Context: an optimization exercise on an open-source flow, tuned for small area and a short achievable clock period. The choices shown serve that exercise and are no tape-out recipe. Function was checked by simulation only, so behaviour that the tests miss may differ from the original. The series may have gaps, and a smaller design here may also do less where the tests do not look. Power figures rest on the tool's default switching activity, not on a simulated workload.

Run 1, the metal 1 layer:
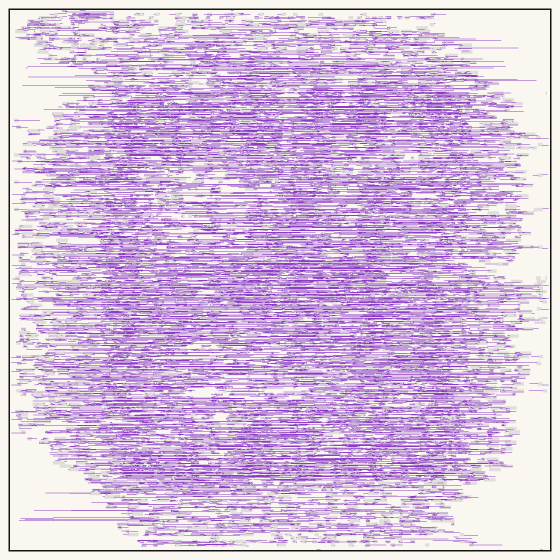
Run 1, metal 2:
Bar = 100 µm.
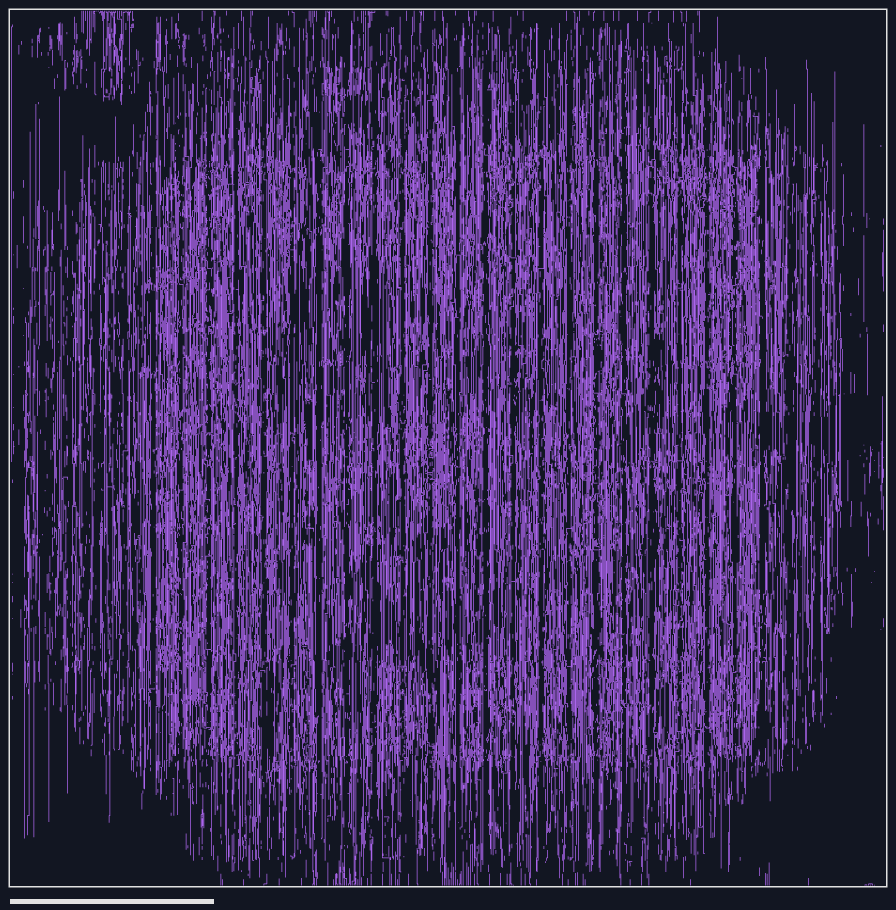
Run 1, metal 3:
Bar = 100 µm.
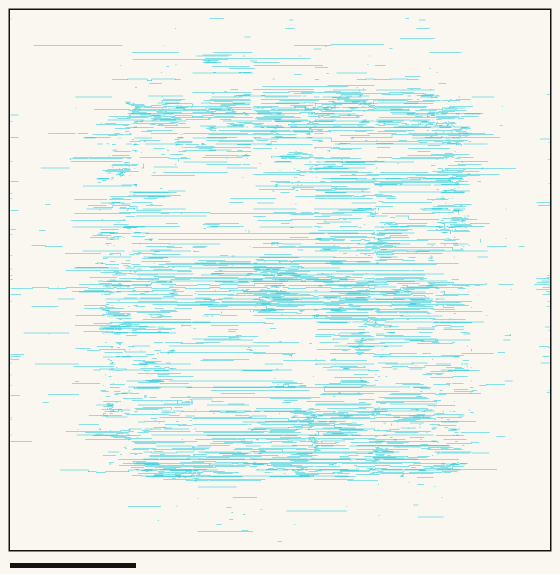
===== design.v =====
`timescale 1ns / 1ps
module riscv32_core (
    input  wire clk,
    input  wire reset,
    input  wire [31:0] instr_in,
    output wire [31:0] pc_dbg,
    output wire [31:0] instr_dbg,
    output wire [31:0] x1_dbg,
    output wire [31:0] x2_dbg,
    output wire [31:0] x3_dbg,
    output wire [31:0] x4_dbg
);
    reg [31:0] pc;
    always @(posedge clk or posedge reset) begin
        if (reset)
            pc <= 32'd0;
        else
            pc <= pc + 32'd4;
    end
    assign pc_dbg = pc;
    wire [31:0] instr;
    assign instr = instr_in;
    assign instr_dbg = instr;
    wire [6:0] opcode = instr[6:0];
    wire [4:0] rd     = instr[11:7];
    wire [4:0] rs1    = instr[19:15];
    wire [4:0] rs2    = instr[24:20];
    wire [6:0] funct7 = instr[31:25];
    wire [31:0] imm_i = {{20{instr[31]}}, instr[31:20]};
    reg [31:0] regfile [0:31];
    integer i;
    always @(posedge clk or posedge reset) begin
        if (reset) begin
            for (i = 0; i < 32; i = i + 1)
                regfile[i] <= 32'd0;
        end else begin
            case (opcode)
                7'b0010011: begin  
                    if (rd != 0)
                        regfile[rd] <= regfile[rs1] + imm_i;
                end
                7'b0110011: begin  
                    if (rd != 0) begin
                        if (funct7 == 7'b0100000)
                            regfile[rd] <= regfile[rs1] - regfile[rs2];
                        else
                            regfile[rd] <= regfile[rs1] + regfile[rs2];
                    end
                end
            endcase
        end
    end
    assign x1_dbg = regfile[1];
    assign x2_dbg = regfile[2];
    assign x3_dbg = regfile[3];
    assign x4_dbg = regfile[4];
endmodule

===== run.sh =====
#!/bin/bash
# synth_recipe.tcl (not shown) runs the flow's synth.tcl, then flattens the netlist and writes it again
# the make line also repeats each setting of config.mk as NAME=value (left out here)
make -C /OpenROAD-flow-scripts/flow DESIGN_CONFIG=/design/flow/config.mk WORK_HOME=/design/flow/orfs CLKGATE_MAP_FILE= SYNTH_SCRIPT=/design/flow/synth_recipe.tcl finish

===== config.mk =====
export PLATFORM = sky130hd
export DESIGN_NAME = riscv32_core
export DESIGN_NICKNAME = riscv32_core
export VERILOG_FILES = /design/flow/design.v
export SDC_FILE = /design/flow/constraint.sdc
export NUM_CORES = 4
export LEC_CHECK = 0
export CAP_MARGIN = 20
export CORE_MARGIN = 2
export CORE_UTILIZATION = 30
export PLACE_DENSITY = 0.4
export SLEW_MARGIN = 20

===== constraint.sdc =====
create_clock -name core_clock -period 12.0 [get_ports {clk}]
set_input_delay 2.4000 -clock core_clock [delete_from_list [all_inputs] [get_ports {clk}]]
set_output_delay 2.4000 -clock core_clock [all_outputs]
set_load 0.01 [all_outputs]

==> results.cfg, run 1 <==
[outcome]
status = complete, no violations

[clock_network]
numClockSinks = 1054
clock_path_buffers = 3
postCtsHoldBufs = 0
clkTransAtPathRegs_ps = 60
postCtsSetupRepairBufs = 0
ctsHtreeMaxLevel = 4
tritoncts = yes
insertion_delay_ps = 850
cts-root-buf = clkbuf_16
numCtsBuffers = 137
cts_resized = 0

[power]
ir_drop_v = 0.0001531
p_per_area_nw_per_um2 = 136.3
leakage_nw = 27.96

[sta]
drv_slew = 0
hold_viol_final = 0
period_share_pct = 89.09
setup_viol_count_final = 0
worstMarginPinSlew_ps = 1269
slew_headroom_pct = 15.18
rsz0062_at_grt = false
skew_ps = 39.40
setup_ws_ps = 1309
fin_crit_ps = 10690
clock.fmax_ghz = 0.09354

[cells_and_area]
sh_seq_area_pct = 40.89
clock_area_share_pct = 7.125
seq_cells = 1054
nMultiInputCombCells = 4322
design_area_um2 = 64500
final_common_cell = nand2_1
final_cell_mix = nand2_1 (1258), dfrtp_1 (1054), o21ai_0 (977)
bufAreaShareNonClock_pct = 6.591
diodes = 25
inv_count = 37
final_core_util_pct = 35.80
fillCellCount = 18420
multiInputGateArea_um2 = 26110
drive_above_1_share_pct = 13.12
nNonClkBuffers = 481
synthToLayoutAreaGrowth_pct = 18.94
num-nets-final = 6111
largestClassByArea = registers
seq_area_um2 = 26380
nClkBuffers = 193
multi_input_area_share_pct = 40.48

[setup_path]
endpoint_kind = flop
reg2reg_from = regfile[1][2]
r2r-end = regfile[15][28]
criticalPathCategory = in2reg
cp-endpoint = regfile[15][28]
r2r_cells = 23
required_ps = 12670
r2r_setup_slack_ps = 4390
start_kind = input port
worstSetupStartpoint = instr_in[21]
crit_arrival_ps = 11360
crit_fanout = 31

[yosys]
muxShareOfSynthArea_pct = 3.608
synth_top_area_share_pct = 48.64
synth_ff_type = dfrtp_1
seq_area_frac_synth_pct = 48.64
synthAdderAreaFrac_pct = 1.029
ys_top_cells_by_area = dfrtp_1 (49%), a22oi_1 (9.6%), o21ai_0 (9.0%)
synth.most_common_cell = nand2_1
synthSimpleGateAreaFrac_pct = 14.89
avgSynthCellArea_um2 = 9.004
yosysWarnings = 2
async_reset_ff_share_pct = 100.0
synthXorXnorAreaFrac_pct = 1.467
synth_seq_cells = 1054
synth_cell_types = 90
postSynthCellCount = 6023
synth_edf_count = 0
synth_top_family_by_area = compound AO/OA/AOI/OAI gates
synthesis.area_um2 = 54230
yosysTopAreaCell = dfrtp_1
synth_common_cells = nand2_1 (1286), dfrtp_1 (1054), o21ai_0 (977)

[die]
well_tap_count = 2370
ios = 226
dieWidth_um = 429.2
die_area_um2 = 184200
core_area_um2 = 180200
start_util_pct = 30.10
rows = 156
die_h_um = 429.2

[global_route]
antenna_found_initial = 39
grt_max_degree = 128
grtUsageTotal_pct = 37.23
grt_pass1_wl_mm = 469.4
grt-ovfl-total = 0
grt_pass1_vias = 50840

[routing]
viasPerCell = 6.400
drt_iter0_drc = 9441
drtAntennaViolNets = 0
drc = 0
first_pass_iters = 6
wire_per_inst_um = 41.17

[worst_hold_path]
worstHoldStart = regfile[0][21]
hold_path_class = reg2reg

[place]
placed_area_um2 = 59840
pre_cts_slack_ps = 798.2
place_hpwl_mm = 230.6
io_buffer_count = 217
routabilityCongestion = 1.010

[flow_run]
cap_viol_max_count = 0
Notes on 'the metal 1 layer' above:
longest straight run: 131 µm
nets with wire on the layer: 5766
share of all routed wire: 41%

Notes on 'metal 2' above:
share of all routed wire: 41%
longest straight run: 213 µm
nets with wire on the layer: 4672
met2 Resource Use GR: 52.71%
routed wire length: 351.3 mm

Notes on 'metal 3' above:
share of all routed wire: 11%
wire length on this layer: 39.7 mm
longest straight run: 232 µm
nets with wire on the layer: 902
Global Route met3 Usage: 10.76%
vias after detailed routing: 54620

==> run 1: per-layer routing <==
layer,part of all wire (%),global-route usage (%)
met2,41,52.71
met4,6.8,21.89
met5,0.085,0.1041
met1,41,50.17
met3,11,10.76
==> run 1: registers in the layout, summed over array words and instances (netlist names) <==
| register | count |
|---|---|
| regfile | 1024 |
| pc | 30 |
==> run 1: worst min-delay path by stage <==
stage / depth (start not counted) / end / slack [ps]
after detailed placement: 0 / regfile[0][21] / 370
after global placement: 0 / regfile[0][21] / 370
after floorplan: 1 / regfile[0][13] / 430
after CTS: 0 / regfile[0][21] / 380
after global routing: 0 / regfile[0][13] / 380
final: 0 / regfile[0][21] / 370
==> run 1: report_power, final <==
group	total (W)	leakage, nW	internal, W	switching, W
clock network	0.00431	2.24	0.00255	0.00177
registers	0.00368	14.7	0.00361	0.0000712
logic	0.000801	11.0	0.000186	0.000615
==> run 1: worst max-delay path, cell delays in order <==
cell,delay (ps)
clkdlybuf4s50_1,720
ha_2,470
or4b_1,540
o221a_2,240
a221oi_1,530
nand3_1,210
buf_4,320
or4_1,450
a211oi_1,980
nand2_1,280
nor2_1,220
nor2_1,70
xnor2_1,170
o21ai_0,100
ha_1,420
and3_1,270
nand3_1,100
a211o_1,330
a211oi_1,620
o21a_1,260
o21ai_0,150
a21oi_1,540
o21ai_0,130
nor2b_1,180
xor2_2,140
buf_4,320
o21ai_0,150
==> run 1: kinds of logic (layout without fill, tap and decap cells) <==
kind of cell / count (synthesis) / in the layout
compound gates: 2158 / 2158
simple gates: 1852 / 1852
fa+ha+maj: 44 / 44
xor+xnor: 90 / 90
other cells: 1 / 27
flops: 1054 / 1054
buf+inv: 648 / 762
mux: 176 / 176
==> run 1: stage by stage <==
| step | hold WS (ps) | instances | power, W | setup TNS, ps |
|---|---|---|---|---|
| 2_1_floorplan | 429.0 | 6024 | 0.004102 | -5199970 |
| 3_3_place_gp | 365.1 | 8264 | 0.004510 | 0 |
| 3_5_place_dp | 366.2 | 8264 | 0.004509 | 0 |
| 4_1_cts | 377.0 | 8508 | 0.008805 | 0 |
| 5_1_grt | 381.2 | 8513 | 0.008991 | 0 |
| 6_report | 373.4 | 8533 | 0.008793 | 0 |
Run 1, met4 routing:
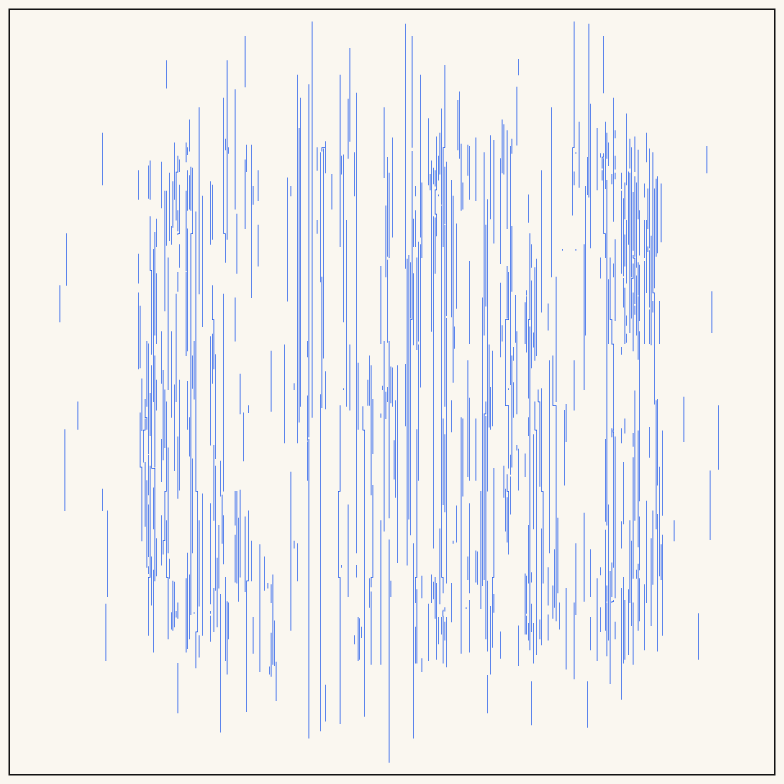

==> inputs of run 2 (changes only) <==
==> design.v (replaced) <==
`timescale 1ns / 1ps
module riscv32_core (
    input  wire clk,
    input  wire reset,
    input  wire [31:0] instr_in,
    output wire [31:0] pc_dbg,
    output wire [31:0] instr_dbg,
    output wire [31:0] x1_dbg,
    output wire [31:0] x2_dbg,
    output wire [31:0] x3_dbg,
    output wire [31:0] x4_dbg
);
    reg [31:2] pc;
    always @(posedge clk or posedge reset) begin
        if (reset)
            pc <= 30'd0;
        else
            pc <= pc + 30'd1;
    end
    assign pc_dbg = {pc, 2'b00};
    wire [31:0] instr = instr_in;
    assign instr_dbg = instr;
    wire [6:0] opcode = instr[6:0];
    wire [4:0] rd     = instr[11:7];
    wire [4:0] rs1    = instr[19:15];
    wire [4:0] rs2    = instr[24:20];
    wire [6:0] funct7 = instr[31:25];
    wire is_opimm = (opcode == 7'b0010011);
    wire is_op    = (opcode == 7'b0110011);
    wire sub      = is_op & (funct7 == 7'b0100000);
    wire wen      = is_opimm | is_op;
    reg [31:1] xv;
    wire [31:0] xs [0:31];
    assign xs[0] = 32'd0;
    function [31:0] rdport(input [4:0] r);
        integer k;
        reg [31:0] acc;
        begin
            acc = 32'd0;
            for (k = 1; k < 32; k = k + 1)
                acc = acc | ({32{(r == k) & xv[k]}} & xs[k]);
            rdport = acc;
        end
    endfunction
    wire [31:0] imm_i = {{20{instr[31]}}, instr[31:20]};
    wire [31:0] ra = rdport(rs1);
    wire [31:0] rb = is_opimm ? imm_i : (rdport(rs2) ^ {32{sub}});
    wire [31:0] result = add32(ra, rb, sub);
    function [31:0] add32(input [31:0] a, input [31:0] b, input cin);
        reg [31:0] g, p, gg, pp, gn, pn;
        integer lvl, i, j;
        begin
            g = a & b;
            p = a ^ b;
            g[0] = g[0] | (p[0] & cin);
            gg = g;
            pp = p;
            for (lvl = 0; lvl < 5; lvl = lvl + 1) begin
                gn = gg;
                pn = pp;
                for (i = 0; i < 32; i = i + 1) begin
                    if (i & (1 << lvl)) begin
                        j = ((i >> lvl) << lvl) - 1;
                        gn[i] = gg[i] | (pp[i] & gg[j]);
                        pn[i] = pp[i] & pp[j];
                    end
                end
                gg = gn;
                pp = pn;
            end
            add32 = p ^ {gg[30:0], cin};
        end
    endfunction
    wire [31:0] we = wen ? (32'd1 << rd) : 32'd0;
    always @(posedge clk or posedge reset) begin
        if (reset)
            xv <= 31'd0;
        else
            xv <= xv | we[31:1];
    end
    genvar g;
    generate
        for (g = 1; g < 32; g = g + 1) begin : gx
            reg [31:0] r;
            always @(posedge clk)
                if (we[g])
                    r <= result;
            assign xs[g] = r;
        end
    endgenerate
    assign x1_dbg = xs[1] & {32{xv[1]}};
    assign x2_dbg = xs[2] & {32{xv[2]}};
    assign x3_dbg = xs[3] & {32{xv[3]}};
    assign x4_dbg = xs[4] & {32{xv[4]}};
endmodule
--- a/config.mk
+++ b/config.mk
@@ -7,6 +7,6 @@
 export LEC_CHECK = 0
 export CAP_MARGIN = 20
 export CORE_MARGIN = 2
-export CORE_UTILIZATION = 30
-export PLACE_DENSITY = 0.4
+export CORE_UTILIZATION = 50
+export PLACE_DENSITY = 0.65
 export SLEW_MARGIN = 20
Run 2, met4 routing:
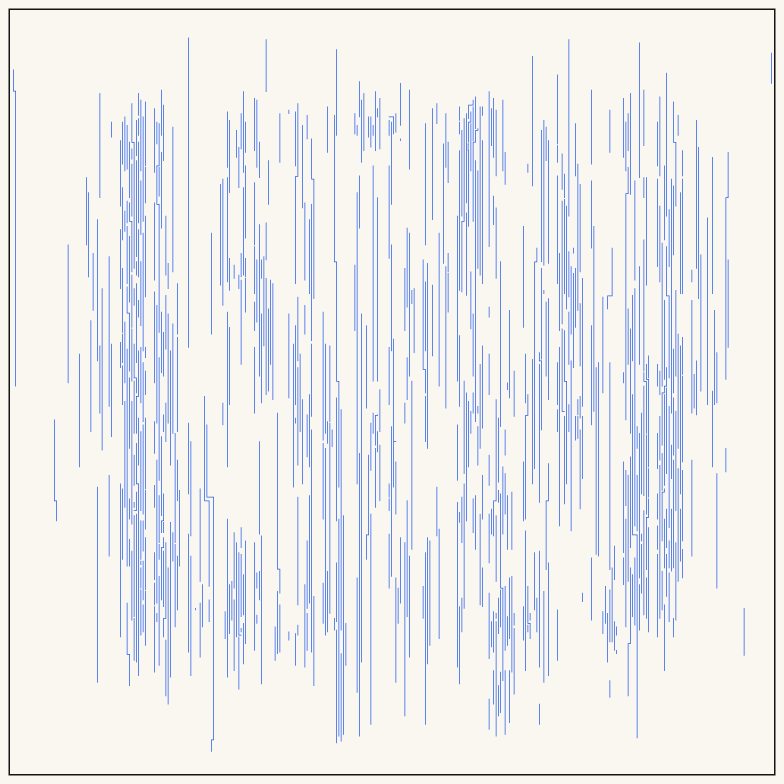
longest straight run: 141 µm
share of all routed wire: 8.6%
nets with wire on the layer: 263
wire length on this layer: 20.1 mm
main direction: vertical
routed wire length: 233.0 mm
vias after detailed routing: 39540

Run 2, metal 2:
Bar = 100 µm.
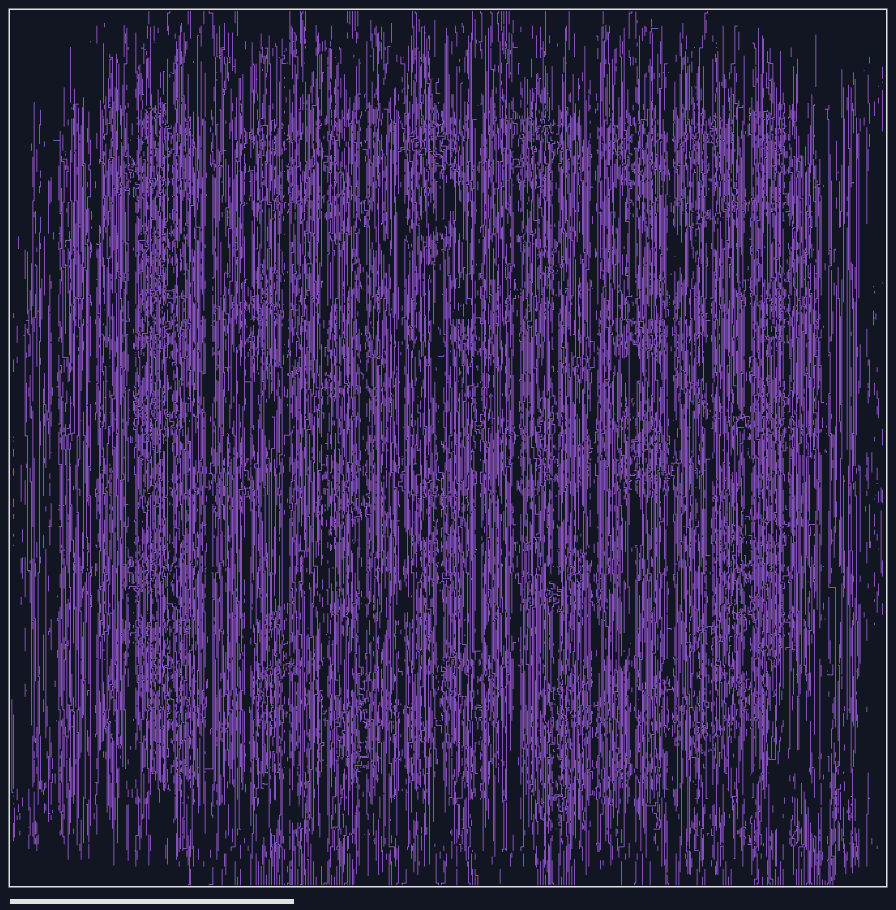
nets with wire on the layer: 3080
longest straight run: 118 µm
met2 Resource Use GR: 67.02%

==> results.cfg, run 2 <==
[clock_network]
clkTransAtPathRegs_ps = 70
clock_path_buffers = 3
numClockSinks = 1053
ctsHtreeMaxLevel = 3
numCtsBuffers = 106
tritoncts = yes
cts-root-buf = clkbuf_16
postCtsHoldBufs = 0
cts_resized = 0
insertion_delay_ps = 710
postCtsSetupRepairBufs = 0

[setup_path]
critPathBufInv = 1
max_stage_delay_ps = 970
cp.depth = 18
start_kind = input port
required_ps = 12330
path_delay_family = compound AO/OA/AOI/OAI gates
criticalPathCategory = in2reg
crit_fanout = 31
crit_chain = clkdlybuf4s50_1 > nor2b_1 > and3_2 > a221oi_1 > nand4_1 > nor3_1 > xnor2_1 > o21ai_0 > fa_2 > fa_2 > a211oi_1 > o21ai_0 > nand3_1 > nand2_1 > a22oi_1 > a311oi_2 > a311oi_1 > xnor2_4
endpoint_kind = flop
r2r_cells = 15
crit_arrival_ps = 9520
crit_slowest_cell = and3_2

[yosys]
synth_ff_type = edfxtp_1
synth_top_area_share_pct = 64.14
synth_cell_types = 67
yosysWarnings = 1
async_reset_ff_share_pct = 5.793
synth_edf_count = 992
synth_seq_cells = 1053
synth_common_cells = edfxtp_1 (992), a22oi_1 (474), a221oi_1 (210)
seq_area_frac_synth_pct = 67.43
avgSynthCellArea_um2 = 14.38
synthesis.area_um2 = 46440
postSynthCellCount = 3230
yosysTopAreaCell = edfxtp_1
ys_top_cells_by_area = edfxtp_1 (64%), a22oi_1 (7.7%), a221oi_1 (4.0%)
synth.most_common_cell = edfxtp_1

[global_route]
grtUsageTotal_pct = 48.15
grt-ovfl-total = 0
grt_pass1_vias = 36830
grt_pass1_wl_mm = 310.1
antenna_found_initial = 14
grt_max_degree = 62

[cells_and_area]
final_common_cell = edfxtp_1
top_register = gx.r
num-nets-final = 3480
synthToLayoutAreaGrowth_pct = 16.33
final_cell_mix = edfxtp_1 (992), a22oi_1 (474), clkdlybuf4s50_1 (217)
top_regs = gx.r (992), xv (31), pc (30)
drive_above_1_share_pct = 13.66
largest_reg_flops = 992
final_core_util_pct = 58.85

[worst_hold_path]
hold_path_class = reg2reg
whs_path_depth = 1

[die]
dieWidth_um = 308.8
start_util_pct = 50.59
die_h_um = 308.8
core_area_um2 = 91800
rows = 111

[sta]
setup_viol_count_final = 0
setup_ws_ps = 2812
drv_slew = 0
period_share_pct = 76.57
worstMarginPinSlew_ps = 1251
fin_crit_ps = 9188
skew_ps = 21.74
whs_ps = 465.0
rsz0062_at_grt = false
clock.fmax_ghz = 0.1088
slew_headroom_pct = 16.59
hold_viol_final = 0
tns_ps = 0

[power]
ir_drop_v = 0.0001173
p_per_area_nw_per_um2 = 140.2
leakage_nw = 18.85

[routing]
drtAntennaViolNets = 0
viasPerCell = 8.321
drc = 0
drt_iter0_drc = 10030
first_pass_iters = 17
wire_per_inst_um = 49.03

[place]
io_buffer_count = 217
pre_cts_slack_ps = 2491
routabilityCongestion = 1.040
place_hpwl_mm = 127.9

[outcome]
status = complete, no violations

[flow_run]
cap_viol_max_count = 0
Run 2, full-chip view from the flow's report step:
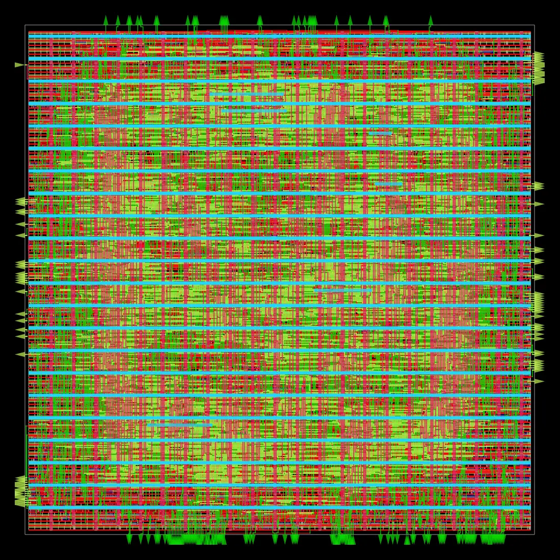
Post-Layout Cell Count: 4752
overall die area: 95340 µm²
I/O pin cnt: 226

-- run 2: path summary, 6_finish.rpt --
path,start,to,slack [ps]
min in group asynchronous,reset,pc[12],2230
worst max-delay path,instr_in[22],gx[7].r[31],2810
max in group asynchronous,reset,xv[3],9220
worst min register to register,pc[31],pc[31],460
worst min-delay path,pc[31],pc[31],460
worst max register to register,xv[1],gx[7].r[31],5000
-- run 2: through the flow --
stage	cells	cell area (µm²)	power (W)
after floorplan	3231	46450	0.004150
after global placement	4542	50400	0.004218
after detailed placement	4543	50420	0.004221
after CTS	4740	53940	0.007554
after global routing	4742	54000	0.007692
final	4752	54030	0.007573
-- run 2: per-layer routing --
layer / track usage [%] / vias to the layer above / share of wire, %
met5: 0.2022 / - / 0.076
met4: 28.42 / 12 / 8.6
met3: 22.37 / 1500 / 19
met2: 67.02 / 5083 / 40
met1: 61.36 / 19060 / 33
li1: - / 13890 / -
-- run 2: logic make-up after synthesis --
group | Yosys count | share of synthesized area [%]
buffers and inverters | 312 | 2.980
adder cells (fa/ha/maj) | 36 | 1.067
multiplexers | 4 | 0.09160
AND/OR/NAND/NOR | 710 | 8.928
flip-flops | 1053 | 67.43
AO/OA/AOI/OAI | 1041 | 18.12
other | 1 | 0.008075
XOR/XNOR | 73 | 1.377
-- run 2: area by class of cell --
type / instances / area, µm²
antenna: 10 / 25.02
sequential: 1053 / 31320
tap: 1243 / 1555
inverter: 16 / 60.06
clock buffer: 133 / 2870
timing repair buffer: 367 / 3372
fill: 7163 / 37780
multi-input combinational: 1866 / 14180
clock inverter: 64 / 643.1
-- run 2: report_power, final --
group / total, W / internal, W / switching, W
clock: 0.00342 / 0.00195 / 0.00147
sequential: 0.00400 / 0.00400 / 0.00000397
combinational: 0.000145 / 0.0000486 / 0.0000966
total: 0.00757 / 0.00600 / 0.00157
Run 2, metal 3:
Bar = 100 µm.
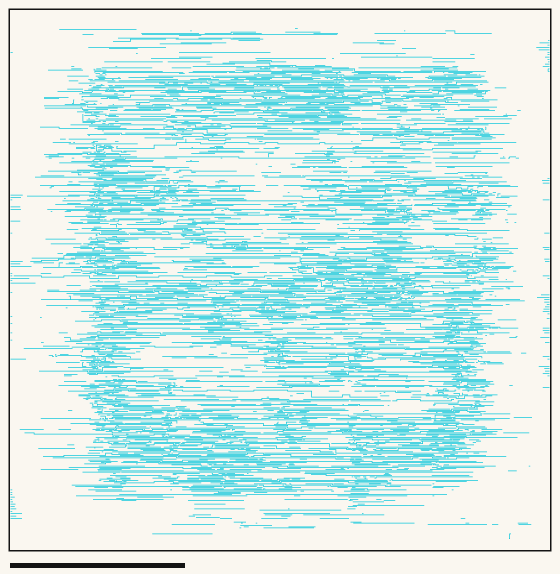

==> inputs of run 3 (changes only) <==
--- a/design.v
+++ b/design.v
@@ -27,25 +27,12 @@
     wire [6:0] funct7 = instr[31:25];
     wire is_opimm = (opcode == 7'b0010011);
     wire is_op    = (opcode == 7'b0110011);
-    wire sub      = is_op & (funct7 == 7'b0100000);
-    wire wen      = is_opimm | is_op;
-    reg [31:1] xv;
-    wire [31:0] xs [0:31];
-    assign xs[0] = 32'd0;
-    function [31:0] rdport(input [4:0] r);
-        integer k;
-        reg [31:0] acc;
-        begin
-            acc = 32'd0;
-            for (k = 1; k < 32; k = k + 1)
-                acc = acc | ({32{(r == k) & xv[k]}} & xs[k]);
-            rdport = acc;
-        end
-    endfunction
-    wire [31:0] imm_i = {{20{instr[31]}}, instr[31:20]};
-    wire [31:0] ra = rdport(rs1);
-    wire [31:0] rb = is_opimm ? imm_i : (rdport(rs2) ^ {32{sub}});
-    wire [31:0] result = add32(ra, rb, sub);
+    wire wen      = (is_opimm | is_op) & (rd != 5'd0);
+    reg        p_v;         
+    reg [4:0]  p_rd;
+    reg [31:0] p_a;         
+    reg [31:0] p_b;         
+    reg        p_sub;
     function [31:0] add32(input [31:0] a, input [31:0] b, input cin);
         reg [31:0] g, p, gg, pp, gn, pn;
         integer lvl, i, j;
@@ -71,25 +58,55 @@
             add32 = p ^ {gg[30:0], cin};
         end
     endfunction
-    wire [31:0] we = wen ? (32'd1 << rd) : 32'd0;
+    wire [31:0] p_sum = add32(p_a, p_b, p_sub);
+    wire [31:0] p_hot = p_v ? (32'd1 << p_rd) : 32'd0;
+    reg [31:1] xv;
     always @(posedge clk or posedge reset) begin
         if (reset)
             xv <= 31'd0;
         else
-            xv <= xv | we[31:1];
+            xv <= xv | p_hot[31:1];
     end
+    wire [31:0] rd_ok = {xv & ~p_hot[31:1], 1'b0};
+    wire [31:0] xs [0:31];
+    assign xs[0] = 32'd0;
     genvar g;
     generate
         for (g = 1; g < 32; g = g + 1) begin : gx
             reg [31:0] r;
             always @(posedge clk)
-                if (we[g])
-                    r <= result;
+                r <= ({32{p_hot[g]}} & p_sum) | ({32{~p_hot[g]}} & r);
             assign xs[g] = r;
         end
     endgenerate
-    assign x1_dbg = xs[1] & {32{xv[1]}};
-    assign x2_dbg = xs[2] & {32{xv[2]}};
-    assign x3_dbg = xs[3] & {32{xv[3]}};
-    assign x4_dbg = xs[4] & {32{xv[4]}};
+    function [31:0] rdport(input [4:0] r);
+        integer k;
+        reg [31:0] acc;
+        begin
+            acc = p_hot[r] ? p_sum : 32'd0;
+            for (k = 1; k < 32; k = k + 1)
+                acc = acc | ({32{(r == k) & rd_ok[k]}} & xs[k]);
+            rdport = acc;
+        end
+    endfunction
+    wire [31:0] imm_i = {{20{instr[31]}}, instr[31:20]};
+    wire [31:0] ra = rdport(rs1);
+    wire        sub = is_op & (funct7 == 7'b0100000);
+    wire [31:0] rb = is_opimm ? imm_i : (rdport(rs2) ^ {32{sub}});
+    always @(posedge clk or posedge reset) begin
+        if (reset)
+            p_v <= 1'b0;
+        else
+            p_v <= wen;
+    end
+    always @(posedge clk) begin
+        p_rd  <= rd;
+        p_a   <= ra;
+        p_b   <= rb;
+        p_sub <= sub;
+    end
+    assign x1_dbg = p_hot[1] ? p_sum : (xs[1] & {32{xv[1]}});
+    assign x2_dbg = p_hot[2] ? p_sum : (xs[2] & {32{xv[2]}});
+    assign x3_dbg = p_hot[3] ? p_sum : (xs[3] & {32{xv[3]}});
+    assign x4_dbg = p_hot[4] ? p_sum : (xs[4] & {32{xv[4]}});
 endmodule
Run 3, metal 3:
Bar = 100 µm.
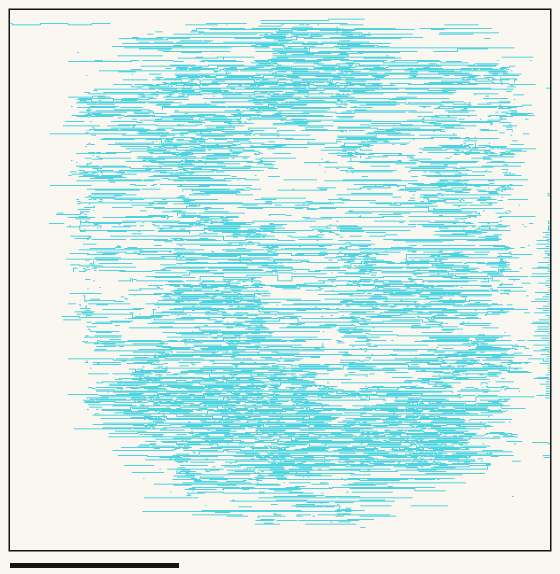
longest straight run: 144 µm
wire length on this layer: 47.3 mm
main direction: horizontal
share of all routed wire: 19%
nets with wire on the layer: 832
Global Route met3 Usage: 23.82%
routed wire length: 245.9 mm

Run 3, met4 routing:
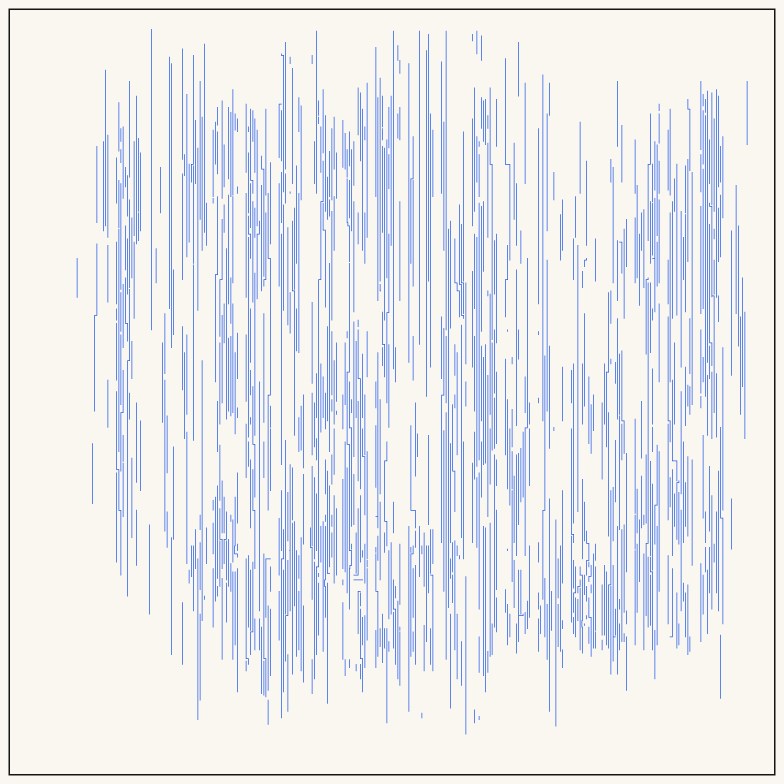
main direction: vertical
wire length on this layer: 25.6 mm
nets with wire on the layer: 268
longest straight run: 158 µm

==> results.cfg, run 3 <==
[routing]
drt_iter0_drc = 10390
routed.top_layer = met5
drc = 0
dr_wl_met3_mm = 47.27
met1_length_mm = 77.10
first_pass_iters = 10
viasPerCell = 8.418
drtAntennaViolNets = 0

[sta]
whs_ps = 491.4
slew_headroom_pct = 20.81
period_share_pct = 66.60
worstMarginPinSlew_ps = 1183
fin_crit_ps = 7992
clock.fmax_ghz = 0.1251

[power]
p_per_area_nw_per_um2 = 142.4
leakage_nw = 18.87
swShare_pct = 21.94
p_seq_w = 0.00429
pg_comb_w = 0.000264
clkPwrFrac_pct = 44.9
power_frac_seq_pct = 51.9

[yosys]
synthSimpleGateAreaFrac_pct = 7.735
async_reset_ff_share_pct = 5.516
synth_cell_types = 81
yosysTopAreaCell = edfxtp_1
synthAdderAreaFrac_pct = 0.9929
synth.most_common_cell = edfxtp_1
ys_top_cells_by_area = edfxtp_1 (60%), a22oi_1 (6.2%), a221oi_1 (4.1%)
avgSynthCellArea_um2 = 13.63

[global_route]
grt_pass1_vias = 40730
grt-ovfl-total = 0
antenna_found_initial = 29

[cells_and_area]
final_common_cell = edfxtp_1
fillCellCount = 7695

[clock_network]
tritoncts = yes
cts_resized = 0
postCtsSetupRepairBufs = 0

[place]
io_buffer_count = 217
placed_area_um2 = 54150

[outcome]
status = complete, no violations

[setup_path]
crit_arrival_ps = 5590
endpoint_kind = primary output

[die]
start_util_pct = 50.56
rows = 115

[worst_hold_path]
hold_path_class = reg2reg
Run 3, full-chip view from the flow's report step:
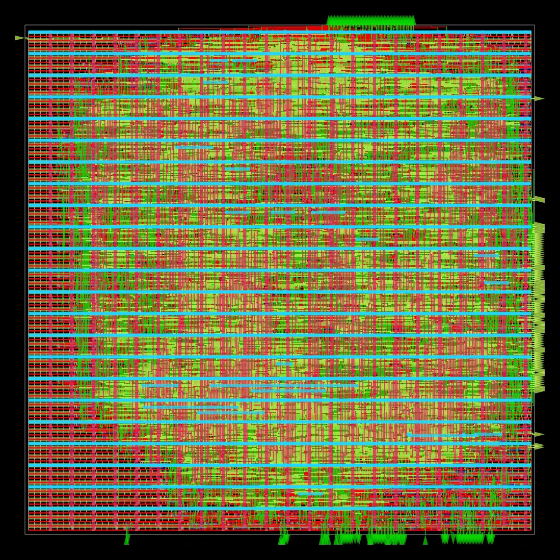
overall die area: 102400 µm²
die extent in y: 319.9 µm

run 3: cell types whose count changed after synthesis, sizes merged, moves of 58 or more:
cell   previous run  this run
o21ai            37       224
and2            133         6
nand3           155       217
and3             69        10
dfxtp             0        70
nand2            35        93
a22oi           474       412
inv              16        86
run 3: cell type report:
type                    count  area (µm²)  share of cell area, %
diodes                     20       50.05                0.08622
clock buffers             138        2992                  5.154
clock inverters            73       847.1                  1.459
inverters                  86       326.6                 0.5626
multi-input cells        2142       16090                  27.72
flip-flops and latches   1124       32750                  56.41
well taps                1287        1610                  2.774
repair buffers            379        3388                  5.837
run 3: cell families (layout without fill, tap and decap cells):
group / after synthesis / after routing
AO/OA/AOI/OAI: 1320 / 1320
XOR/XNOR: 65 / 65
adder cells (fa/ha/maj): 36 / 36
buffers and inverters: 396 / 676
flip-flops: 1124 / 1124
multiplexers: 8 / 8
other: 1 / 22
AND/OR/NAND/NOR: 711 / 711
run 3: critical path, stage by stage (launching register included):
cell and delay (ps):
dfxtp_1 340, fa_1 200, inv_1 60, fa_1 400, nand2b_1 180, a21oi_1 500
o21ai_0 270, o21ai_0 470, a21oi_1 160, fa_1 430, xor2_1 180, buf_4 160
o21ai_0 820, clkdlybuf4s50_1 710
run 3: worst paths after layout:
path | start | end | slack, ps | cells past startpoint
setup / recovery | p_a[0] | x3_dbg[17] | 4010 | 13
hold / removal | pc[18] | pc[18] | 490 | 1
setup reg to reg | p_rd[3] | p_a[14] | 6750 | 11
hold reg to reg | pc[18] | pc[18] | 490 | 1
max in group asynchronous | reset | xv[2] | 9040 | 3
min in group asynchronous | reset | pc[31] | 2290 | 3
run 3: stage by stage:
| stage | power, W | instances | util [%] | setup WS, ps |
|---|---|---|---|---|
| detailed placement | 0.004627 | 5018 | 54.86 | 5117 |
| global placement | 0.004624 | 5018 | 54.86 | 5185 |
| finish | 0.008265 | 5249 | 58.81 | 4008 |
| floorplan | 0.004501 | 3662 | - | 6530 |
| global route | 0.008402 | 5230 | 58.76 | 4005 |
| CTS | 0.008213 | 5229 | 58.75 | 4358 |
run 3: routing by layer:
| layer | track usage [%] | vias to the layer above |
|---|---|---|
| met2 | 64.00 | 5593 |
| met5 | 1.844 | - |
| met1 | 56.72 | 20980 |
| li1 | - | 15750 |
| met4 | 35.72 | 39 |
| met3 | 23.82 | 1834 |
Run 3, the metal 1 layer:
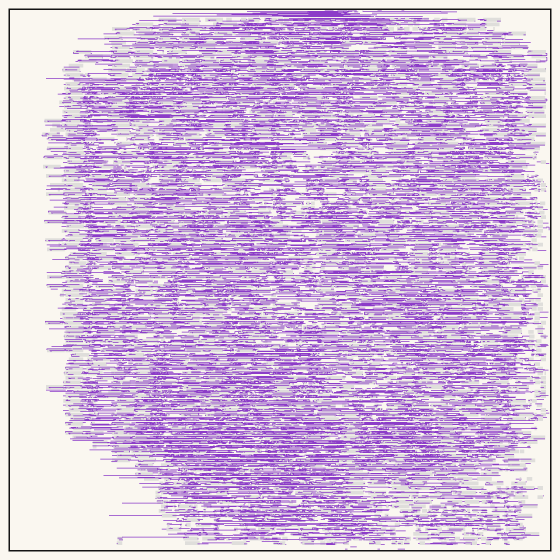

==> inputs of run 4 (changes only) <==
==> design.v (replaced) <==
`timescale 1ns / 1ps
module riscv32_core (
    input  wire clk,
    input  wire reset,
    input  wire [31:0] instr_in,
    output wire [31:0] pc_dbg,
    output wire [31:0] instr_dbg,
    output wire [31:0] x1_dbg,
    output wire [31:0] x2_dbg,
    output wire [31:0] x3_dbg,
    output wire [31:0] x4_dbg
);
    reg [31:2] pc;
    always @(posedge clk or posedge reset) begin
        if (reset)
            pc <= 30'd0;
        else
            pc <= pc + 30'd1;
    end
    assign pc_dbg = {pc, 2'b00};
    wire [31:0] instr = instr_in;
    assign instr_dbg = instr;
    wire [6:0] opcode = instr[6:0];
    wire [4:0] rd     = instr[11:7];
    wire [4:0] rs1    = instr[19:15];
    wire [4:0] rs2    = instr[24:20];
    wire [6:0] funct7 = instr[31:25];
    wire is_opimm = (opcode == 7'b0010011);
    wire is_op    = (opcode == 7'b0110011);
    wire sub      = is_op & (funct7 == 7'b0100000);
    wire wen      = (is_opimm | is_op) & (rd != 5'd0);
    reg        p_v;         
    reg [4:0]  p_rd;
    reg [15:0] p_lo;        
    reg        p_c16;       
    reg [15:0] p_h0;        
    reg [15:0] p_h1;        
    wire [31:0] p_sum = {p_c16 ? p_h1 : p_h0, p_lo};
    wire [31:0] p_hot = p_v ? (32'd1 << p_rd) : 32'd0;
    reg [31:1] xv;
    always @(posedge clk or posedge reset) begin
        if (reset)
            xv <= 31'd0;
        else
            xv <= xv | p_hot[31:1];
    end
    wire [31:0] rd_ok = {xv & ~p_hot[31:1], 1'b0};
    wire [31:0] xs [0:31];
    assign xs[0] = 32'd0;
    genvar g;
    generate
        for (g = 1; g < 32; g = g + 1) begin : gx
            reg [31:0] r;
            always @(posedge clk)
                if (p_hot[g])
                    r <= p_sum;
            assign xs[g] = r;
        end
    endgenerate
    function [31:0] rdport(input [4:0] r);
        integer k;
        reg [31:0] acc;
        begin
            acc = p_hot[r] ? p_sum : 32'd0;
            for (k = 1; k < 32; k = k + 1)
                acc = acc | ({32{(r == k) & rd_ok[k]}} & xs[k]);
            rdport = acc;
        end
    endfunction
    wire [31:0] imm_i = {{20{instr[31]}}, instr[31:20]};
    wire [31:0] a = rdport(rs1);
    wire [31:0] b = is_opimm ? imm_i : (rdport(rs2) ^ {32{sub}});
    wire [16:0] lo = {1'b0, a[15:0]} + {1'b0, b[15:0]} + {16'd0, sub};
    wire [15:0] h0 = a[31:16] + b[31:16];
    wire [15:0] h1 = a[31:16] + b[31:16] + 16'd1;
    always @(posedge clk or posedge reset) begin
        if (reset)
            p_v <= 1'b0;
        else
            p_v <= wen;
    end
    always @(posedge clk) begin
        p_rd  <= rd;
        p_lo  <= lo[15:0];
        p_c16 <= lo[16];
        p_h0  <= h0;
        p_h1  <= h1;
    end
    assign x1_dbg = p_hot[1] ? p_sum : (xs[1] & {32{xv[1]}});
    assign x2_dbg = p_hot[2] ? p_sum : (xs[2] & {32{xv[2]}});
    assign x3_dbg = p_hot[3] ? p_sum : (xs[3] & {32{xv[3]}});
    assign x4_dbg = p_hot[4] ? p_sum : (xs[4] & {32{xv[4]}});
endmodule
==> flow/run.sh (new file) <==
#!/bin/bash
# Layout flow: the standard ORFS flow (standard.sh), unchanged, with two
# optimisation settings passed through the environment:
#  - port buffers use sky130_fd_sc_hd__buf_2 instead of the default delay
#    buffer (every input and output port still gets its own buffer);
#  - timing repair aims for extra setup slack, so that the design is sized
#    for a shorter achieved period (the SDC and clock period are unchanged).
# make's full output goes to standard.log; ORFS's per-step logs stay under
# orfs/logs/.
set -euo pipefail
export BUFFER_PORTS_ARGS="-buffer_cell sky130_fd_sc_hd__buf_2"
export SETUP_SLACK_MARGIN=6.5
bash standard.sh > standard.log 2>&1
==> standard.sh (new file) <==
#!/bin/bash
# synth_recipe.tcl (not shown) runs the flow's synth.tcl, then flattens the netlist and writes it again
# the make line also repeats each setting of config.mk as NAME=value (left out here)
make -C /OpenROAD-flow-scripts/flow DESIGN_CONFIG=/design/flow/config.mk WORK_HOME=/design/flow/orfs CLKGATE_MAP_FILE= SYNTH_SCRIPT=/design/flow/synth_recipe.tcl "${@:-finish}"
removed: run.sh
Run 4, the metal 1 layer:
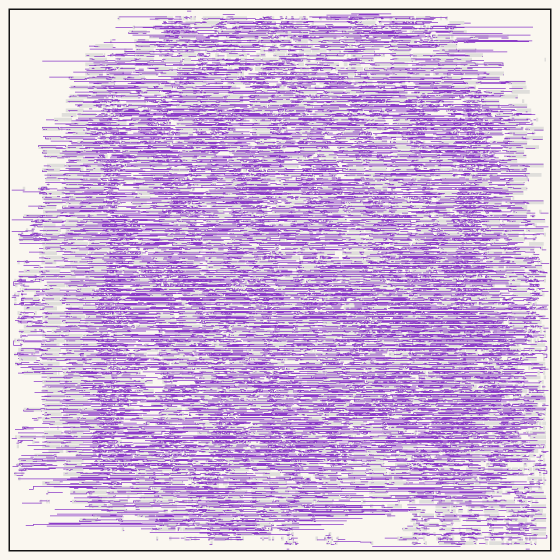
share of all routed wire: 31%
main direction: horizontal
wire length on this layer: 83.7 mm
nets with wire on the layer: 3979

Run 4, metal 2:
Bar = 100 µm.
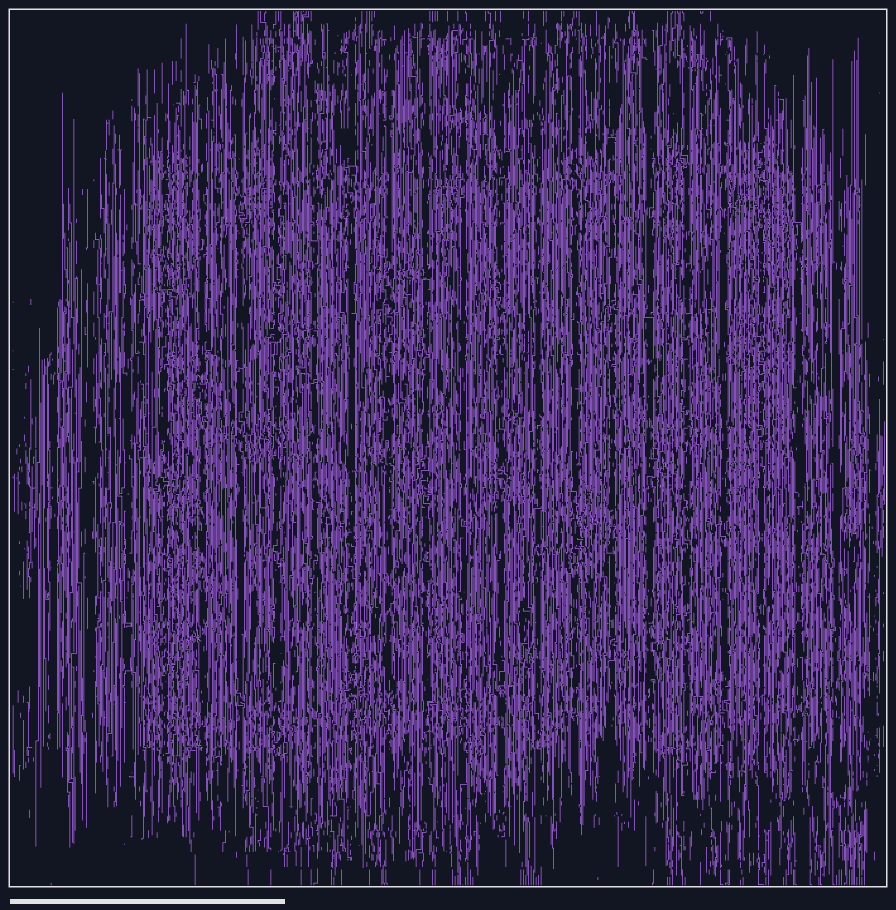
share of all routed wire: 37%
main direction: vertical
wire length on this layer: 98.7 mm
nets with wire on the layer: 3756
longest straight run: 140 µm
vias after detailed routing: 46980
met2 Resource Use GR: 65.76%

==> results.cfg, run 4 <==
[setup_path]
crit_arrival_ps = 7180
crit_slowest_cell = o41a_1
criticalPathCategory = in2reg
crit_chain = buf_16 > or3b_4 > buf_4 > a2111oi_4 > buf_6 > buf_12 > a22oi_1 > nand3_1 > a2111oi_4 > xnor2_1 > o21ai_1 > fa_2 > fa_2 > a21o_1 > a21oi_4 > o21ai_4 > a211oi_4 > o31ai_4 > o41a_1 > a311oi_2 > o21ai_1
r2r-end = p_c16
endpoint_kind = flop
worstSetupStartpoint = instr_in[22]
crit_fanout = 9
required_ps = 12640
cp-endpoint = p_c16
r2r_setup_slack_ps = 5600
reg2reg_from = p_rd[0]
max_stage_delay_ps = 480

[routing]
viasPerCell = 8.440
drt_iter0_drc = 12300
drtAntennaViolNets = 0
first_pass_iters = 22
wire_per_inst_um = 47.84
drc = 0

[outcome]
status = complete, no violations

[yosys]
synth_cell_types = 76
synth_common_cells = edfxtp_1 (992), a22oi_1 (468), clkbuf_1 (239)
ys_top_cells_by_area = edfxtp_1 (60%), a22oi_1 (7.1%), a221oi_1 (3.7%)
synth_edf_count = 992
yosysWarnings = 1
postSynthCellCount = 3693
yosysTopAreaCell = edfxtp_1
synth.most_common_cell = edfxtp_1

[global_route]
antenna_found_initial = 20
grt-ovfl-total = 0
grt_max_degree = 63
grt_pass1_wl_mm = 348.9

[die]
start_util_pct = 50.42
rows = 115
ios = 226
core_area_um2 = 98420
die_h_um = 319.0
dieWidth_um = 319.0

[sta]
worstMarginPinSlew_ps = 1398
tns_ps = 0
whs_ps = 468.0
slew_headroom_pct = 6.514
drv_slew = 0
setup_ws_ps = 5465
hold_viol_final = 0
period_share_pct = 54.46
skew_ps = 45.58

[place]
placed_area_um2 = 53760
place_hpwl_mm = 132.9
pre_cts_slack_ps = 3580

[cells_and_area]
final_common_cell = edfxtp_1
drive_above_1_share_pct = 26.56
final_cell_mix = edfxtp_1 (992), a22oi_1 (462), buf_4 (262)
top_register = gx.r
num-nets-final = 4223
design_area_um2 = 62610
top_regs = gx.r (992), xv (31), pc (30)
largest_reg_flops = 992

[power]
leakage_nw = 22.01
p_total_w = 0.008242
ir_drop_v = 0.0001201

[clock_network]
tritoncts = yes
clock_path_buffers = 3
ctsHtreeMaxLevel = 3
cts-root-buf = clkbuf_16
insertion_delay_ps = 760
numClockSinks = 1108

[worst_hold_path]
hold_path_class = reg2reg

[flow_run]
cap_viol_max_count = 0
Run 4, metal 3:
Bar = 100 µm.
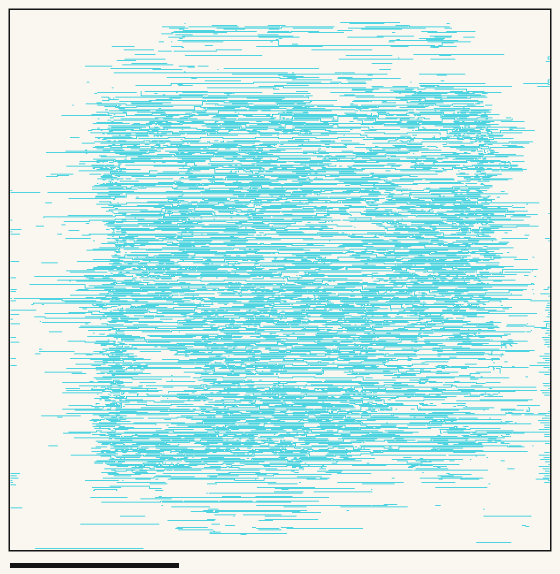
share of all routed wire: 21%
main direction: horizontal
routed wire length: 266.3 mm
Global Route met3 Usage: 29.49%

## run 4: changes by cell type after synthesis, sizes merged, moves of 31 or more
cell,delta
buf,-47
a221oi,-32
a2111oi,+31
a22oi,+56
o21ai,-76
xnor2,+32
nand2,+100
clkbuf,+59
## run 4: kinds of logic after synthesis
kind of cell               synth area share (%)
DFF                                       65.33
AOI/OAI and AO/OA                         19.91
and+or+nand+nor                           8.290
adders and majority gates                0.9279
muxes                                    0.3681
xor gates and xnor gates                  1.863
other                                  0.007557
buffers and inverters                     3.295
## run 4: worst min-delay path by stage
| stage | startpoint | end | slack, ps | cells after the start |
|---|---|---|---|---|
| after floorplan | xv[13] | xv[13] | 450 | 1 |
| after global placement | pc[31] | pc[31] | 460 | 1 |
| after detailed placement | pc[31] | pc[31] | 460 | 1 |
| after CTS | pc[31] | pc[31] | 470 | 1 |
| after global routing | pc[31] | pc[31] | 490 | 1 |
| final | pc[31] | pc[31] | 470 | 1 |
## run 4: cell type report
class	count	area, µm²	share of cell area, %
tap	1287	1610	2.572
clock inverter	83	889.6	1.421
antenna	24	60.06	0.09592
timing repair buffer	665	6570	10.49
multi-input combinational	2195	17680	28.23
inverter	69	310.3	0.4956
sequential	1108	32440	51.81
clock buffer	135	3057	4.882
## run 4: report_power, final
group | internal (W) | leakage, nW | total [W] | switching, W
clock network | 0.00214 | 1.93 | 0.00378 | 0.00164
registers | 0.00420 | 10.5 | 0.00421 | 0.0000105
logic | 0.0000824 | 9.56 | 0.000256 | 0.000174
total | 0.00642 | 22.0 | 0.00824 | 0.00182
## run 4: what timing repair did
item / in CTS / in global routing
pin swaps: 86 / 61
gates resized for setup: 382 / 87
setup endpoints to repair: 165 / 54
gates cloned: 24 / 5
hold buffers: 0 / 0
setup buffers: 175 / 51
## run 4: worst max-delay path, delay by kind of cell
family | cells | cell delay [ps]
buf+inv | 4 | 600
compound gates | 12 | 2740
fa+ha+maj | 2 | 770
xor+xnor | 1 | 170
simple gates | 2 | 480
## run 4: routing by layer
layer / vias to the layer above / wire (µm) / track usage [%]
met4: 18 / 27840 / 33.46
met3: 2204 / 55280 / 29.49
met5: - / 713 / 3.310
met1: 22170 / 83710 / 61.25
li1: 16420 / - / -
met2: 6170 / 98750 / 65.76
Run 4, met4 routing:
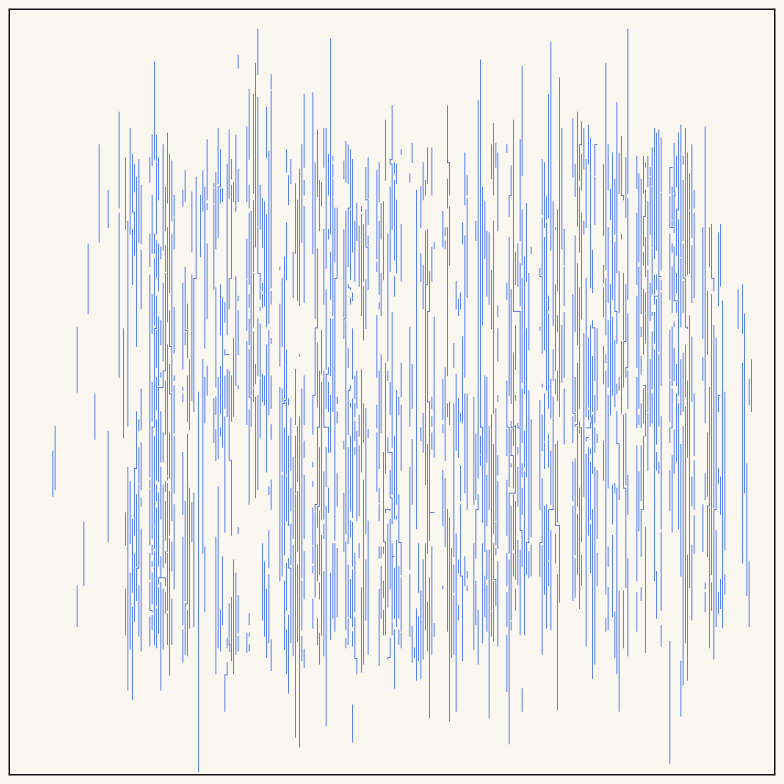

==> inputs of run 5 (changes only) <==
--- a/design.v
+++ b/design.v
@@ -31,11 +31,42 @@
     wire wen      = (is_opimm | is_op) & (rd != 5'd0);
     reg        p_v;         
     reg [4:0]  p_rd;
-    reg [15:0] p_lo;        
-    reg        p_c16;       
-    reg [15:0] p_h0;        
-    reg [15:0] p_h1;        
-    wire [31:0] p_sum = {p_c16 ? p_h1 : p_h0, p_lo};
+    reg [31:0] p_s0;        
+    reg [31:0] p_s1;        
+    reg [7:0]  p_bg;        
+    reg [7:0]  p_bp;        
+    reg        p_inv;       
+    function [7:0] blkcarry(input [7:0] g, input [7:0] p);
+        reg [7:0] gg, pp, gn, pn;
+        integer lvl, i, j;
+        begin
+            gg = g;
+            pp = p;
+            for (lvl = 0; lvl < 3; lvl = lvl + 1) begin
+                gn = gg;
+                pn = pp;
+                for (i = 0; i < 8; i = i + 1) begin
+                    if (i & (1 << lvl)) begin
+                        j = ((i >> lvl) << lvl) - 1;
+                        gn[i] = gg[i] | (pp[i] & gg[j]);
+                        pn[i] = pp[i] & pp[j];
+                    end
+                end
+                gg = gn;
+                pp = pn;
+            end
+            blkcarry = {gg[6:0], 1'b0};
+        end
+    endfunction
+    wire [7:0]  p_bc = blkcarry(p_bg, p_bp);
+    wire [31:0] p_sel;
+    genvar q;
+    generate
+        for (q = 0; q < 8; q = q + 1) begin : gsel
+            assign p_sel[4*q+3:4*q] = p_bc[q] ? p_s1[4*q+3:4*q] : p_s0[4*q+3:4*q];
+        end
+    endgenerate
+    wire [31:0] p_sum = p_sel ^ {32{p_inv}};
     wire [31:0] p_hot = p_v ? (32'd1 << p_rd) : 32'd0;
     reg [31:1] xv;
     always @(posedge clk or posedge reset) begin
@@ -68,11 +99,32 @@
         end
     endfunction
     wire [31:0] imm_i = {{20{instr[31]}}, instr[31:20]};
-    wire [31:0] a = rdport(rs1);
-    wire [31:0] b = is_opimm ? imm_i : (rdport(rs2) ^ {32{sub}});
-    wire [16:0] lo = {1'b0, a[15:0]} + {1'b0, b[15:0]} + {16'd0, sub};
-    wire [15:0] h0 = a[31:16] + b[31:16];
-    wire [15:0] h1 = a[31:16] + b[31:16] + 16'd1;
+    wire [31:0] a = rdport(rs1) ^ {32{sub}};
+    wire [31:0] b = is_opimm ? imm_i : rdport(rs2);
+    wire [31:0] gen = a & b;
+    wire [31:0] prp = a ^ b;
+    function [79:0] blocks(input [31:0] g, input [31:0] p);
+        reg [31:0] s0, s1;
+        reg [7:0]  bg, bp;
+        reg        c0, c1;
+        integer n, m;
+        begin
+            for (n = 0; n < 8; n = n + 1) begin
+                c0 = 1'b0;
+                c1 = 1'b1;
+                for (m = 0; m < 4; m = m + 1) begin
+                    s0[4*n+m] = p[4*n+m] ^ c0;
+                    s1[4*n+m] = p[4*n+m] ^ c1;
+                    c0 = g[4*n+m] | (p[4*n+m] & c0);
+                    c1 = g[4*n+m] | (p[4*n+m] & c1);
+                end
+                bg[n] = c0;
+                bp[n] = &p[4*n +: 4];
+            end
+            blocks = {bp, bg, s1, s0};
+        end
+    endfunction
+    wire [79:0] blk = blocks(gen, prp);
     always @(posedge clk or posedge reset) begin
         if (reset)
             p_v <= 1'b0;
@@ -81,10 +133,11 @@
     end
     always @(posedge clk) begin
         p_rd  <= rd;
-        p_lo  <= lo[15:0];
-        p_c16 <= lo[16];
-        p_h0  <= h0;
-        p_h1  <= h1;
+        p_s0  <= blk[31:0];
+        p_s1  <= blk[63:32];
+        p_bg  <= blk[71:64];
+        p_bp  <= blk[79:72];
+        p_inv <= sub;
     end
     assign x1_dbg = p_hot[1] ? p_sum : (xs[1] & {32{xv[1]}});
     assign x2_dbg = p_hot[2] ? p_sum : (xs[2] & {32{xv[2]}});
--- a/config.mk
+++ b/config.mk
@@ -7,6 +7,6 @@
 export LEC_CHECK = 0
 export CAP_MARGIN = 20
 export CORE_MARGIN = 2
-export CORE_UTILIZATION = 50
-export PLACE_DENSITY = 0.65
+export CORE_UTILIZATION = 40
+export PLACE_DENSITY = 0.55
 export SLEW_MARGIN = 20
Run 5, met4 routing:
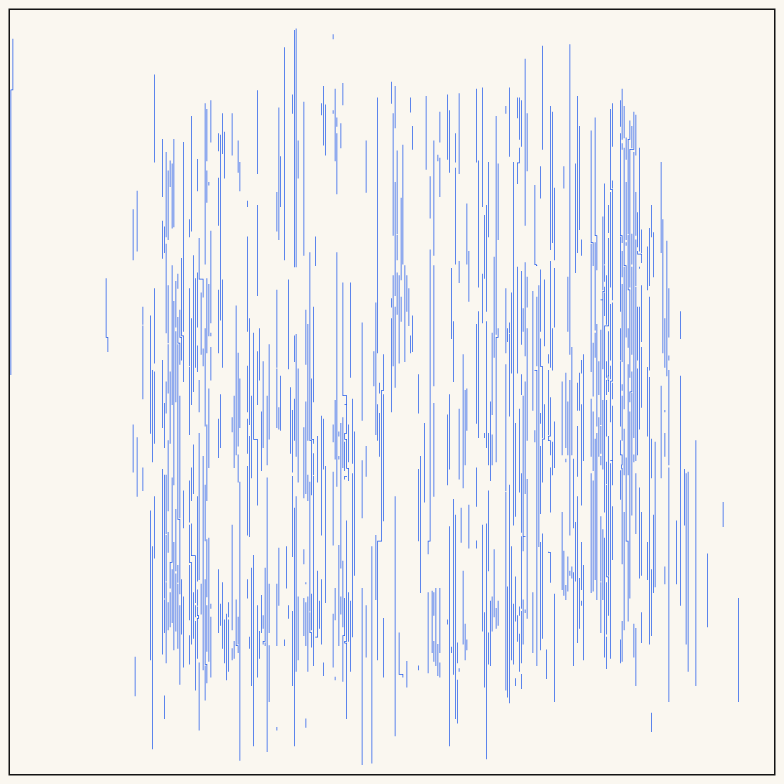
share of all routed wire: 8.5%
nets with wire on the layer: 257
wire length on this layer: 22.8 mm

Run 5, full-chip view from the flow's report step:
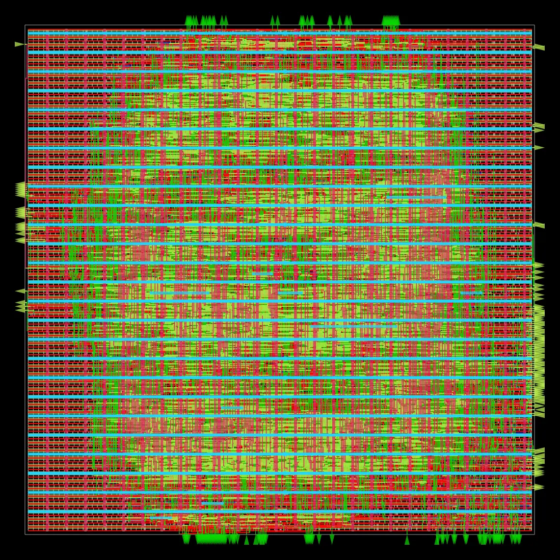
Post-Layout Cell Count: 5834
die extent in y: 362.2 µm
Design Area, Final: 61360 µm²
die width: 362.2 µm
row count: 131

Run 5, the metal 1 layer:
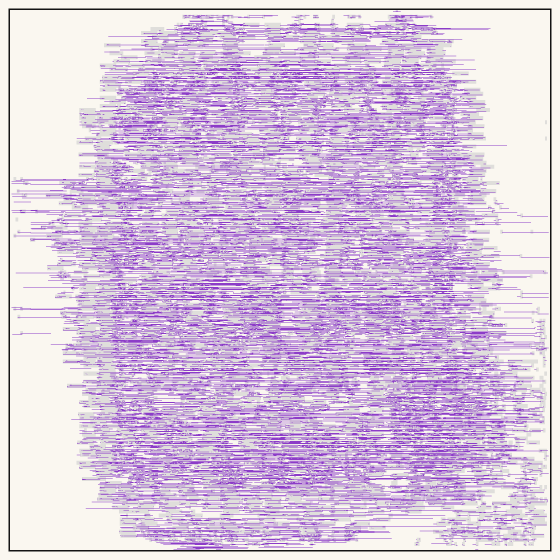
share of all routed wire: 34%
wire length on this layer: 92.9 mm
longest straight run: 98.0 µm
main direction: horizontal
nets with wire on the layer: 3874

==> results.cfg, run 5 <==
[place]
placed_area_um2 = 55270
dp.cells = 5494
io_buffer_count = 217
routabilityCongestion = 0.9941
place_hpwl_mm = 142.5

[sta]
fin_crit_ps = 5557
drv_slew = 0
setup_viol_count_final = 0
hold_viol_final = 0
clock.fmax_ghz = 0.1799
rsz0062_at_grt = true
skew_ps = 36.46
slew_headroom_pct = 19.89
tns_ps = 0
whs_ps = 465.1
period_share_pct = 46.31

[yosys]
synth_common_cells = edfxtp_1 (992), a22oi_1 (474), a221oi_1 (190)
synth_ff_type = edfxtp_1
synth_edf_count = 992
avgSynthCellArea_um2 = 13.62
synth_top_area_share_pct = 58.03
yosysTopAreaCell = edfxtp_1
yosysWarnings = 1
synth_seq_cells = 1133
async_reset_ff_share_pct = 5.472
synth_cell_types = 91
postSynthCellCount = 3769
synth.most_common_cell = edfxtp_1
ys_top_cells_by_area = edfxtp_1 (58%), a22oi_1 (6.9%), a221oi_1 (3.2%)
seq_area_frac_synth_pct = 64.14

[cells_and_area]
largest_reg_flops = 992
top_register = gx.r
top_regs = gx.r (992), p_s0 (32), xv (31)
final_core_util_pct = 48.12
final_cell_mix = edfxtp_1 (992), a22oi_1 (473), buf_2 (207)
synthToLayoutAreaGrowth_pct = 19.53
drive_above_1_share_pct = 22.33
num-nets-final = 4157
final_common_cell = edfxtp_1

[routing]
totalWireLength_mm = 269.7
wire_per_inst_um = 46.22
drt_iter0_drc = 10880
viasPerCell = 7.762
drc = 0
first_pass_iters = 15
drtAntennaViolNets = 0
vias = 45290

[clock_network]
ctsHtreeMaxLevel = 3
clock_path_buffers = 3
tritoncts = yes
numCtsBuffers = 117
clkTransAtPathRegs_ps = 60
cts-root-buf = clkbuf_16

[global_route]
antenna_found_initial = 15
grt_pass1_wl_mm = 353.2
grtUsageTotal_pct = 39.43
grt_pass1_vias = 41340
grt_max_degree = 63
grt-ovfl-total = 0

[worst_hold_path]
hold_path_class = reg2reg

[setup_path]
criticalPathCategory = in2reg
endpoint_kind = flop
crit_chain = buf_8 > nor3b_1 > o2111a_2 > buf_6 > a22o_1 > a221oi_1 > and3_1 > nand4_1 > o32a_1 > ha_2 > fa_2 > fa_2 > inv_2 > fa_1 > inv_1
required_ps = 12660
crit_path_frequent_cell = fa_2
crit_arrival_ps = 6220
crit_slowest_cell = o2111a_2
start_kind = input port
r2r_setup_slack_ps = 6540
max_stage_delay_ps = 610
crit_fanout = 23

[die]
start_util_pct = 40.25
die_area_um2 = 131200
ios = 226
core_area_um2 = 127500

[outcome]
status = complete, no violations

[flow_run]
cap_viol_max_count = 0

[power]
leakage_nw = 20.94
p_per_area_nw_per_um2 = 137.9
ir_drop_v = 0.0001195
run 5: cell families after synthesis:
kind of cell / after synthesis / synth area share [%]
muxes: 28 / 0.5704
DFF: 1133 / 64.14
buffers and inverters: 418 / 3.617
AOI/OAI and AO/OA: 1277 / 19.78
other: 1 / 0.007306
xor gates and xnor gates: 114 / 1.999
adders and majority gates: 71 / 2.272
and+or+nand+nor: 727 / 7.617
run 5: final cells by class:
class | instances | area, µm²
fill | 11100 | 66160
sequential | 1133 | 32940
multi-input combinational | 2220 | 18010
timing repair buffer | 489 | 4001
clock buffer | 146 | 3087
tap | 1662 | 2079
clock inverter | 76 | 852.1
inverter | 90 | 341.6
antenna | 17 | 42.54
timing repair inverter | 1 | 5.005
run 5: worst paths after layout:
kind | to | cells after the start | from
worst min register to register | pc[31] | 1 | pc[31]
max in group asynchronous | p_v | 3 | reset
worst max register to register | p_s0[19] | 11 | p_rd[3]
min in group asynchronous | xv[21] | 3 | reset
worst max-delay path | p_s0[3] | 15 | instr_in[23]
worst min-delay path | pc[31] | 1 | pc[31]
run 5: per-layer routing:
metal  vias to the layer above  routed length, µm  track usage, %
met1                     22160              92890           50.80
met3                      1476              48610           18.04
met5                         -                224          0.4809
met4                        19              22800           24.08
met2                      5503             105200           53.68
li1                      16130                  -               -
run 5: critical path, delay by kind of cell:
family	cells	cell delay (ps)
AND/OR/NAND/NOR	3	770
AO/OA/AOI/OAI	4	1070
adder cells (fa/ha/maj)	4	1210
buffers and inverters	4	750
run 5: per-stage QoR:
step	setup slack, ps	power (W)
final	6443	0.008463
after global routing	6473	0.008610
after CTS	6501	0.008425
after detailed placement	4764	0.004709
after global placement	4825	0.004706
after floorplan	6479	0.004586
run 5: report_power, final:
| group | internal, W | leakage, nW | switching (W) |
|---|---|---|---|
| combinational | 0.0000839 | 8.40 | 0.000247 |
| clock | 0.00214 | 1.93 | 0.00166 |
| sequential | 0.00433 | 10.6 | 0.0000141 |
| total | 0.00655 | 20.9 | 0.00192 |
run 5: timing repair:
action / CTS / global route
gates resized for setup: 205 / 88
cloned: 3 / 4
pin swaps: 8 / 9
endpoints found under the hold margin: 0 / 0
setup endpoints to repair: 168 / 54
hold buffers: 0 / 0
setup buffers: 41 / 53
Run 5, metal 2:
Bar = 100 µm.
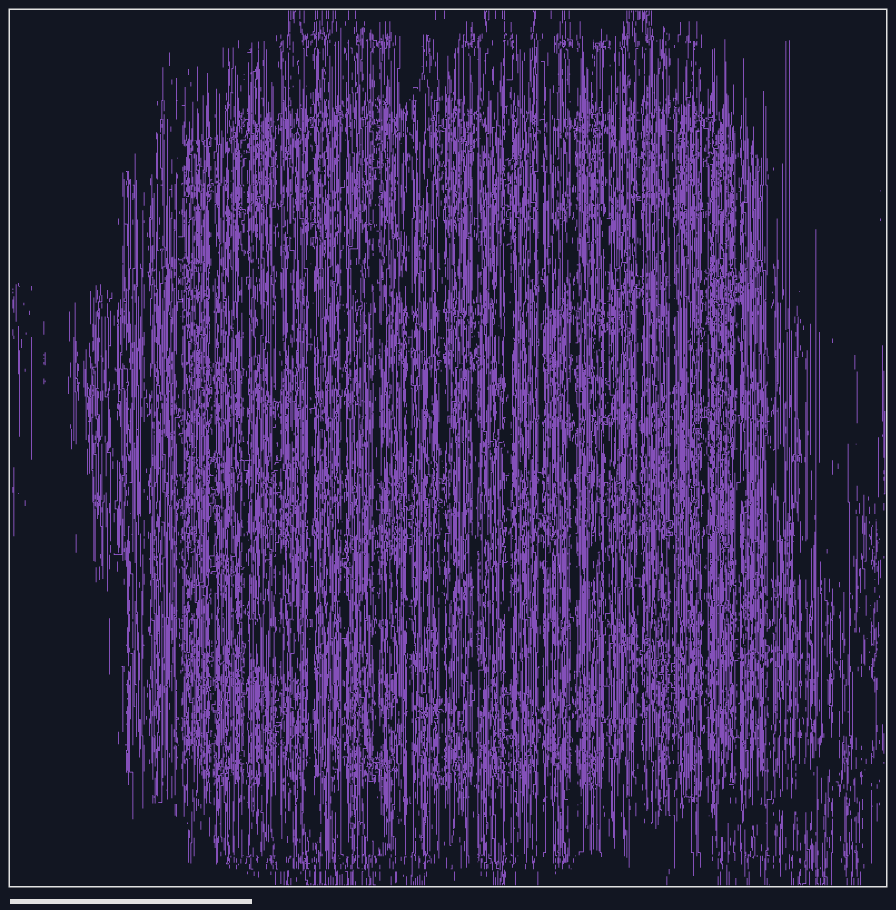

==> inputs of run 6 (changes only) <==
--- a/design.v
+++ b/design.v
@@ -32,7 +32,6 @@
     reg        p_v;         
     reg [4:0]  p_rd;
     reg [31:0] p_s0;        
-    reg [31:0] p_s1;        
     reg [7:0]  p_bg;        
     reg [7:0]  p_bp;        
     reg        p_inv;       
@@ -63,7 +62,8 @@
     genvar q;
     generate
         for (q = 0; q < 8; q = q + 1) begin : gsel
-            assign p_sel[4*q+3:4*q] = p_bc[q] ? p_s1[4*q+3:4*q] : p_s0[4*q+3:4*q];
+            assign p_sel[4*q+3:4*q] = p_s0[4*q+3:4*q] ^ ({4{p_bc[q]}} &
+                {&p_s0[4*q+2:4*q], &p_s0[4*q+1:4*q], p_s0[4*q], 1'b1});
         end
     endgenerate
     wire [31:0] p_sum = p_sel ^ {32{p_inv}};
@@ -103,28 +103,26 @@
     wire [31:0] b = is_opimm ? imm_i : rdport(rs2);
     wire [31:0] gen = a & b;
     wire [31:0] prp = a ^ b;
-    function [79:0] blocks(input [31:0] g, input [31:0] p);
-        reg [31:0] s0, s1;
+    function [47:0] blocks(input [31:0] g, input [31:0] p);
+        reg [31:0] s0;
         reg [7:0]  bg, bp;
-        reg        c0, c1;
-        integer n, m;
+        integer n;
         begin
             for (n = 0; n < 8; n = n + 1) begin
-                c0 = 1'b0;
-                c1 = 1'b1;
-                for (m = 0; m < 4; m = m + 1) begin
-                    s0[4*n+m] = p[4*n+m] ^ c0;
-                    s1[4*n+m] = p[4*n+m] ^ c1;
-                    c0 = g[4*n+m] | (p[4*n+m] & c0);
-                    c1 = g[4*n+m] | (p[4*n+m] & c1);
-                end
-                bg[n] = c0;
+                s0[4*n]   = p[4*n];
+                s0[4*n+1] = p[4*n+1] ^ g[4*n];
+                s0[4*n+2] = p[4*n+2] ^ (g[4*n+1] | (p[4*n+1] & g[4*n]));
+                s0[4*n+3] = p[4*n+3] ^ (g[4*n+2] | (p[4*n+2] & g[4*n+1])
+                                       | (p[4*n+2] & p[4*n+1] & g[4*n]));
+                bg[n] = g[4*n+3] | (p[4*n+3] & g[4*n+2])
+                      | (p[4*n+3] & p[4*n+2] & g[4*n+1])
+                      | (p[4*n+3] & p[4*n+2] & p[4*n+1] & g[4*n]);
                 bp[n] = &p[4*n +: 4];
             end
-            blocks = {bp, bg, s1, s0};
+            blocks = {bp, bg, s0};
         end
     endfunction
-    wire [79:0] blk = blocks(gen, prp);
+    wire [47:0] blk = blocks(gen, prp);
     always @(posedge clk or posedge reset) begin
         if (reset)
             p_v <= 1'b0;
@@ -134,9 +132,8 @@
     always @(posedge clk) begin
         p_rd  <= rd;
         p_s0  <= blk[31:0];
-        p_s1  <= blk[63:32];
-        p_bg  <= blk[71:64];
-        p_bp  <= blk[79:72];
+        p_bg  <= blk[39:32];
+        p_bp  <= blk[47:40];
         p_inv <= sub;
     end
     assign x1_dbg = p_hot[1] ? p_sum : (xs[1] & {32{xv[1]}});
==> flow/run.sh (replaced) <==
#!/bin/bash
# Layout flow: the standard ORFS flow (standard.sh), unchanged, with three
# optimisation settings passed through the environment:
#  - port buffers use sky130_fd_sc_hd__buf_2 instead of the default delay
#    buffer (every input and output port still gets its own buffer);
#  - timing repair aims for extra setup slack, so that the design is sized
#    for a shorter achieved period (the SDC and clock period are unchanged);
#  - clock tree synthesis uses ORFS's default arguments but inserts no dummy
#    loads.
# make's full output goes to standard.log; ORFS's per-step logs stay under
# orfs/logs/.
set -euo pipefail
export BUFFER_PORTS_ARGS="-buffer_cell sky130_fd_sc_hd__buf_2"
export SETUP_SLACK_MARGIN=6.5
export CTS_ARGS="-sink_clustering_enable -repair_clock_nets -dont_use_dummy_load"
bash standard.sh > standard.log 2>&1
Run 6, metal 2:
Bar = 100 µm.
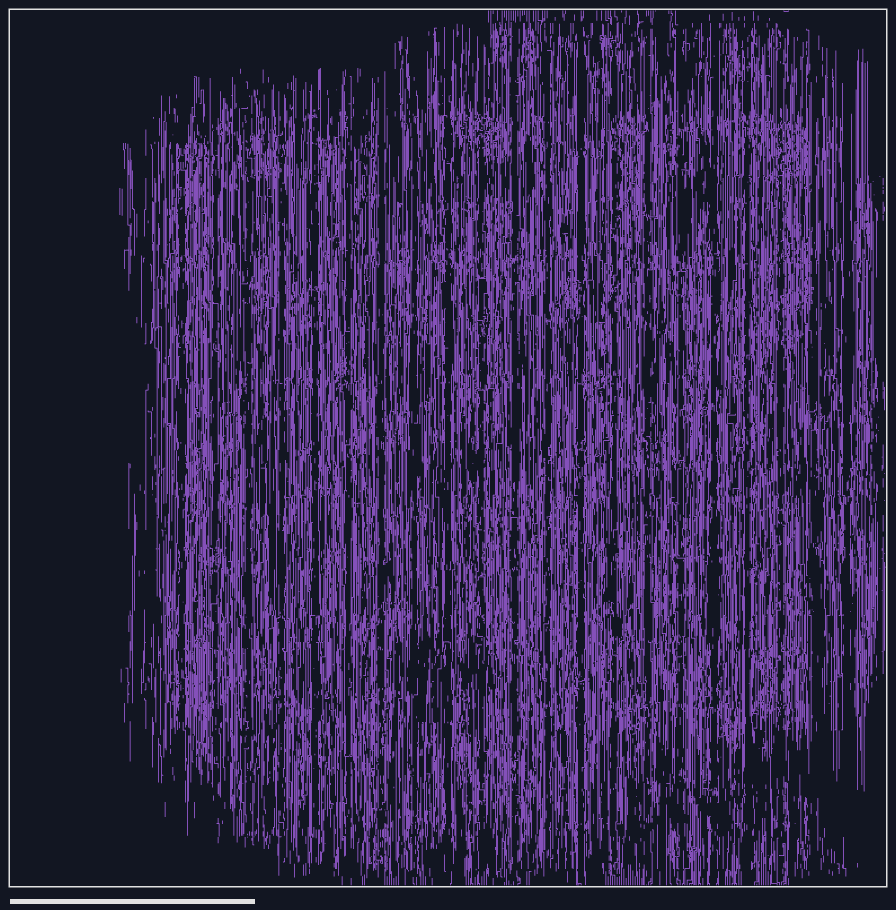
main direction: vertical
wire length on this layer: 97.0 mm
share of all routed wire: 41%
nets with wire on the layer: 3453

Run 6, met4 routing:
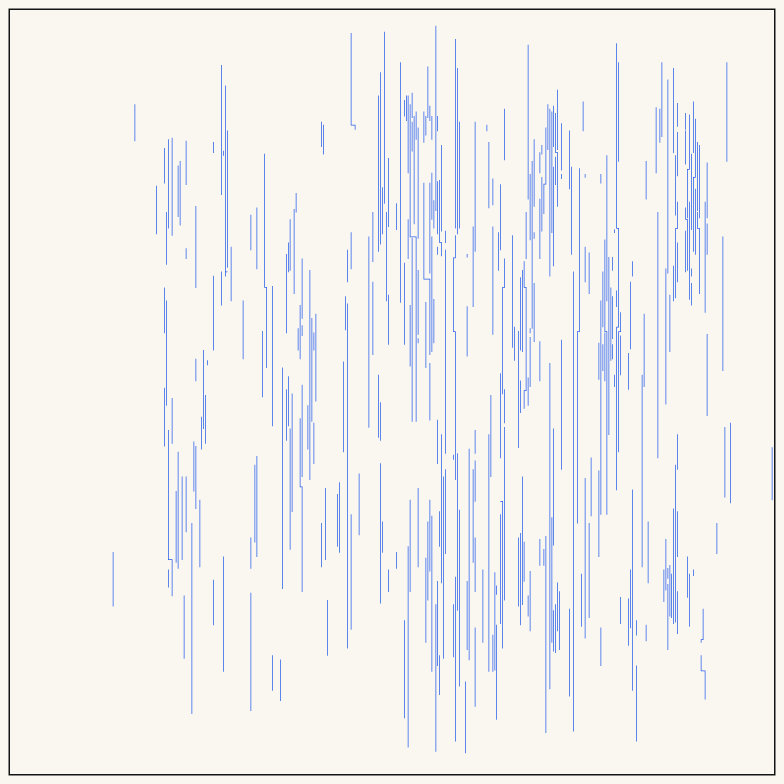
nets with wire on the layer: 170
wire length on this layer: 13200 µm
longest straight run: 215 µm
vias after detailed routing: 41050
routed wire length: 236.6 mm

==> results.cfg, run 6 <==
[die]
rows = 129
start_util_pct = 40.36
die_area_um2 = 127700
ios = 226
dieWidth_um = 357.4

[clock_network]
insertion_delay_ps = 730
tritoncts = yes
numCtsBuffers = 113
cts-root-buf = clkbuf_16
ctsHtreeMaxLevel = 3
clock_path_buffers = 3
numClockSinks = 1105
clkTransAtPathRegs_ps = 60

[yosys]
async_reset_ff_share_pct = 5.611
synth_ff_type = edfxtp_1
synthesis.area_um2 = 49960
synth_seq_cells = 1105
seq_area_frac_synth_pct = 64.77
postSynthCellCount = 3698
synth_common_cells = edfxtp_1 (992), a22oi_1 (388), a22o_1 (225)
synth_cell_types = 80
ys_top_cells_by_area = edfxtp_1 (60%), a22oi_1 (5.8%), a22o_1 (3.9%)
synth.most_common_cell = edfxtp_1
avgSynthCellArea_um2 = 13.51

[sta]
drv_slew = 0
tns_ps = 0
rsz0062_at_grt = true
setup_viol_count_final = 0
fin_crit_ps = 5492
worstMarginPinSlew_ps = 1252
clock.fmax_ghz = 0.1821

[flow_run]
cap_viol_max_count = 0

[power]
p_total_w = 0.007574
p_per_area_nw_per_um2 = 132.0
leakage_nw = 18.95
ir_drop_v = 0.0001105

[routing]
drc = 0
first_pass_iters = 10
viasPerCell = 7.419
routed.top_layer = met5
route.met2.wl_mm = 96.98

[cells_and_area]
final_common_cell = edfxtp_1
fillCellCount = 10900
multiInputGateArea_um2 = 16970
largest_reg_flops = 992
seq_area_um2 = 32370
synthToLayoutAreaGrowth_pct = 14.81
final_cell_mix = edfxtp_1 (992), a22oi_1 (369), a22o_1 (225)
drive_above_1_share_pct = 17.93

[global_route]
grt_max_degree = 68
grtUsageTotal_pct = 35.94
grt_pass1_vias = 38120

[setup_path]
criticalPathCategory = in2reg
r2r_cells = 15
start_kind = input port
endpoint_kind = flop
crit_arrival_ps = 6080

[place]
routabilityCongestion = 0.9892
io_buffer_count = 217

[outcome]
status = complete, no violations
Run 6, full-chip view from the flow's report step:
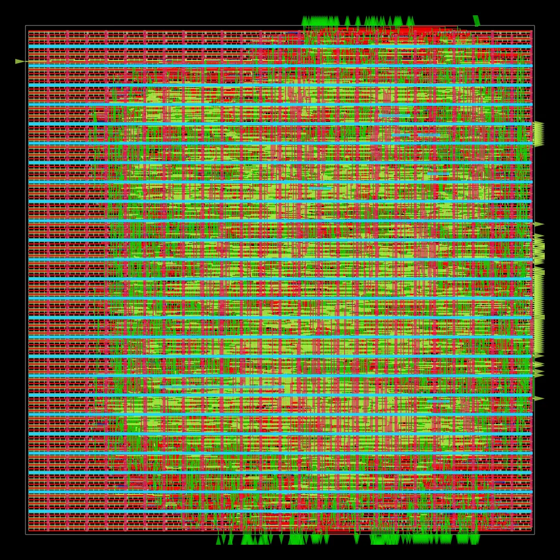
die extent in y: 357.4 µm
Design Area, Final: 57360 µm²

-- run 6: worst paths after layout --
kind | startpoint | endpoint | slack, ps
worst min-delay path | pc[31] | pc[31] | 470
max in group asynchronous | reset | p_v | 9370
min in group asynchronous | reset | pc[22] | 1970
worst min register to register | pc[31] | pc[31] | 470
worst max-delay path | instr_in[16] | p_bg[6] | 6510
worst max register to register | p_rd[3] | p_bg[1] | 6800
-- run 6: kinds of logic after synthesis --
group	Yosys count	share of synthesized area (%)
other	1	0.007506
adder cells (fa/ha/maj)	47	1.192
AO/OA/AOI/OAI	1271	20.09
buffers and inverters	405	3.559
flip-flops	1105	64.77
AND/OR/NAND/NOR	725	7.828
XOR/XNOR	143	2.534
multiplexers	1	0.02003
-- run 6: metrics by stage --
| stage | area, µm² | worst slack [ps] | hold WS, ps | cells | util, % |
|---|---|---|---|---|---|
| after global placement | 53520 | 5254 | 467.6 | 5384 | 43.23 |
| after floorplan | 50090 | 6505 | 439.8 | 3699 | - |
| final | 57360 | 6508 | 472.1 | 5533 | 46.34 |
| after detailed placement | 53540 | 5210 | 468.4 | 5385 | 43.24 |
| after CTS | 56580 | 6384 | 479.7 | 5506 | 45.71 |
| after global routing | 57360 | 6427 | 486.1 | 5530 | 46.33 |
-- run 6: repair_timing --
action                     in CTS  in global routing
setup endpoints to repair     138                 64
pin swaps                       3                 15
resized for setup              43                120
cloned                          0                  3
setup buffers                   8                 17
-- run 6: area by class of cell --
type | count | area share [%]
antenna | 3 | 0.01309
tap | 1637 | 3.571
sequential | 1105 | 56.43
clock buffer | 113 | 4.929
multi-input combinational | 2189 | 29.59
timing repair buffer | 402 | 4.921
inverter | 84 | 0.5497
-- run 6: worst max-delay path, stage by stage --
cell	delay, ps
buf_2	240
or3b_4	520
a2111oi_4	370
buf_6	490
a22oi_1	200
nand4_1	490
a2111oi_0	190
xnor2_1	200
ha_1	370
a21oi_1	280
nor2b_1	80
o21ai_0	150
nand2b_1	70
-- run 6: report_power, final --
group / total (W) / switching [W] / internal (W)
registers: 0.00423 / 0.0000139 / 0.00422
logic: 0.000291 / 0.000219 / 0.0000711
clock network: 0.00305 / 0.00142 / 0.00163
-- run 6: per-layer routing --
metal  track usage (%)  vias up
met1             46.83    20590
met3             16.23      834
met5                 0        -
met2             51.14     3930
li1                  -    15690
met4             16.34       14
Run 6, metal 3:
Bar = 100 µm.
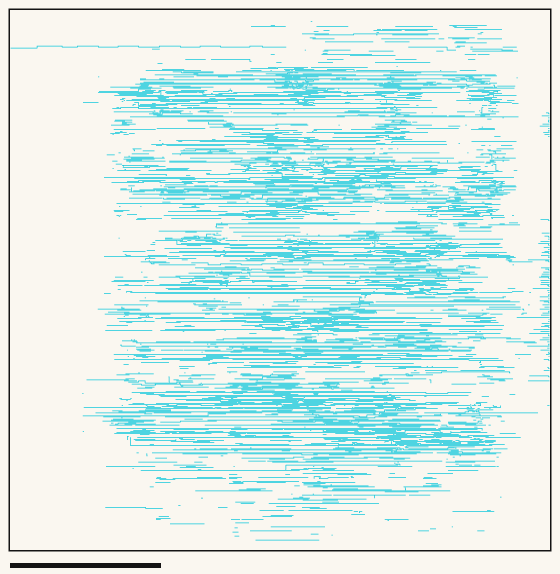

==> inputs of run 7 (changes only) <==
--- a/flow/run.sh
+++ b/flow/run.sh
@@ -11,6 +11,6 @@
 # orfs/logs/.
 set -euo pipefail
 export BUFFER_PORTS_ARGS="-buffer_cell sky130_fd_sc_hd__buf_2"
-export SETUP_SLACK_MARGIN=6.5
+export SETUP_SLACK_MARGIN=6.8
 export CTS_ARGS="-sink_clustering_enable -repair_clock_nets -dont_use_dummy_load"
 bash standard.sh > standard.log 2>&1
Run 7, metal 3:
Bar = 100 µm.
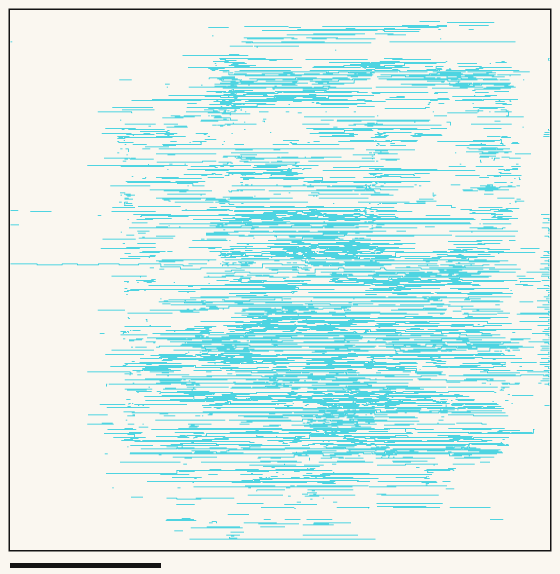
main direction: horizontal
wire length on this layer: 40.2 mm
share of all routed wire: 16%
longest straight run: 174 µm
nets with wire on the layer: 769
routed wire length: 245.3 mm
Global Route met3 Usage: 16.56%
vias after detailed routing: 42030

Run 7, the metal 1 layer:
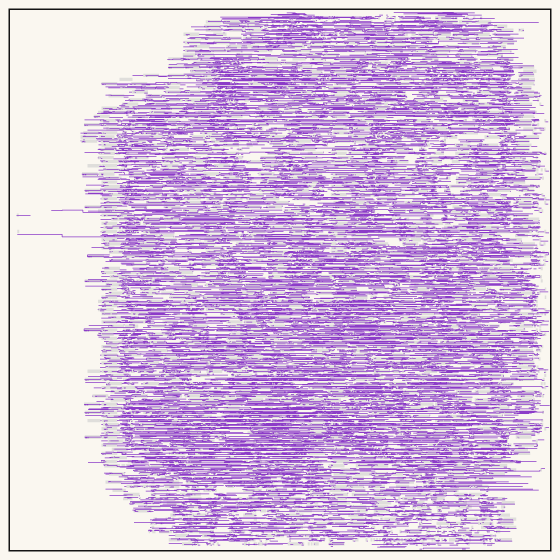
nets with wire on the layer: 3743
main direction: horizontal

Run 7, met4 routing:
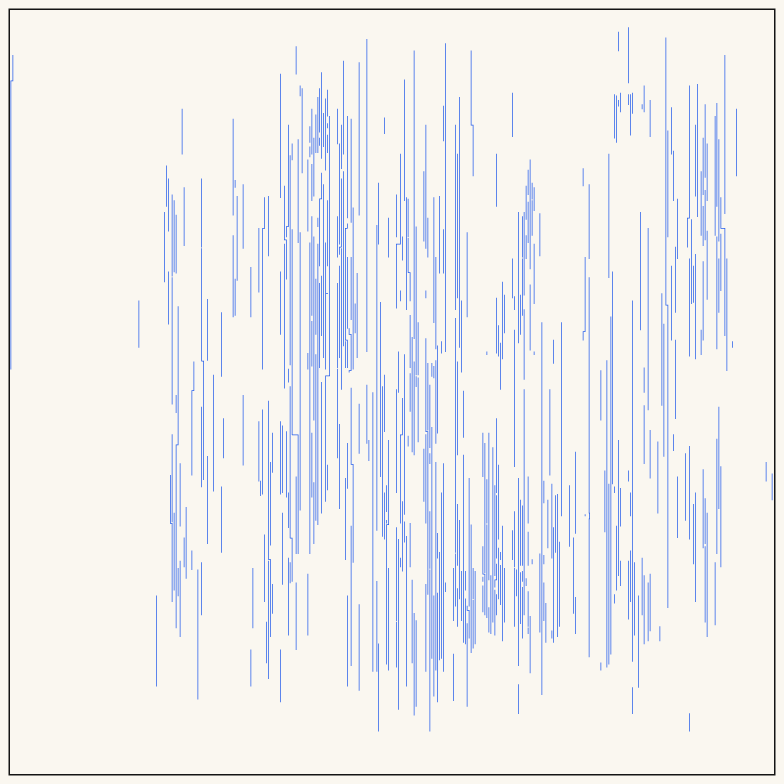
longest straight run: 174 µm
share of all routed wire: 7.1%
main direction: vertical
nets with wire on the layer: 189
wire length on this layer: 17500 µm

==> results.cfg, run 7 <==
[die]
dieWidth_um = 357.4
ios = 226
rows = 129
die_h_um = 357.4
start_util_pct = 40.36

[cells_and_area]
num-nets-final = 3986
stdcell_count = 5552
top_register = gx.r
final_cell_mix = edfxtp_1 (992), a22oi_1 (380), a22o_1 (225)
largest_reg_flops = 992
final_core_util_pct = 47.02
drive_above_1_share_pct = 19.19

[setup_path]
reg2reg_from = p_v
r2r_cells = 15
endpoint_kind = flop
max_stage_delay_ps = 570
criticalPathCategory = in2reg
crit_path_frequent_cell = a2111oi_4
cp-endpoint = p_bp[5]
crit_fanout = 31
r2r_setup_slack_ps = 6940
worstSetupStartpoint = instr_in[16]
crit_arrival_ps = 5850

[routing]
drtAntennaViolNets = 0
first_pass_iters = 10
wire_per_inst_um = 44.19

[global_route]
grt_pass1_wl_mm = 329.3
grt_pass1_vias = 38920
grtUsageTotal_pct = 37.50

[yosys]
synth.most_common_cell = edfxtp_1
synth_cell_types = 80
async_reset_ff_share_pct = 5.611
yosysTopAreaCell = edfxtp_1
synth_seq_cells = 1105
avgSynthCellArea_um2 = 13.51
synth_common_cells = edfxtp_1 (992), a22oi_1 (388), a22o_1 (225)
synth_top_area_share_pct = 59.62
yosysWarnings = 1
synth_edf_count = 992
postSynthCellCount = 3698
synthesis.area_um2 = 49960

[clock_network]
numClockSinks = 1105
ctsHtreeMaxLevel = 3
clock_path_buffers = 3
tritoncts = yes
insertion_delay_ps = 720
cts-root-buf = clkbuf_16
clkTransAtPathRegs_ps = 60
postCtsHoldBufs = 0

[sta]
setup_viol_count_final = 0
skew_ps = 42.16
worstMarginPinSlew_ps = 1166
rsz0062_at_grt = true
whs_ps = 461.3

[place]
io_buffer_count = 217
place_hpwl_mm = 142.9
routabilityCongestion = 0.9949
dp.cells = 5393

[power]
p_per_area_nw_per_um2 = 130.6
ir_drop_v = 0.0001219

[outcome]
status = complete, no violations
## run 7: cell counts after synthesis
No cell type changed its count.
## run 7: per-stage QoR
step	setup WS [ps]	total power [W]	area, µm²
floorplan	6776	0.004457	50360
global placement	5081	0.004575	53750
detailed placement	5044	0.004578	53750
CTS	6768	0.007575	57600
global route	6739	0.007748	58170
finish	6759	0.007600	58200
## run 7: cell type report
cell class | count | area (µm²)
multi-input combinational | 2189 | 17440
sequential | 1105 | 32390
tap | 1637 | 2048
antenna | 12 | 30.03
fill | 10890 | 65590
inverter | 84 | 316.6
clock buffer | 114 | 2853
timing repair buffer | 411 | 3123
## run 7: kinds of logic after synthesis
logic type      after synthesis  synth area share, %
buf+inv                     405                3.559
simple gates                725                7.828
other cells                   1             0.007506
flops                      1105                64.77
mux                           1              0.02003
xor+xnor                    143                2.534
fa+ha+maj                    47                1.192
compound gates             1271                20.09
## run 7: metal layers
metal | track usage, % | share of wire, % | vias up
li1 | - | - | 15730
met1 | 47.80 | 36 | 20890
met2 | 52.64 | 40 | 4333
met3 | 16.56 | 16 | 1057
met4 | 21.59 | 7.2 | 14
met5 | 1.519 | 0.13 | -
## run 7: worst min path at each step
stage	startpoint	end	slack [ps]	cells after the start
after global placement	pc[31]	pc[31]	450	1
after detailed placement	pc[31]	pc[31]	460	1
final	pc[31]	pc[31]	460	1
after global routing	pc[31]	pc[31]	480	1
after CTS	pc[31]	pc[31]	470	1
after floorplan	xv[19]	xv[19]	450	2
## run 7: timing repair
action | in CTS | in global routing
setup endpoints to repair | 178 | 60
setup buffers | 22 | 7
resized for setup | 201 | 96
pin swaps | 16 | 26
gates cloned | 1 | 0
## run 7: critical path, delay by kind of cell
family	cells	cell delay (ps)
compound gates	3	650
simple gates	3	1240
buf+inv	2	750
xor+xnor	1	380
fa+ha+maj	1	390
## run 7: report_power, final
| group | switching, W | internal (W) | total, W |
|---|---|---|---|
| clock network | 0.00141 | 0.00165 | 0.00306 |
| registers | 0.0000142 | 0.00422 | 0.00423 |
| logic | 0.000228 | 0.0000768 | 0.000305 |
| total | 0.00166 | 0.00594 | 0.00760 |
Run 7, metal 2:
Bar = 100 µm.
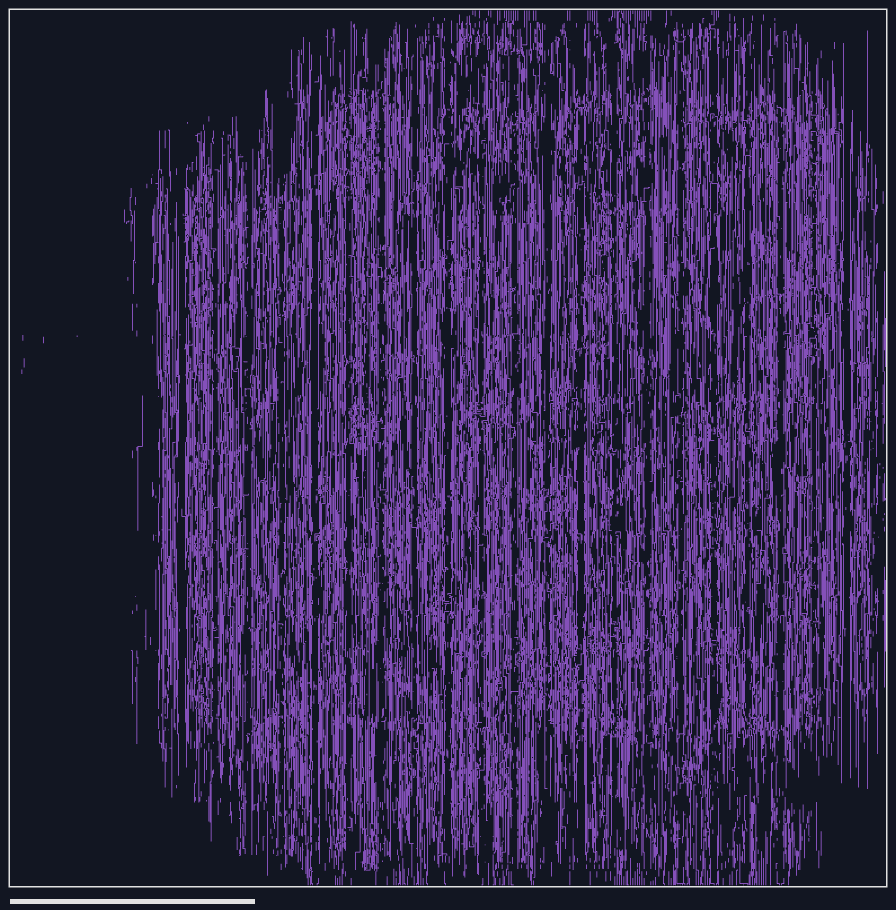

==> inputs of run 8 (changes only) <==
==> flow/run.sh (replaced) <==
#!/bin/bash
# Layout flow: the standard ORFS flow (standard.sh), unchanged, with three
# optimisation settings passed through the environment:
#  - port buffers use sky130_fd_sc_hd__buf_2 instead of the default delay
#    buffer (every input and output port still gets its own buffer);
#  - timing repair aims for extra setup slack, so that the design is sized
#    for a shorter achieved period (the SDC and clock period are unchanged);
#  - clock tree synthesis uses ORFS's default arguments plus larger sink
#    clusters and no dummy loads, for fewer clock buffers (the clock still
#    reaches every register through the buffered tree).
# make's full output goes to standard.log; ORFS's per-step logs stay under
# orfs/logs/.
set -euo pipefail
export BUFFER_PORTS_ARGS="-buffer_cell sky130_fd_sc_hd__buf_2"
export SETUP_SLACK_MARGIN=6.8
export CTS_ARGS="-sink_clustering_enable -repair_clock_nets -dont_use_dummy_load -sink_clustering_size 24 -sink_clustering_max_diameter 80"
bash standard.sh > standard.log 2>&1
Run 8, metal 2:
Bar = 100 µm.
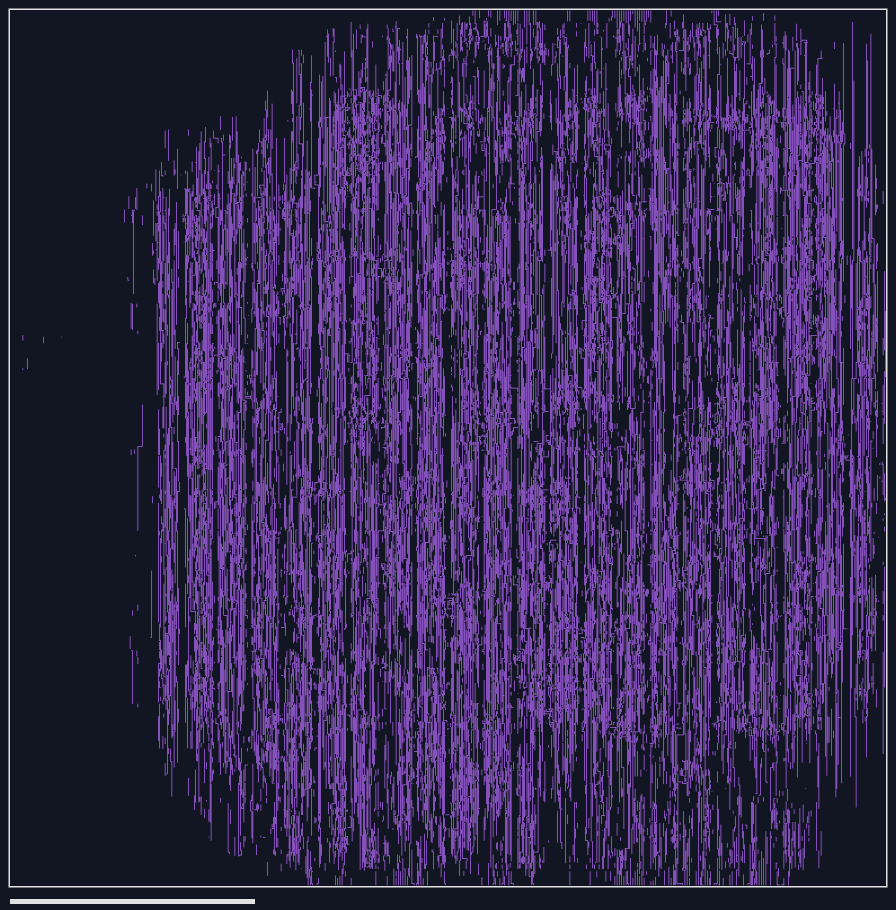
wire length on this layer: 99.2 mm
main direction: vertical
met2 Resource Use GR: 52.17%
routed wire length: 245.0 mm
vias after detailed routing: 41620

Run 8, metal 3:
Bar = 100 µm.
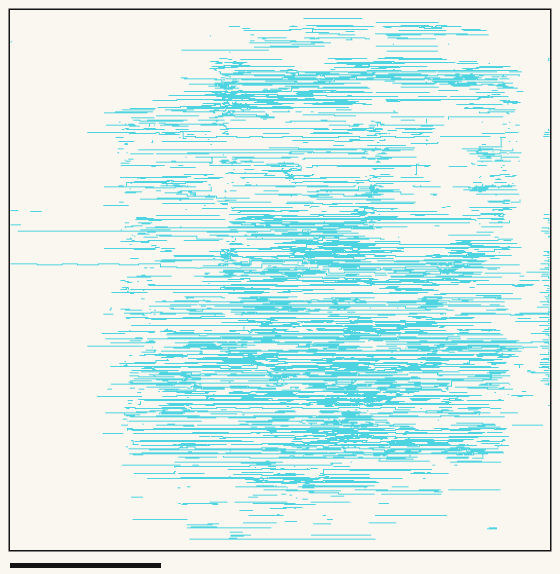
longest straight run: 174 µm
nets with wire on the layer: 764
wire length on this layer: 40.1 mm
main direction: horizontal

Run 8, met4 routing:
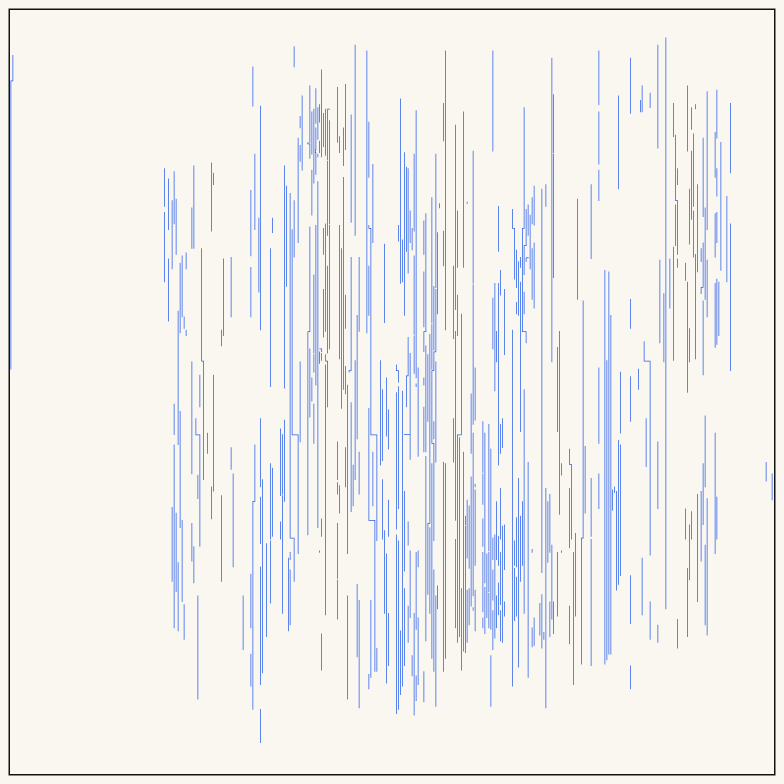
wire length on this layer: 17300 µm
main direction: vertical
longest straight run: 267 µm

==> results.cfg, run 8 <==
[routing]
first_pass_iters = 12
drt_iter0_drc = 7820
drtAntennaViolNets = 0
wire_per_inst_um = 44.46
viasPerCell = 7.554

[global_route]
grt_pass1_wl_mm = 326.9
grt_max_degree = 63
grtUsageTotal_pct = 37.23
antenna_found_initial = 9
grt_pass1_vias = 38310

[setup_path]
start_kind = input port
criticalPathCategory = in2reg
required_ps = 12610
path_delay_family = compound AO/OA/AOI/OAI gates
crit_slowest_cell = a2111oi_1
max_stage_delay_ps = 650
crit_fanout = 32
crit_arrival_ps = 5840
critPathBufInv = 3
endpoint_kind = flop

[cells_and_area]
top_regs = gx.r (992), p_s0 (32), xv (31)
design_area_um2 = 56920
final_common_cell = edfxtp_1
final_cell_mix = edfxtp_1 (992), a22oi_1 (380), a22o_1 (225)
stdcell_count = 5509
top_register = gx.r
num-nets-final = 3946
drive_above_1_share_pct = 18.43
largest_reg_flops = 992
synthToLayoutAreaGrowth_pct = 13.93

[yosys]
synth_common_cells = edfxtp_1 (992), a22oi_1 (388), a22o_1 (225)
synthesis.area_um2 = 49960
synth_top_area_share_pct = 59.62
yosysWarnings = 1
synth_seq_cells = 1105
yosysTopAreaCell = edfxtp_1
async_reset_ff_share_pct = 5.611
synth_ff_type = edfxtp_1
ys_top_cells_by_area = edfxtp_1 (60%), a22oi_1 (5.8%), a22o_1 (3.9%)
avgSynthCellArea_um2 = 13.51
synth_edf_count = 992
synth_cell_types = 80

[sta]
clock.fmax_ghz = 0.1910
slew_headroom_pct = 19.45
drv_slew = 0
skew_ps = 47.84
setup_ws_ps = 6764
hold_viol_final = 0
period_share_pct = 43.64
tns_ps = 0
fin_crit_ps = 5236
rsz0062_at_grt = true
setup_viol_count_final = 0

[power]
ir_drop_v = 0.0001144
power_frac_seq_pct = 64.3
leakage_nw = 18.58
comb_power_share_pct = 4.6
swShare_pct = 22.41
p_int_w = 0.005105
clkPwrFrac_pct = 31.1
switchingPower_w = 0.001474
p_per_area_nw_per_um2 = 115.6

[clock_network]
cts-root-buf = clkbuf_16
numClockSinks = 1105
ctsHtreeMaxLevel = 2
clkTransAtPathRegs_ps = 90
clock_path_buffers = 3
tritoncts = yes
numCtsBuffers = 55
postCtsHoldBufs = 0
insertion_delay_ps = 730

[place]
io_buffer_count = 217
dp.cells = 5393
pre_cts_slack_ps = 5044
routabilityCongestion = 0.9949
place_hpwl_mm = 142.9
placed_area_um2 = 53750

[die]
start_util_pct = 40.36
rows = 129
ios = 226
core_area_um2 = 123800
dieWidth_um = 357.4
die_area_um2 = 127700
die_h_um = 357.4

[worst_hold_path]
hold_path_class = reg2reg

[outcome]
status = complete, no violations

[flow_run]
cap_viol_max_count = 0
-- run 8: changes by cell type in the layout (fill, tap and decap cells not counted), sizes merged --
cell / previous run / this run
bufbuf: 2 / 3
inv: 81 / 80
clkinv: 3 / 4
buf: 406 / 424
diode: 12 / 9
clkbuf: 117 / 58
-- run 8: path summary, 6_finish.rpt --
path / cells after the start / startpoint / slack, ps / to
max reg2reg: 15 / p_v / 6850 / p_bg[0]
min in group asynchronous: 3 / reset / 1950 / pc[31]
min: 1 / pc[31] / 470 / pc[31]
max: 14 / instr_in[24] / 6760 / p_bg[6]
max in group asynchronous: 3 / reset / 9360 / xv[1]
min reg2reg: 1 / pc[31] / 470 / pc[31]
-- run 8: power by group through the flow --
| stage | sequential, W | clock [W] | combinational [W] |
|---|---|---|---|
| 6_report | 0.00423 | 0.00205 | 0.000305 |
| 5_1_grt | 0.00423 | 0.00217 | 0.000316 |
| 4_1_cts | 0.00423 | 0.00205 | 0.000279 |
| 3_5_place_dp | 0.00431 | 0 | 0.000264 |
| 3_3_place_gp | 0.00431 | 0 | 0.000262 |
| 2_1_floorplan | 0.00430 | 0 | 0.000153 |
-- run 8: kinds of logic after synthesis --
logic type | synth area share (%)
compound gates | 20.09
flops | 64.77
simple gates | 7.828
buf+inv | 3.559
xor+xnor | 2.534
fa+ha+maj | 1.192
other cells | 0.007506
mux | 0.02003
-- run 8: final cells by class --
cell class | count | area, µm²
Inverter | 84 | 316.6
Tap cell | 1637 | 2048
Sequential cell | 1105 | 32390
Multi-Input combinational cell | 2189 | 17490
Fill cell | 11000 | 66870
Timing Repair Buffer | 430 | 3274
Antenna cell | 9 | 22.52
Clock buffer | 55 | 1376
-- run 8: layer usage --
metal / vias to the layer above / track usage (%) / wire length, µm
met2: 4191 / 52.17 / 99160
met4: 12 / 20.20 / 17330
li1: 15620 / - / -
met3: 1011 / 16.36 / 40140
met5: - / 0 / 238
met1: 20790 / 48.21 / 88080
-- run 8: metrics by stage --
stage / total power (W) / hold slack, ps
2_1_floorplan: 0.004457 / 448.1
3_3_place_gp: 0.004575 / 453.9
3_5_place_dp: 0.004578 / 462.0
4_1_cts: 0.006553 / 475.1
5_1_grt: 0.006718 / 486.4
6_report: 0.006579 / 466.0
-- run 8: repair_timing --
item                                    4_1_cts  5_1_grt
pin swaps                                    17       27
endpoints found under the setup margin      179       68
gates resized for setup                     208      100
cloned                                        1        1
setup buffers                                22       26
Run 8, full-chip view from the flow's report step:
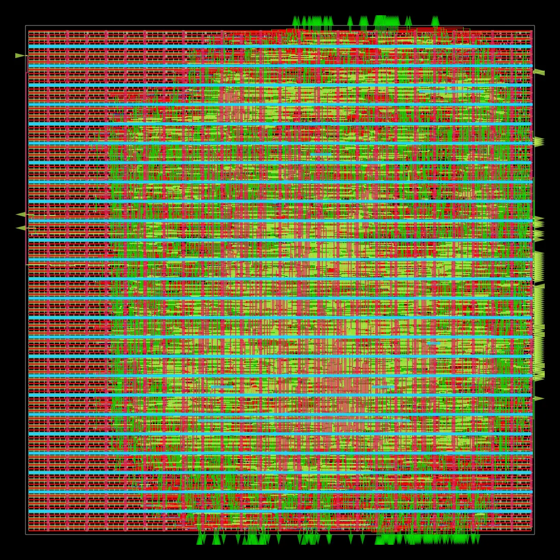

==> inputs of run 9 (changes only) <==
--- a/flow/run.sh
+++ b/flow/run.sh
@@ -12,6 +12,6 @@
 # orfs/logs/.
 set -euo pipefail
 export BUFFER_PORTS_ARGS="-buffer_cell sky130_fd_sc_hd__buf_2"
-export SETUP_SLACK_MARGIN=6.8
+export SETUP_SLACK_MARGIN=7.0
 export CTS_ARGS="-sink_clustering_enable -repair_clock_nets -dont_use_dummy_load -sink_clustering_size 24 -sink_clustering_max_diameter 80"
 bash standard.sh > standard.log 2>&1
Run 9, full-chip view from the flow's report step:
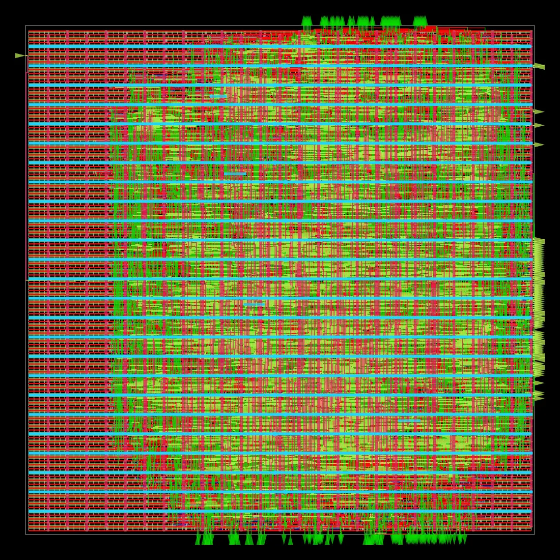
overall die area: 127700 µm²
die width: 357.4 µm

Run 9, met4 routing:
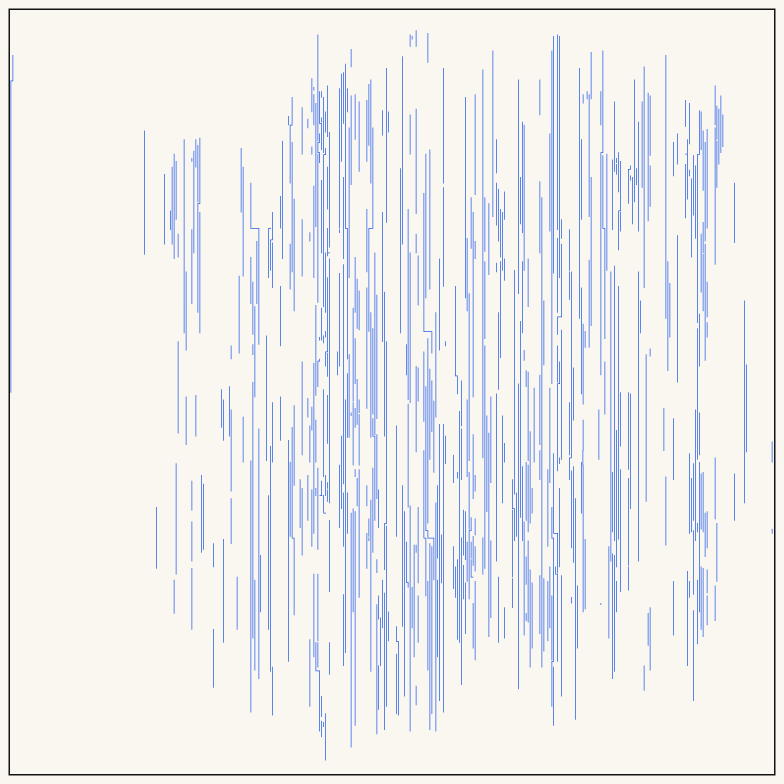
share of all routed wire: 7.9%
main direction: vertical

==> results.cfg, run 9 <==
[cells_and_area]
drive_above_1_share_pct = 22.12
fillCellCount = 10730
top_register = gx.r
final_cell_mix = edfxtp_1 (992), a22oi_1 (379), a22o_1 (225)
top_regs = gx.r (992), p_s0 (32), xv (31)
final_common_cell = edfxtp_1
final_core_util_pct = 48.10
largest_reg_flops = 992
num-nets-final = 4048
synthToLayoutAreaGrowth_pct = 19.19
stdcell_count = 5605
design_area_um2 = 59550

[routing]
wire_per_inst_um = 45.52
drc = 0
viasPerCell = 7.618
first_pass_iters = 9
drtAntennaViolNets = 0
drt_iter0_drc = 8656

[yosys]
synthesis.area_um2 = 49960
synth_top_area_share_pct = 59.62
postSynthCellCount = 3698
yosysTopAreaCell = edfxtp_1
synth_common_cells = edfxtp_1 (992), a22oi_1 (388), a22o_1 (225)
synth_seq_cells = 1105
async_reset_ff_share_pct = 5.611
seq_area_frac_synth_pct = 64.77
ys_top_cells_by_area = edfxtp_1 (60%), a22oi_1 (5.8%), a22o_1 (3.9%)
avgSynthCellArea_um2 = 13.51
yosysWarnings = 1
synth_cell_types = 80
synth_ff_type = edfxtp_1
synth.most_common_cell = edfxtp_1

[sta]
drv_slew = 0
clock.fmax_ghz = 0.1954
worstMarginPinSlew_ps = 1165
setup_viol_count_final = 0
tns_ps = 0
slew_headroom_pct = 22.26
fin_crit_ps = 5118
hold_viol_final = 0
setup_ws_ps = 6882
rsz0062_at_grt = true
period_share_pct = 42.65
skew_ps = 67.10

[setup_path]
max_stage_delay_ps = 680
start_kind = input port
r2r-end = p_s0[31]
r2r_cells = 16
crit_slowest_cell = a41oi_1
r2r_setup_slack_ps = 7120
crit_arrival_ps = 5670
criticalPathCategory = in2reg
critPathBufInv = 2
path_delay_family = compound AO/OA/AOI/OAI gates
required_ps = 12550
reg2reg_from = p_v
crit_fanout = 32

[flow_run]
cap_viol_max_count = 0

[global_route]
grt_max_degree = 63
grtUsageTotal_pct = 37.99
grt_pass1_vias = 39290
antenna_found_initial = 10
grt-ovfl-total = 0
grt_pass1_wl_mm = 333.1

[clock_network]
postCtsHoldBufs = 0
numClockSinks = 1105
numCtsBuffers = 56
tritoncts = yes
clkTransAtPathRegs_ps = 100
ctsHtreeMaxLevel = 2
cts-root-buf = clkbuf_16
insertion_delay_ps = 720
clock_path_buffers = 3

[place]
dp.cells = 5393
placed_area_um2 = 53880
pre_cts_slack_ps = 5308
io_buffer_count = 217
routabilityCongestion = 0.9765

[power]
leakage_nw = 19.71
ir_drop_v = 0.0001185

[outcome]
status = complete, no violations

[worst_hold_path]
hold_path_class = reg2reg
worstHoldStart = pc[31]
hold_end = pc[31]
whs_path_depth = 1

[die]
ios = 226
core_area_um2 = 123800
rows = 129
start_util_pct = 40.36
Run 9, the metal 1 layer:
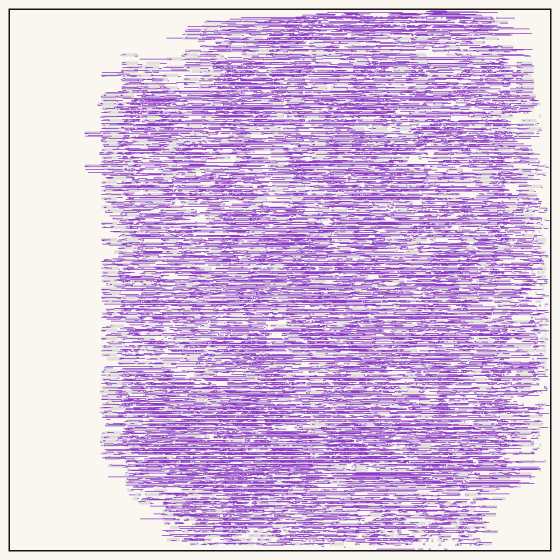
nets with wire on the layer: 3816
longest straight run: 92.9 µm
wire length on this layer: 86.4 mm
met1 track demand over resource: 47.74%
vias after detailed routing: 42700
routed wire length: 255.1 mm

[run 9: cell types whose count changed in the layout (fill, tap and decap cells not counted), sizes merged]
cell / before / now
diode: 9 / 3
buf: 424 / 501
bufbuf: 3 / 14
clkinv: 4 / 2
clkbuf: 58 / 70
inv: 80 / 82
nand2: 145 / 147
[run 9: power by group]
part	internal, W	switching, W
clock	0.000829	0.00124
combinational	0.000125	0.000249
sequential	0.00421	0.0000115
[run 9: how the worst max path moves through the flow]
stage | startpoint | end | slack [ps] | depth (start not counted)
5_1_grt | instr_in[17] | p_bg[0] | 6880 | 14
3_3_place_gp | instr_in[20] | p_bg[1] | 5060 | 13
2_1_floorplan | instr_in[17] | p_s0[31] | 6870 | 14
6_report | instr_in[23] | p_s0[31] | 6880 | 9
3_5_place_dp | instr_in[20] | p_bg[1] | 5310 | 13
4_1_cts | instr_in[24] | p_s0[31] | 6900 | 15
[run 9: layout make-up]
cell class                 count  area (µm²)  area share (%)
inverter                      84       316.6          0.5316
antenna                        3       7.507         0.01261
clock buffer                  56        1401           2.353
tap                         1637        2048           3.440
sequential                  1105       32400           54.42
multi-input combinational   2191       18100           30.39
timing repair buffer         529        5274           8.856
[run 9: kinds of logic after synthesis]
group | Yosys count | share of synthesized area [%]
and+or+nand+nor | 725 | 7.828
other | 1 | 0.007506
buffers and inverters | 405 | 3.559
adders and majority gates | 47 | 1.192
muxes | 1 | 0.02003
DFF | 1105 | 64.77
xor gates and xnor gates | 143 | 2.534
AOI/OAI and AO/OA | 1271 | 20.09
[run 9: per-layer routing]
metal	vias to the layer above	wire length, µm	GRT usage, %
li1	15850	-	-
met4	8	20140	23.03
met2	4544	104900	54.58
met5	-	50	0
met1	21130	86380	47.74
met3	1163	43720	15.65
[run 9: stage by stage]
step                      total power (W)  hold slack [ps]
after detailed placement         0.004583            462.3
final                            0.006663            479.4
after floorplan                  0.004462            462.4
after CTS                        0.006610            479.3
after global routing             0.006781            484.9
after global placement           0.004581            461.8
[run 9: repair_timing]
item,in CTS,in global routing
endpoints found under the hold margin,0,0
resized for setup,366,278
pin swaps,26,56
endpoints found under the setup margin,202,160
setup buffers,60,66
gates cloned,17,10
Run 9, metal 2:
Bar = 100 µm.
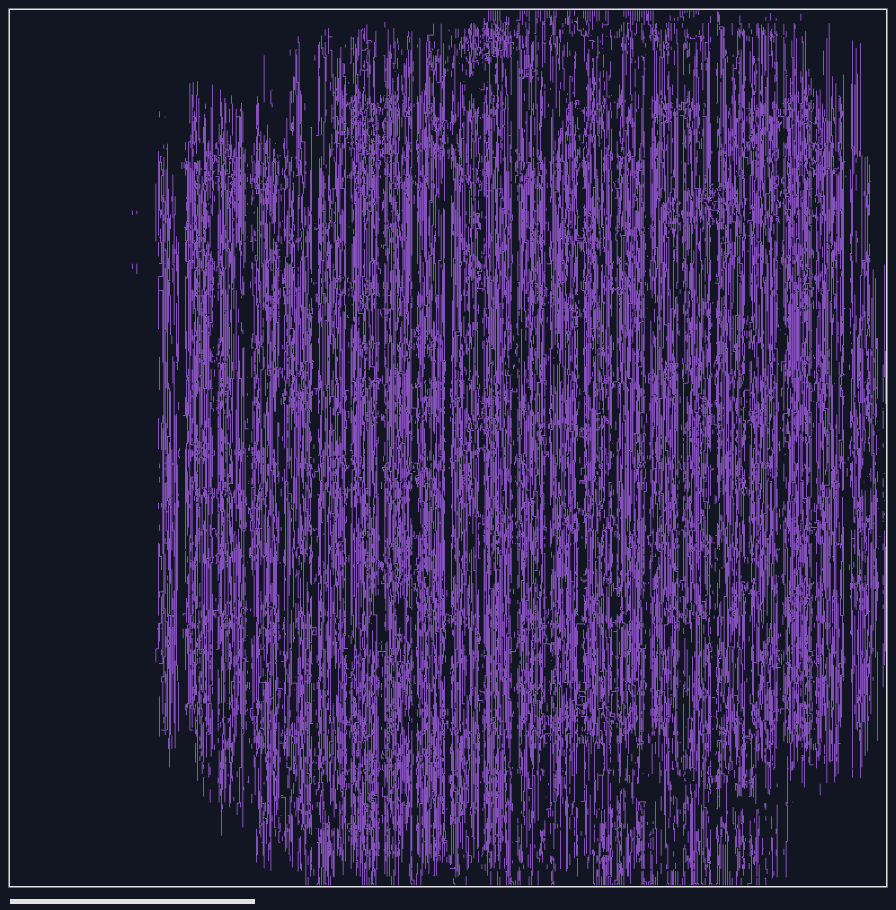

==> inputs of run 10 (changes only) <==
--- a/flow/run.sh
+++ b/flow/run.sh
@@ -12,6 +12,6 @@
 # orfs/logs/.
 set -euo pipefail
 export BUFFER_PORTS_ARGS="-buffer_cell sky130_fd_sc_hd__buf_2"
-export SETUP_SLACK_MARGIN=7.0
+export SETUP_SLACK_MARGIN=6.8
 export CTS_ARGS="-sink_clustering_enable -repair_clock_nets -dont_use_dummy_load -sink_clustering_size 24 -sink_clustering_max_diameter 80"
 bash standard.sh > standard.log 2>&1
--- a/config.mk
+++ b/config.mk
@@ -8,5 +8,5 @@
 export CAP_MARGIN = 20
 export CORE_MARGIN = 2
 export CORE_UTILIZATION = 40
-export PLACE_DENSITY = 0.55
+export PLACE_DENSITY = 0.65
 export SLEW_MARGIN = 20
Run 10, metal 2:
Bar = 100 µm.
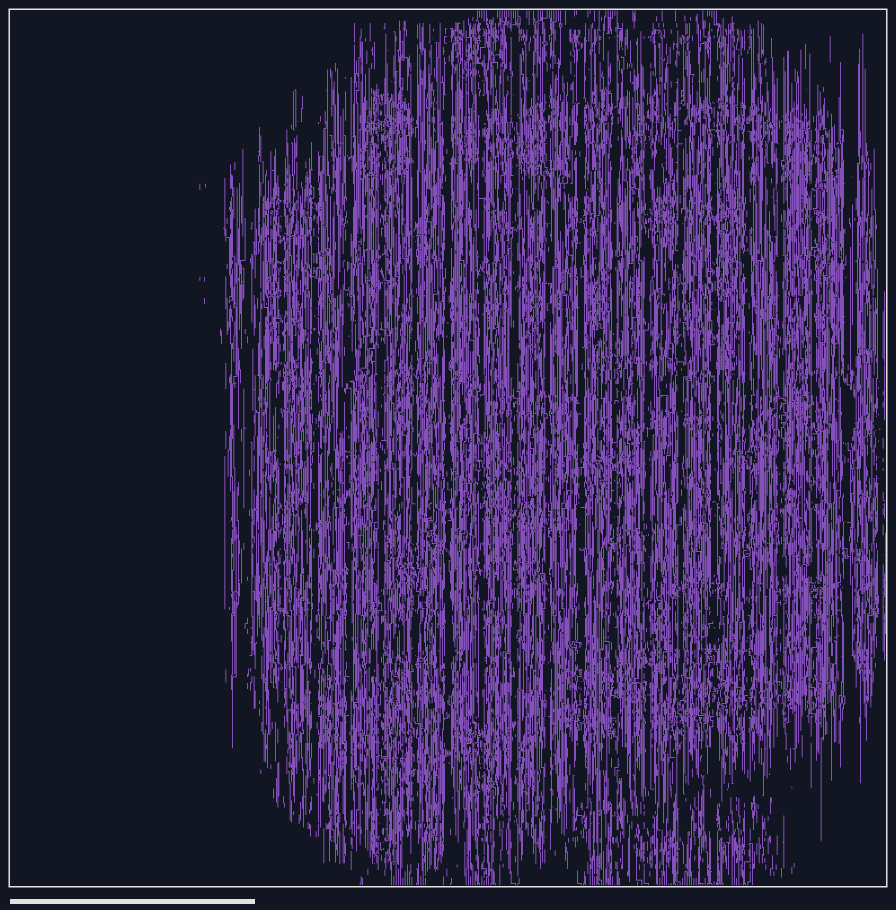
longest straight run: 101 µm
main direction: vertical
wire length on this layer: 93.6 mm
vias after detailed routing: 42660
met2 Resource Use GR: 49.98%
routed wire length: 235.8 mm

Run 10, full-chip view from the flow's report step:
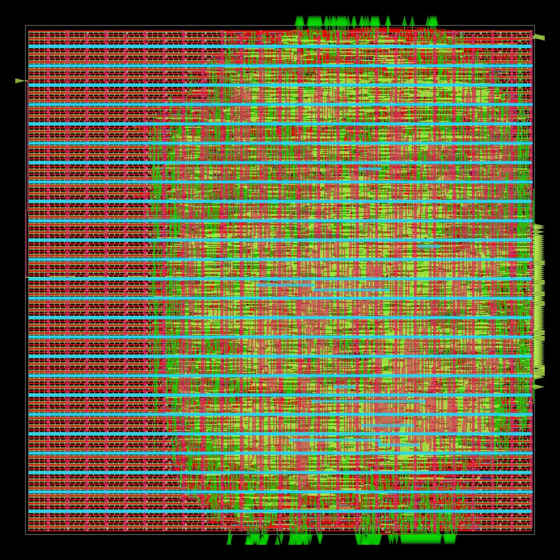
Post-Layout Cell Count: 5522
fin util: 46.01%
row count: 129

Run 10, the metal 1 layer:
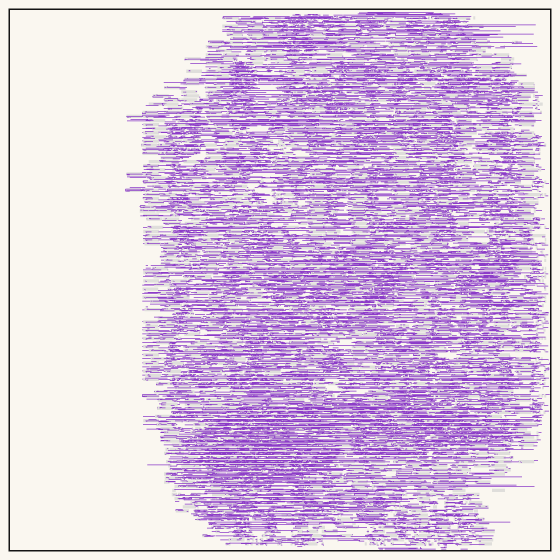
main direction: horizontal
nets with wire on the layer: 3699
longest straight run: 86.0 µm
wire length on this layer: 75.6 mm
share of all routed wire: 32%

==> results.cfg, run 10 <==
[setup_path]
required_ps = 12560
criticalPathCategory = in2reg
r2r_cells = 15
crit_fanout = 31
reg2reg_from = p_rd[3]
r2r_setup_slack_ps = 6800
crit_arrival_ps = 5880

[yosys]
postSynthCellCount = 3698
synth_ff_type = edfxtp_1
synth_edf_count = 992
seq_area_frac_synth_pct = 64.77
avgSynthCellArea_um2 = 13.51
async_reset_ff_share_pct = 5.611
yosysWarnings = 1
synth_seq_cells = 1105
ys_top_cells_by_area = edfxtp_1 (60%), a22oi_1 (5.8%), a22o_1 (3.9%)
synth_common_cells = edfxtp_1 (992), a22oi_1 (388), a22o_1 (225)
synth.most_common_cell = edfxtp_1
yosysTopAreaCell = edfxtp_1
synth_cell_types = 80

[place]
io_buffer_count = 217
place_hpwl_mm = 134.8
routabilityCongestion = 1.009

[cells_and_area]
fillCellCount = 10810
top_regs = gx.r (992), p_s0 (32), xv (31)
num-nets-final = 3963
drive_above_1_share_pct = 18.38
final_cell_mix = edfxtp_1 (992), a22oi_1 (386), a22o_1 (225)
top_register = gx.r
synthToLayoutAreaGrowth_pct = 14.01

[sta]
rsz0062_at_grt = true
clock.fmax_ghz = 0.1879
fin_crit_ps = 5321
hold_viol_final = 0
tns_ps = 0
period_share_pct = 44.34
worstMarginPinSlew_ps = 1157
slew_headroom_pct = 22.68
drv_slew = 0

[power]
pg_comb_w = 0.000306
ir_drop_v = 0.0001014
leakage_nw = 18.62
switchingPower_w = 0.001438
p_per_area_nw_per_um2 = 114.7
p_int_w = 0.005093
power.group.top = registers

[clock_network]
numClockSinks = 1105
numCtsBuffers = 54
tritoncts = yes
clock_path_buffers = 3
ctsHtreeMaxLevel = 2
postCtsHoldBufs = 0
clkTransAtPathRegs_ps = 100
insertion_delay_ps = 710

[global_route]
antenna_found_initial = 8
grt-ovfl-total = 0
grtUsageTotal_pct = 35.45
grt_max_degree = 63
grt_pass1_wl_mm = 315.4

[outcome]
status = complete, no violations

[routing]
drc = 0
first_pass_iters = 13
viasPerCell = 7.725
wire_per_inst_um = 42.71
drt_iter0_drc = 9316

[worst_hold_path]
hold_end = pc[31]
worstHoldStart = pc[31]
hold_path_class = reg2reg

[die]
die_h_um = 357.4
dieWidth_um = 357.4

[flow_run]
cap_viol_max_count = 0
==> run 10: worst max-delay path by stage <==
stage | slack (ps) | endpoint | start | cells past startpoint
6_report | 6680 | p_s0[27] | instr_in[16] | 13
5_1_grt | 6750 | p_bg[6] | instr_in[15] | 16
4_1_cts | 6750 | p_s0[31] | instr_in[18] | 14
3_5_place_dp | 5240 | p_bg[6] | instr_in[18] | 13
3_3_place_gp | 5210 | p_bg[3] | instr_in[23] | 14
2_1_floorplan | 6780 | p_s0[31] | instr_in[23] | 14
==> run 10: worst max-delay path: stages <==
cell and delay, ps:
buf_4 190, or3b_4 520, a2111oi_4 370, buf_6 490
a22o_1 280, a221oi_1 70, nand4_1 200, a2111oi_2 90
xnor2_1 590, ha_1 320, a21o_1 130, a21oi_1 70
xnor2_1 130
==> run 10: timing repair <==
| action | 4_1_cts | 5_1_grt |
|---|---|---|
| cloned | 0 | 2 |
| pin swaps | 14 | 14 |
| endpoints found under the setup margin | 177 | 91 |
| gates resized for setup | 170 | 134 |
| buffers inserted | 33 | 30 |
==> run 10: through the flow <==
step	power (W)	hold slack, ps	util, %	area (µm²)	worst slack (ps)
3_3_place_gp	0.004568	452.2	43.44	53770	5206
6_report	0.006531	495.2	46.01	56960	6679
5_1_grt	0.006656	509.7	46.01	56950	6749
4_1_cts	0.006486	498.9	45.32	56110	6749
2_1_floorplan	0.004457	448.1	-	50360	6776
3_5_place_dp	0.004572	483.0	43.44	53770	5236
==> run 10: layout make-up <==
cell class	instances	area, µm²	area share (%)
Antenna cell	5	12.51	0.02197
Clock buffer	54	1351	2.372
Inverter	84	317.8	0.5579
Multi-Input combinational cell	2189	17460	30.66
Sequential cell	1105	32380	56.85
Tap cell	1637	2048	3.596
Timing Repair Buffer	448	3387	5.946
==> run 10: metal layers <==
layer | up-vias | wire (µm) | track usage, %
met5 | - | 336 | 1.852
met4 | 17 | 23760 | 25.27
met3 | 1582 | 42520 | 16.11
met2 | 4933 | 93640 | 49.98
met1 | 20480 | 75590 | 42.71
li1 | 15650 | - | -
==> run 10: logic make-up (layout without fill, tap and decap cells) <==
logic type	after synthesis	in the layout	share of synthesized area, %
compound gates	1271	1271	20.09
flops	1105	1105	64.77
simple gates	725	725	7.828
buf+inv	405	586	3.559
xor+xnor	143	143	2.534
fa+ha+maj	47	47	1.192
other cells	1	7	0.007506
mux	1	1	0.02003

==> separate check: timing with driven ports <==
The flow's constraints put no driver on any port. The routed layouts listed below were extracted and timed again, unchanged, in two steps.
Step 1 sets driving cells, clkbuf_16 on the clock port and buf_2 on the other inputs (assumed; they add their load-dependent delay and slew).
Step 2 also shifts input and output timing later by t, the mid clock arrival at the registers, as if the neighbouring blocks saw the same clock.
Three values: ideal ports, drivers, drivers and shift; two values: the first two.
run | t, ns | setup slack, ns | worst hold slack (ns) | cell pins on the clock port's net
run 1 | 0.913 | 1.309 / 1.369 / 0.456 | 0.373 / 0.373 / 0.373 | 1
run 2 | 0.774 | 2.812 / 2.862 / 2.088 | 0.465 / 0.465 / 0.465 | 1
run 3 | 0.789 | 4.008 / 3.927 / 4.716 | 0.491 / 0.491 / 0.491 | 1
run 4 | 0.821 | 5.465 / 5.382 / 4.561 | 0.468 / 0.468 / 0.468 | 1
run 5 | 0.825 | 6.443 / 6.394 / 5.637 | 0.465 / 0.465 / 0.465 | 1
run 6 | 0.778 | 6.508 / 6.462 / 5.785 | 0.472 / 0.472 / 0.472 | 1
run 7 | 0.774 | 6.759 / 6.720 / 6.034 | 0.461 / 0.461 / 0.461 | 1
run 8 | 0.788 | 6.764 / 6.711 / 6.024 | 0.466 / 0.466 / 0.466 | 1
run 9 | 0.762 | 6.882 / 6.760 / 5.998 | 0.479 / 0.479 / 0.479 | 1
run 10 | 0.745 | 6.679 / 6.630 / 5.984 | 0.495 / 0.495 / 0.495 | 1
After both steps setup and hold are still met in every run listed. For run 4, which loses most, drivers alone change the setup slack by -0.083 ns; drivers and shift together by -0.904 ns.
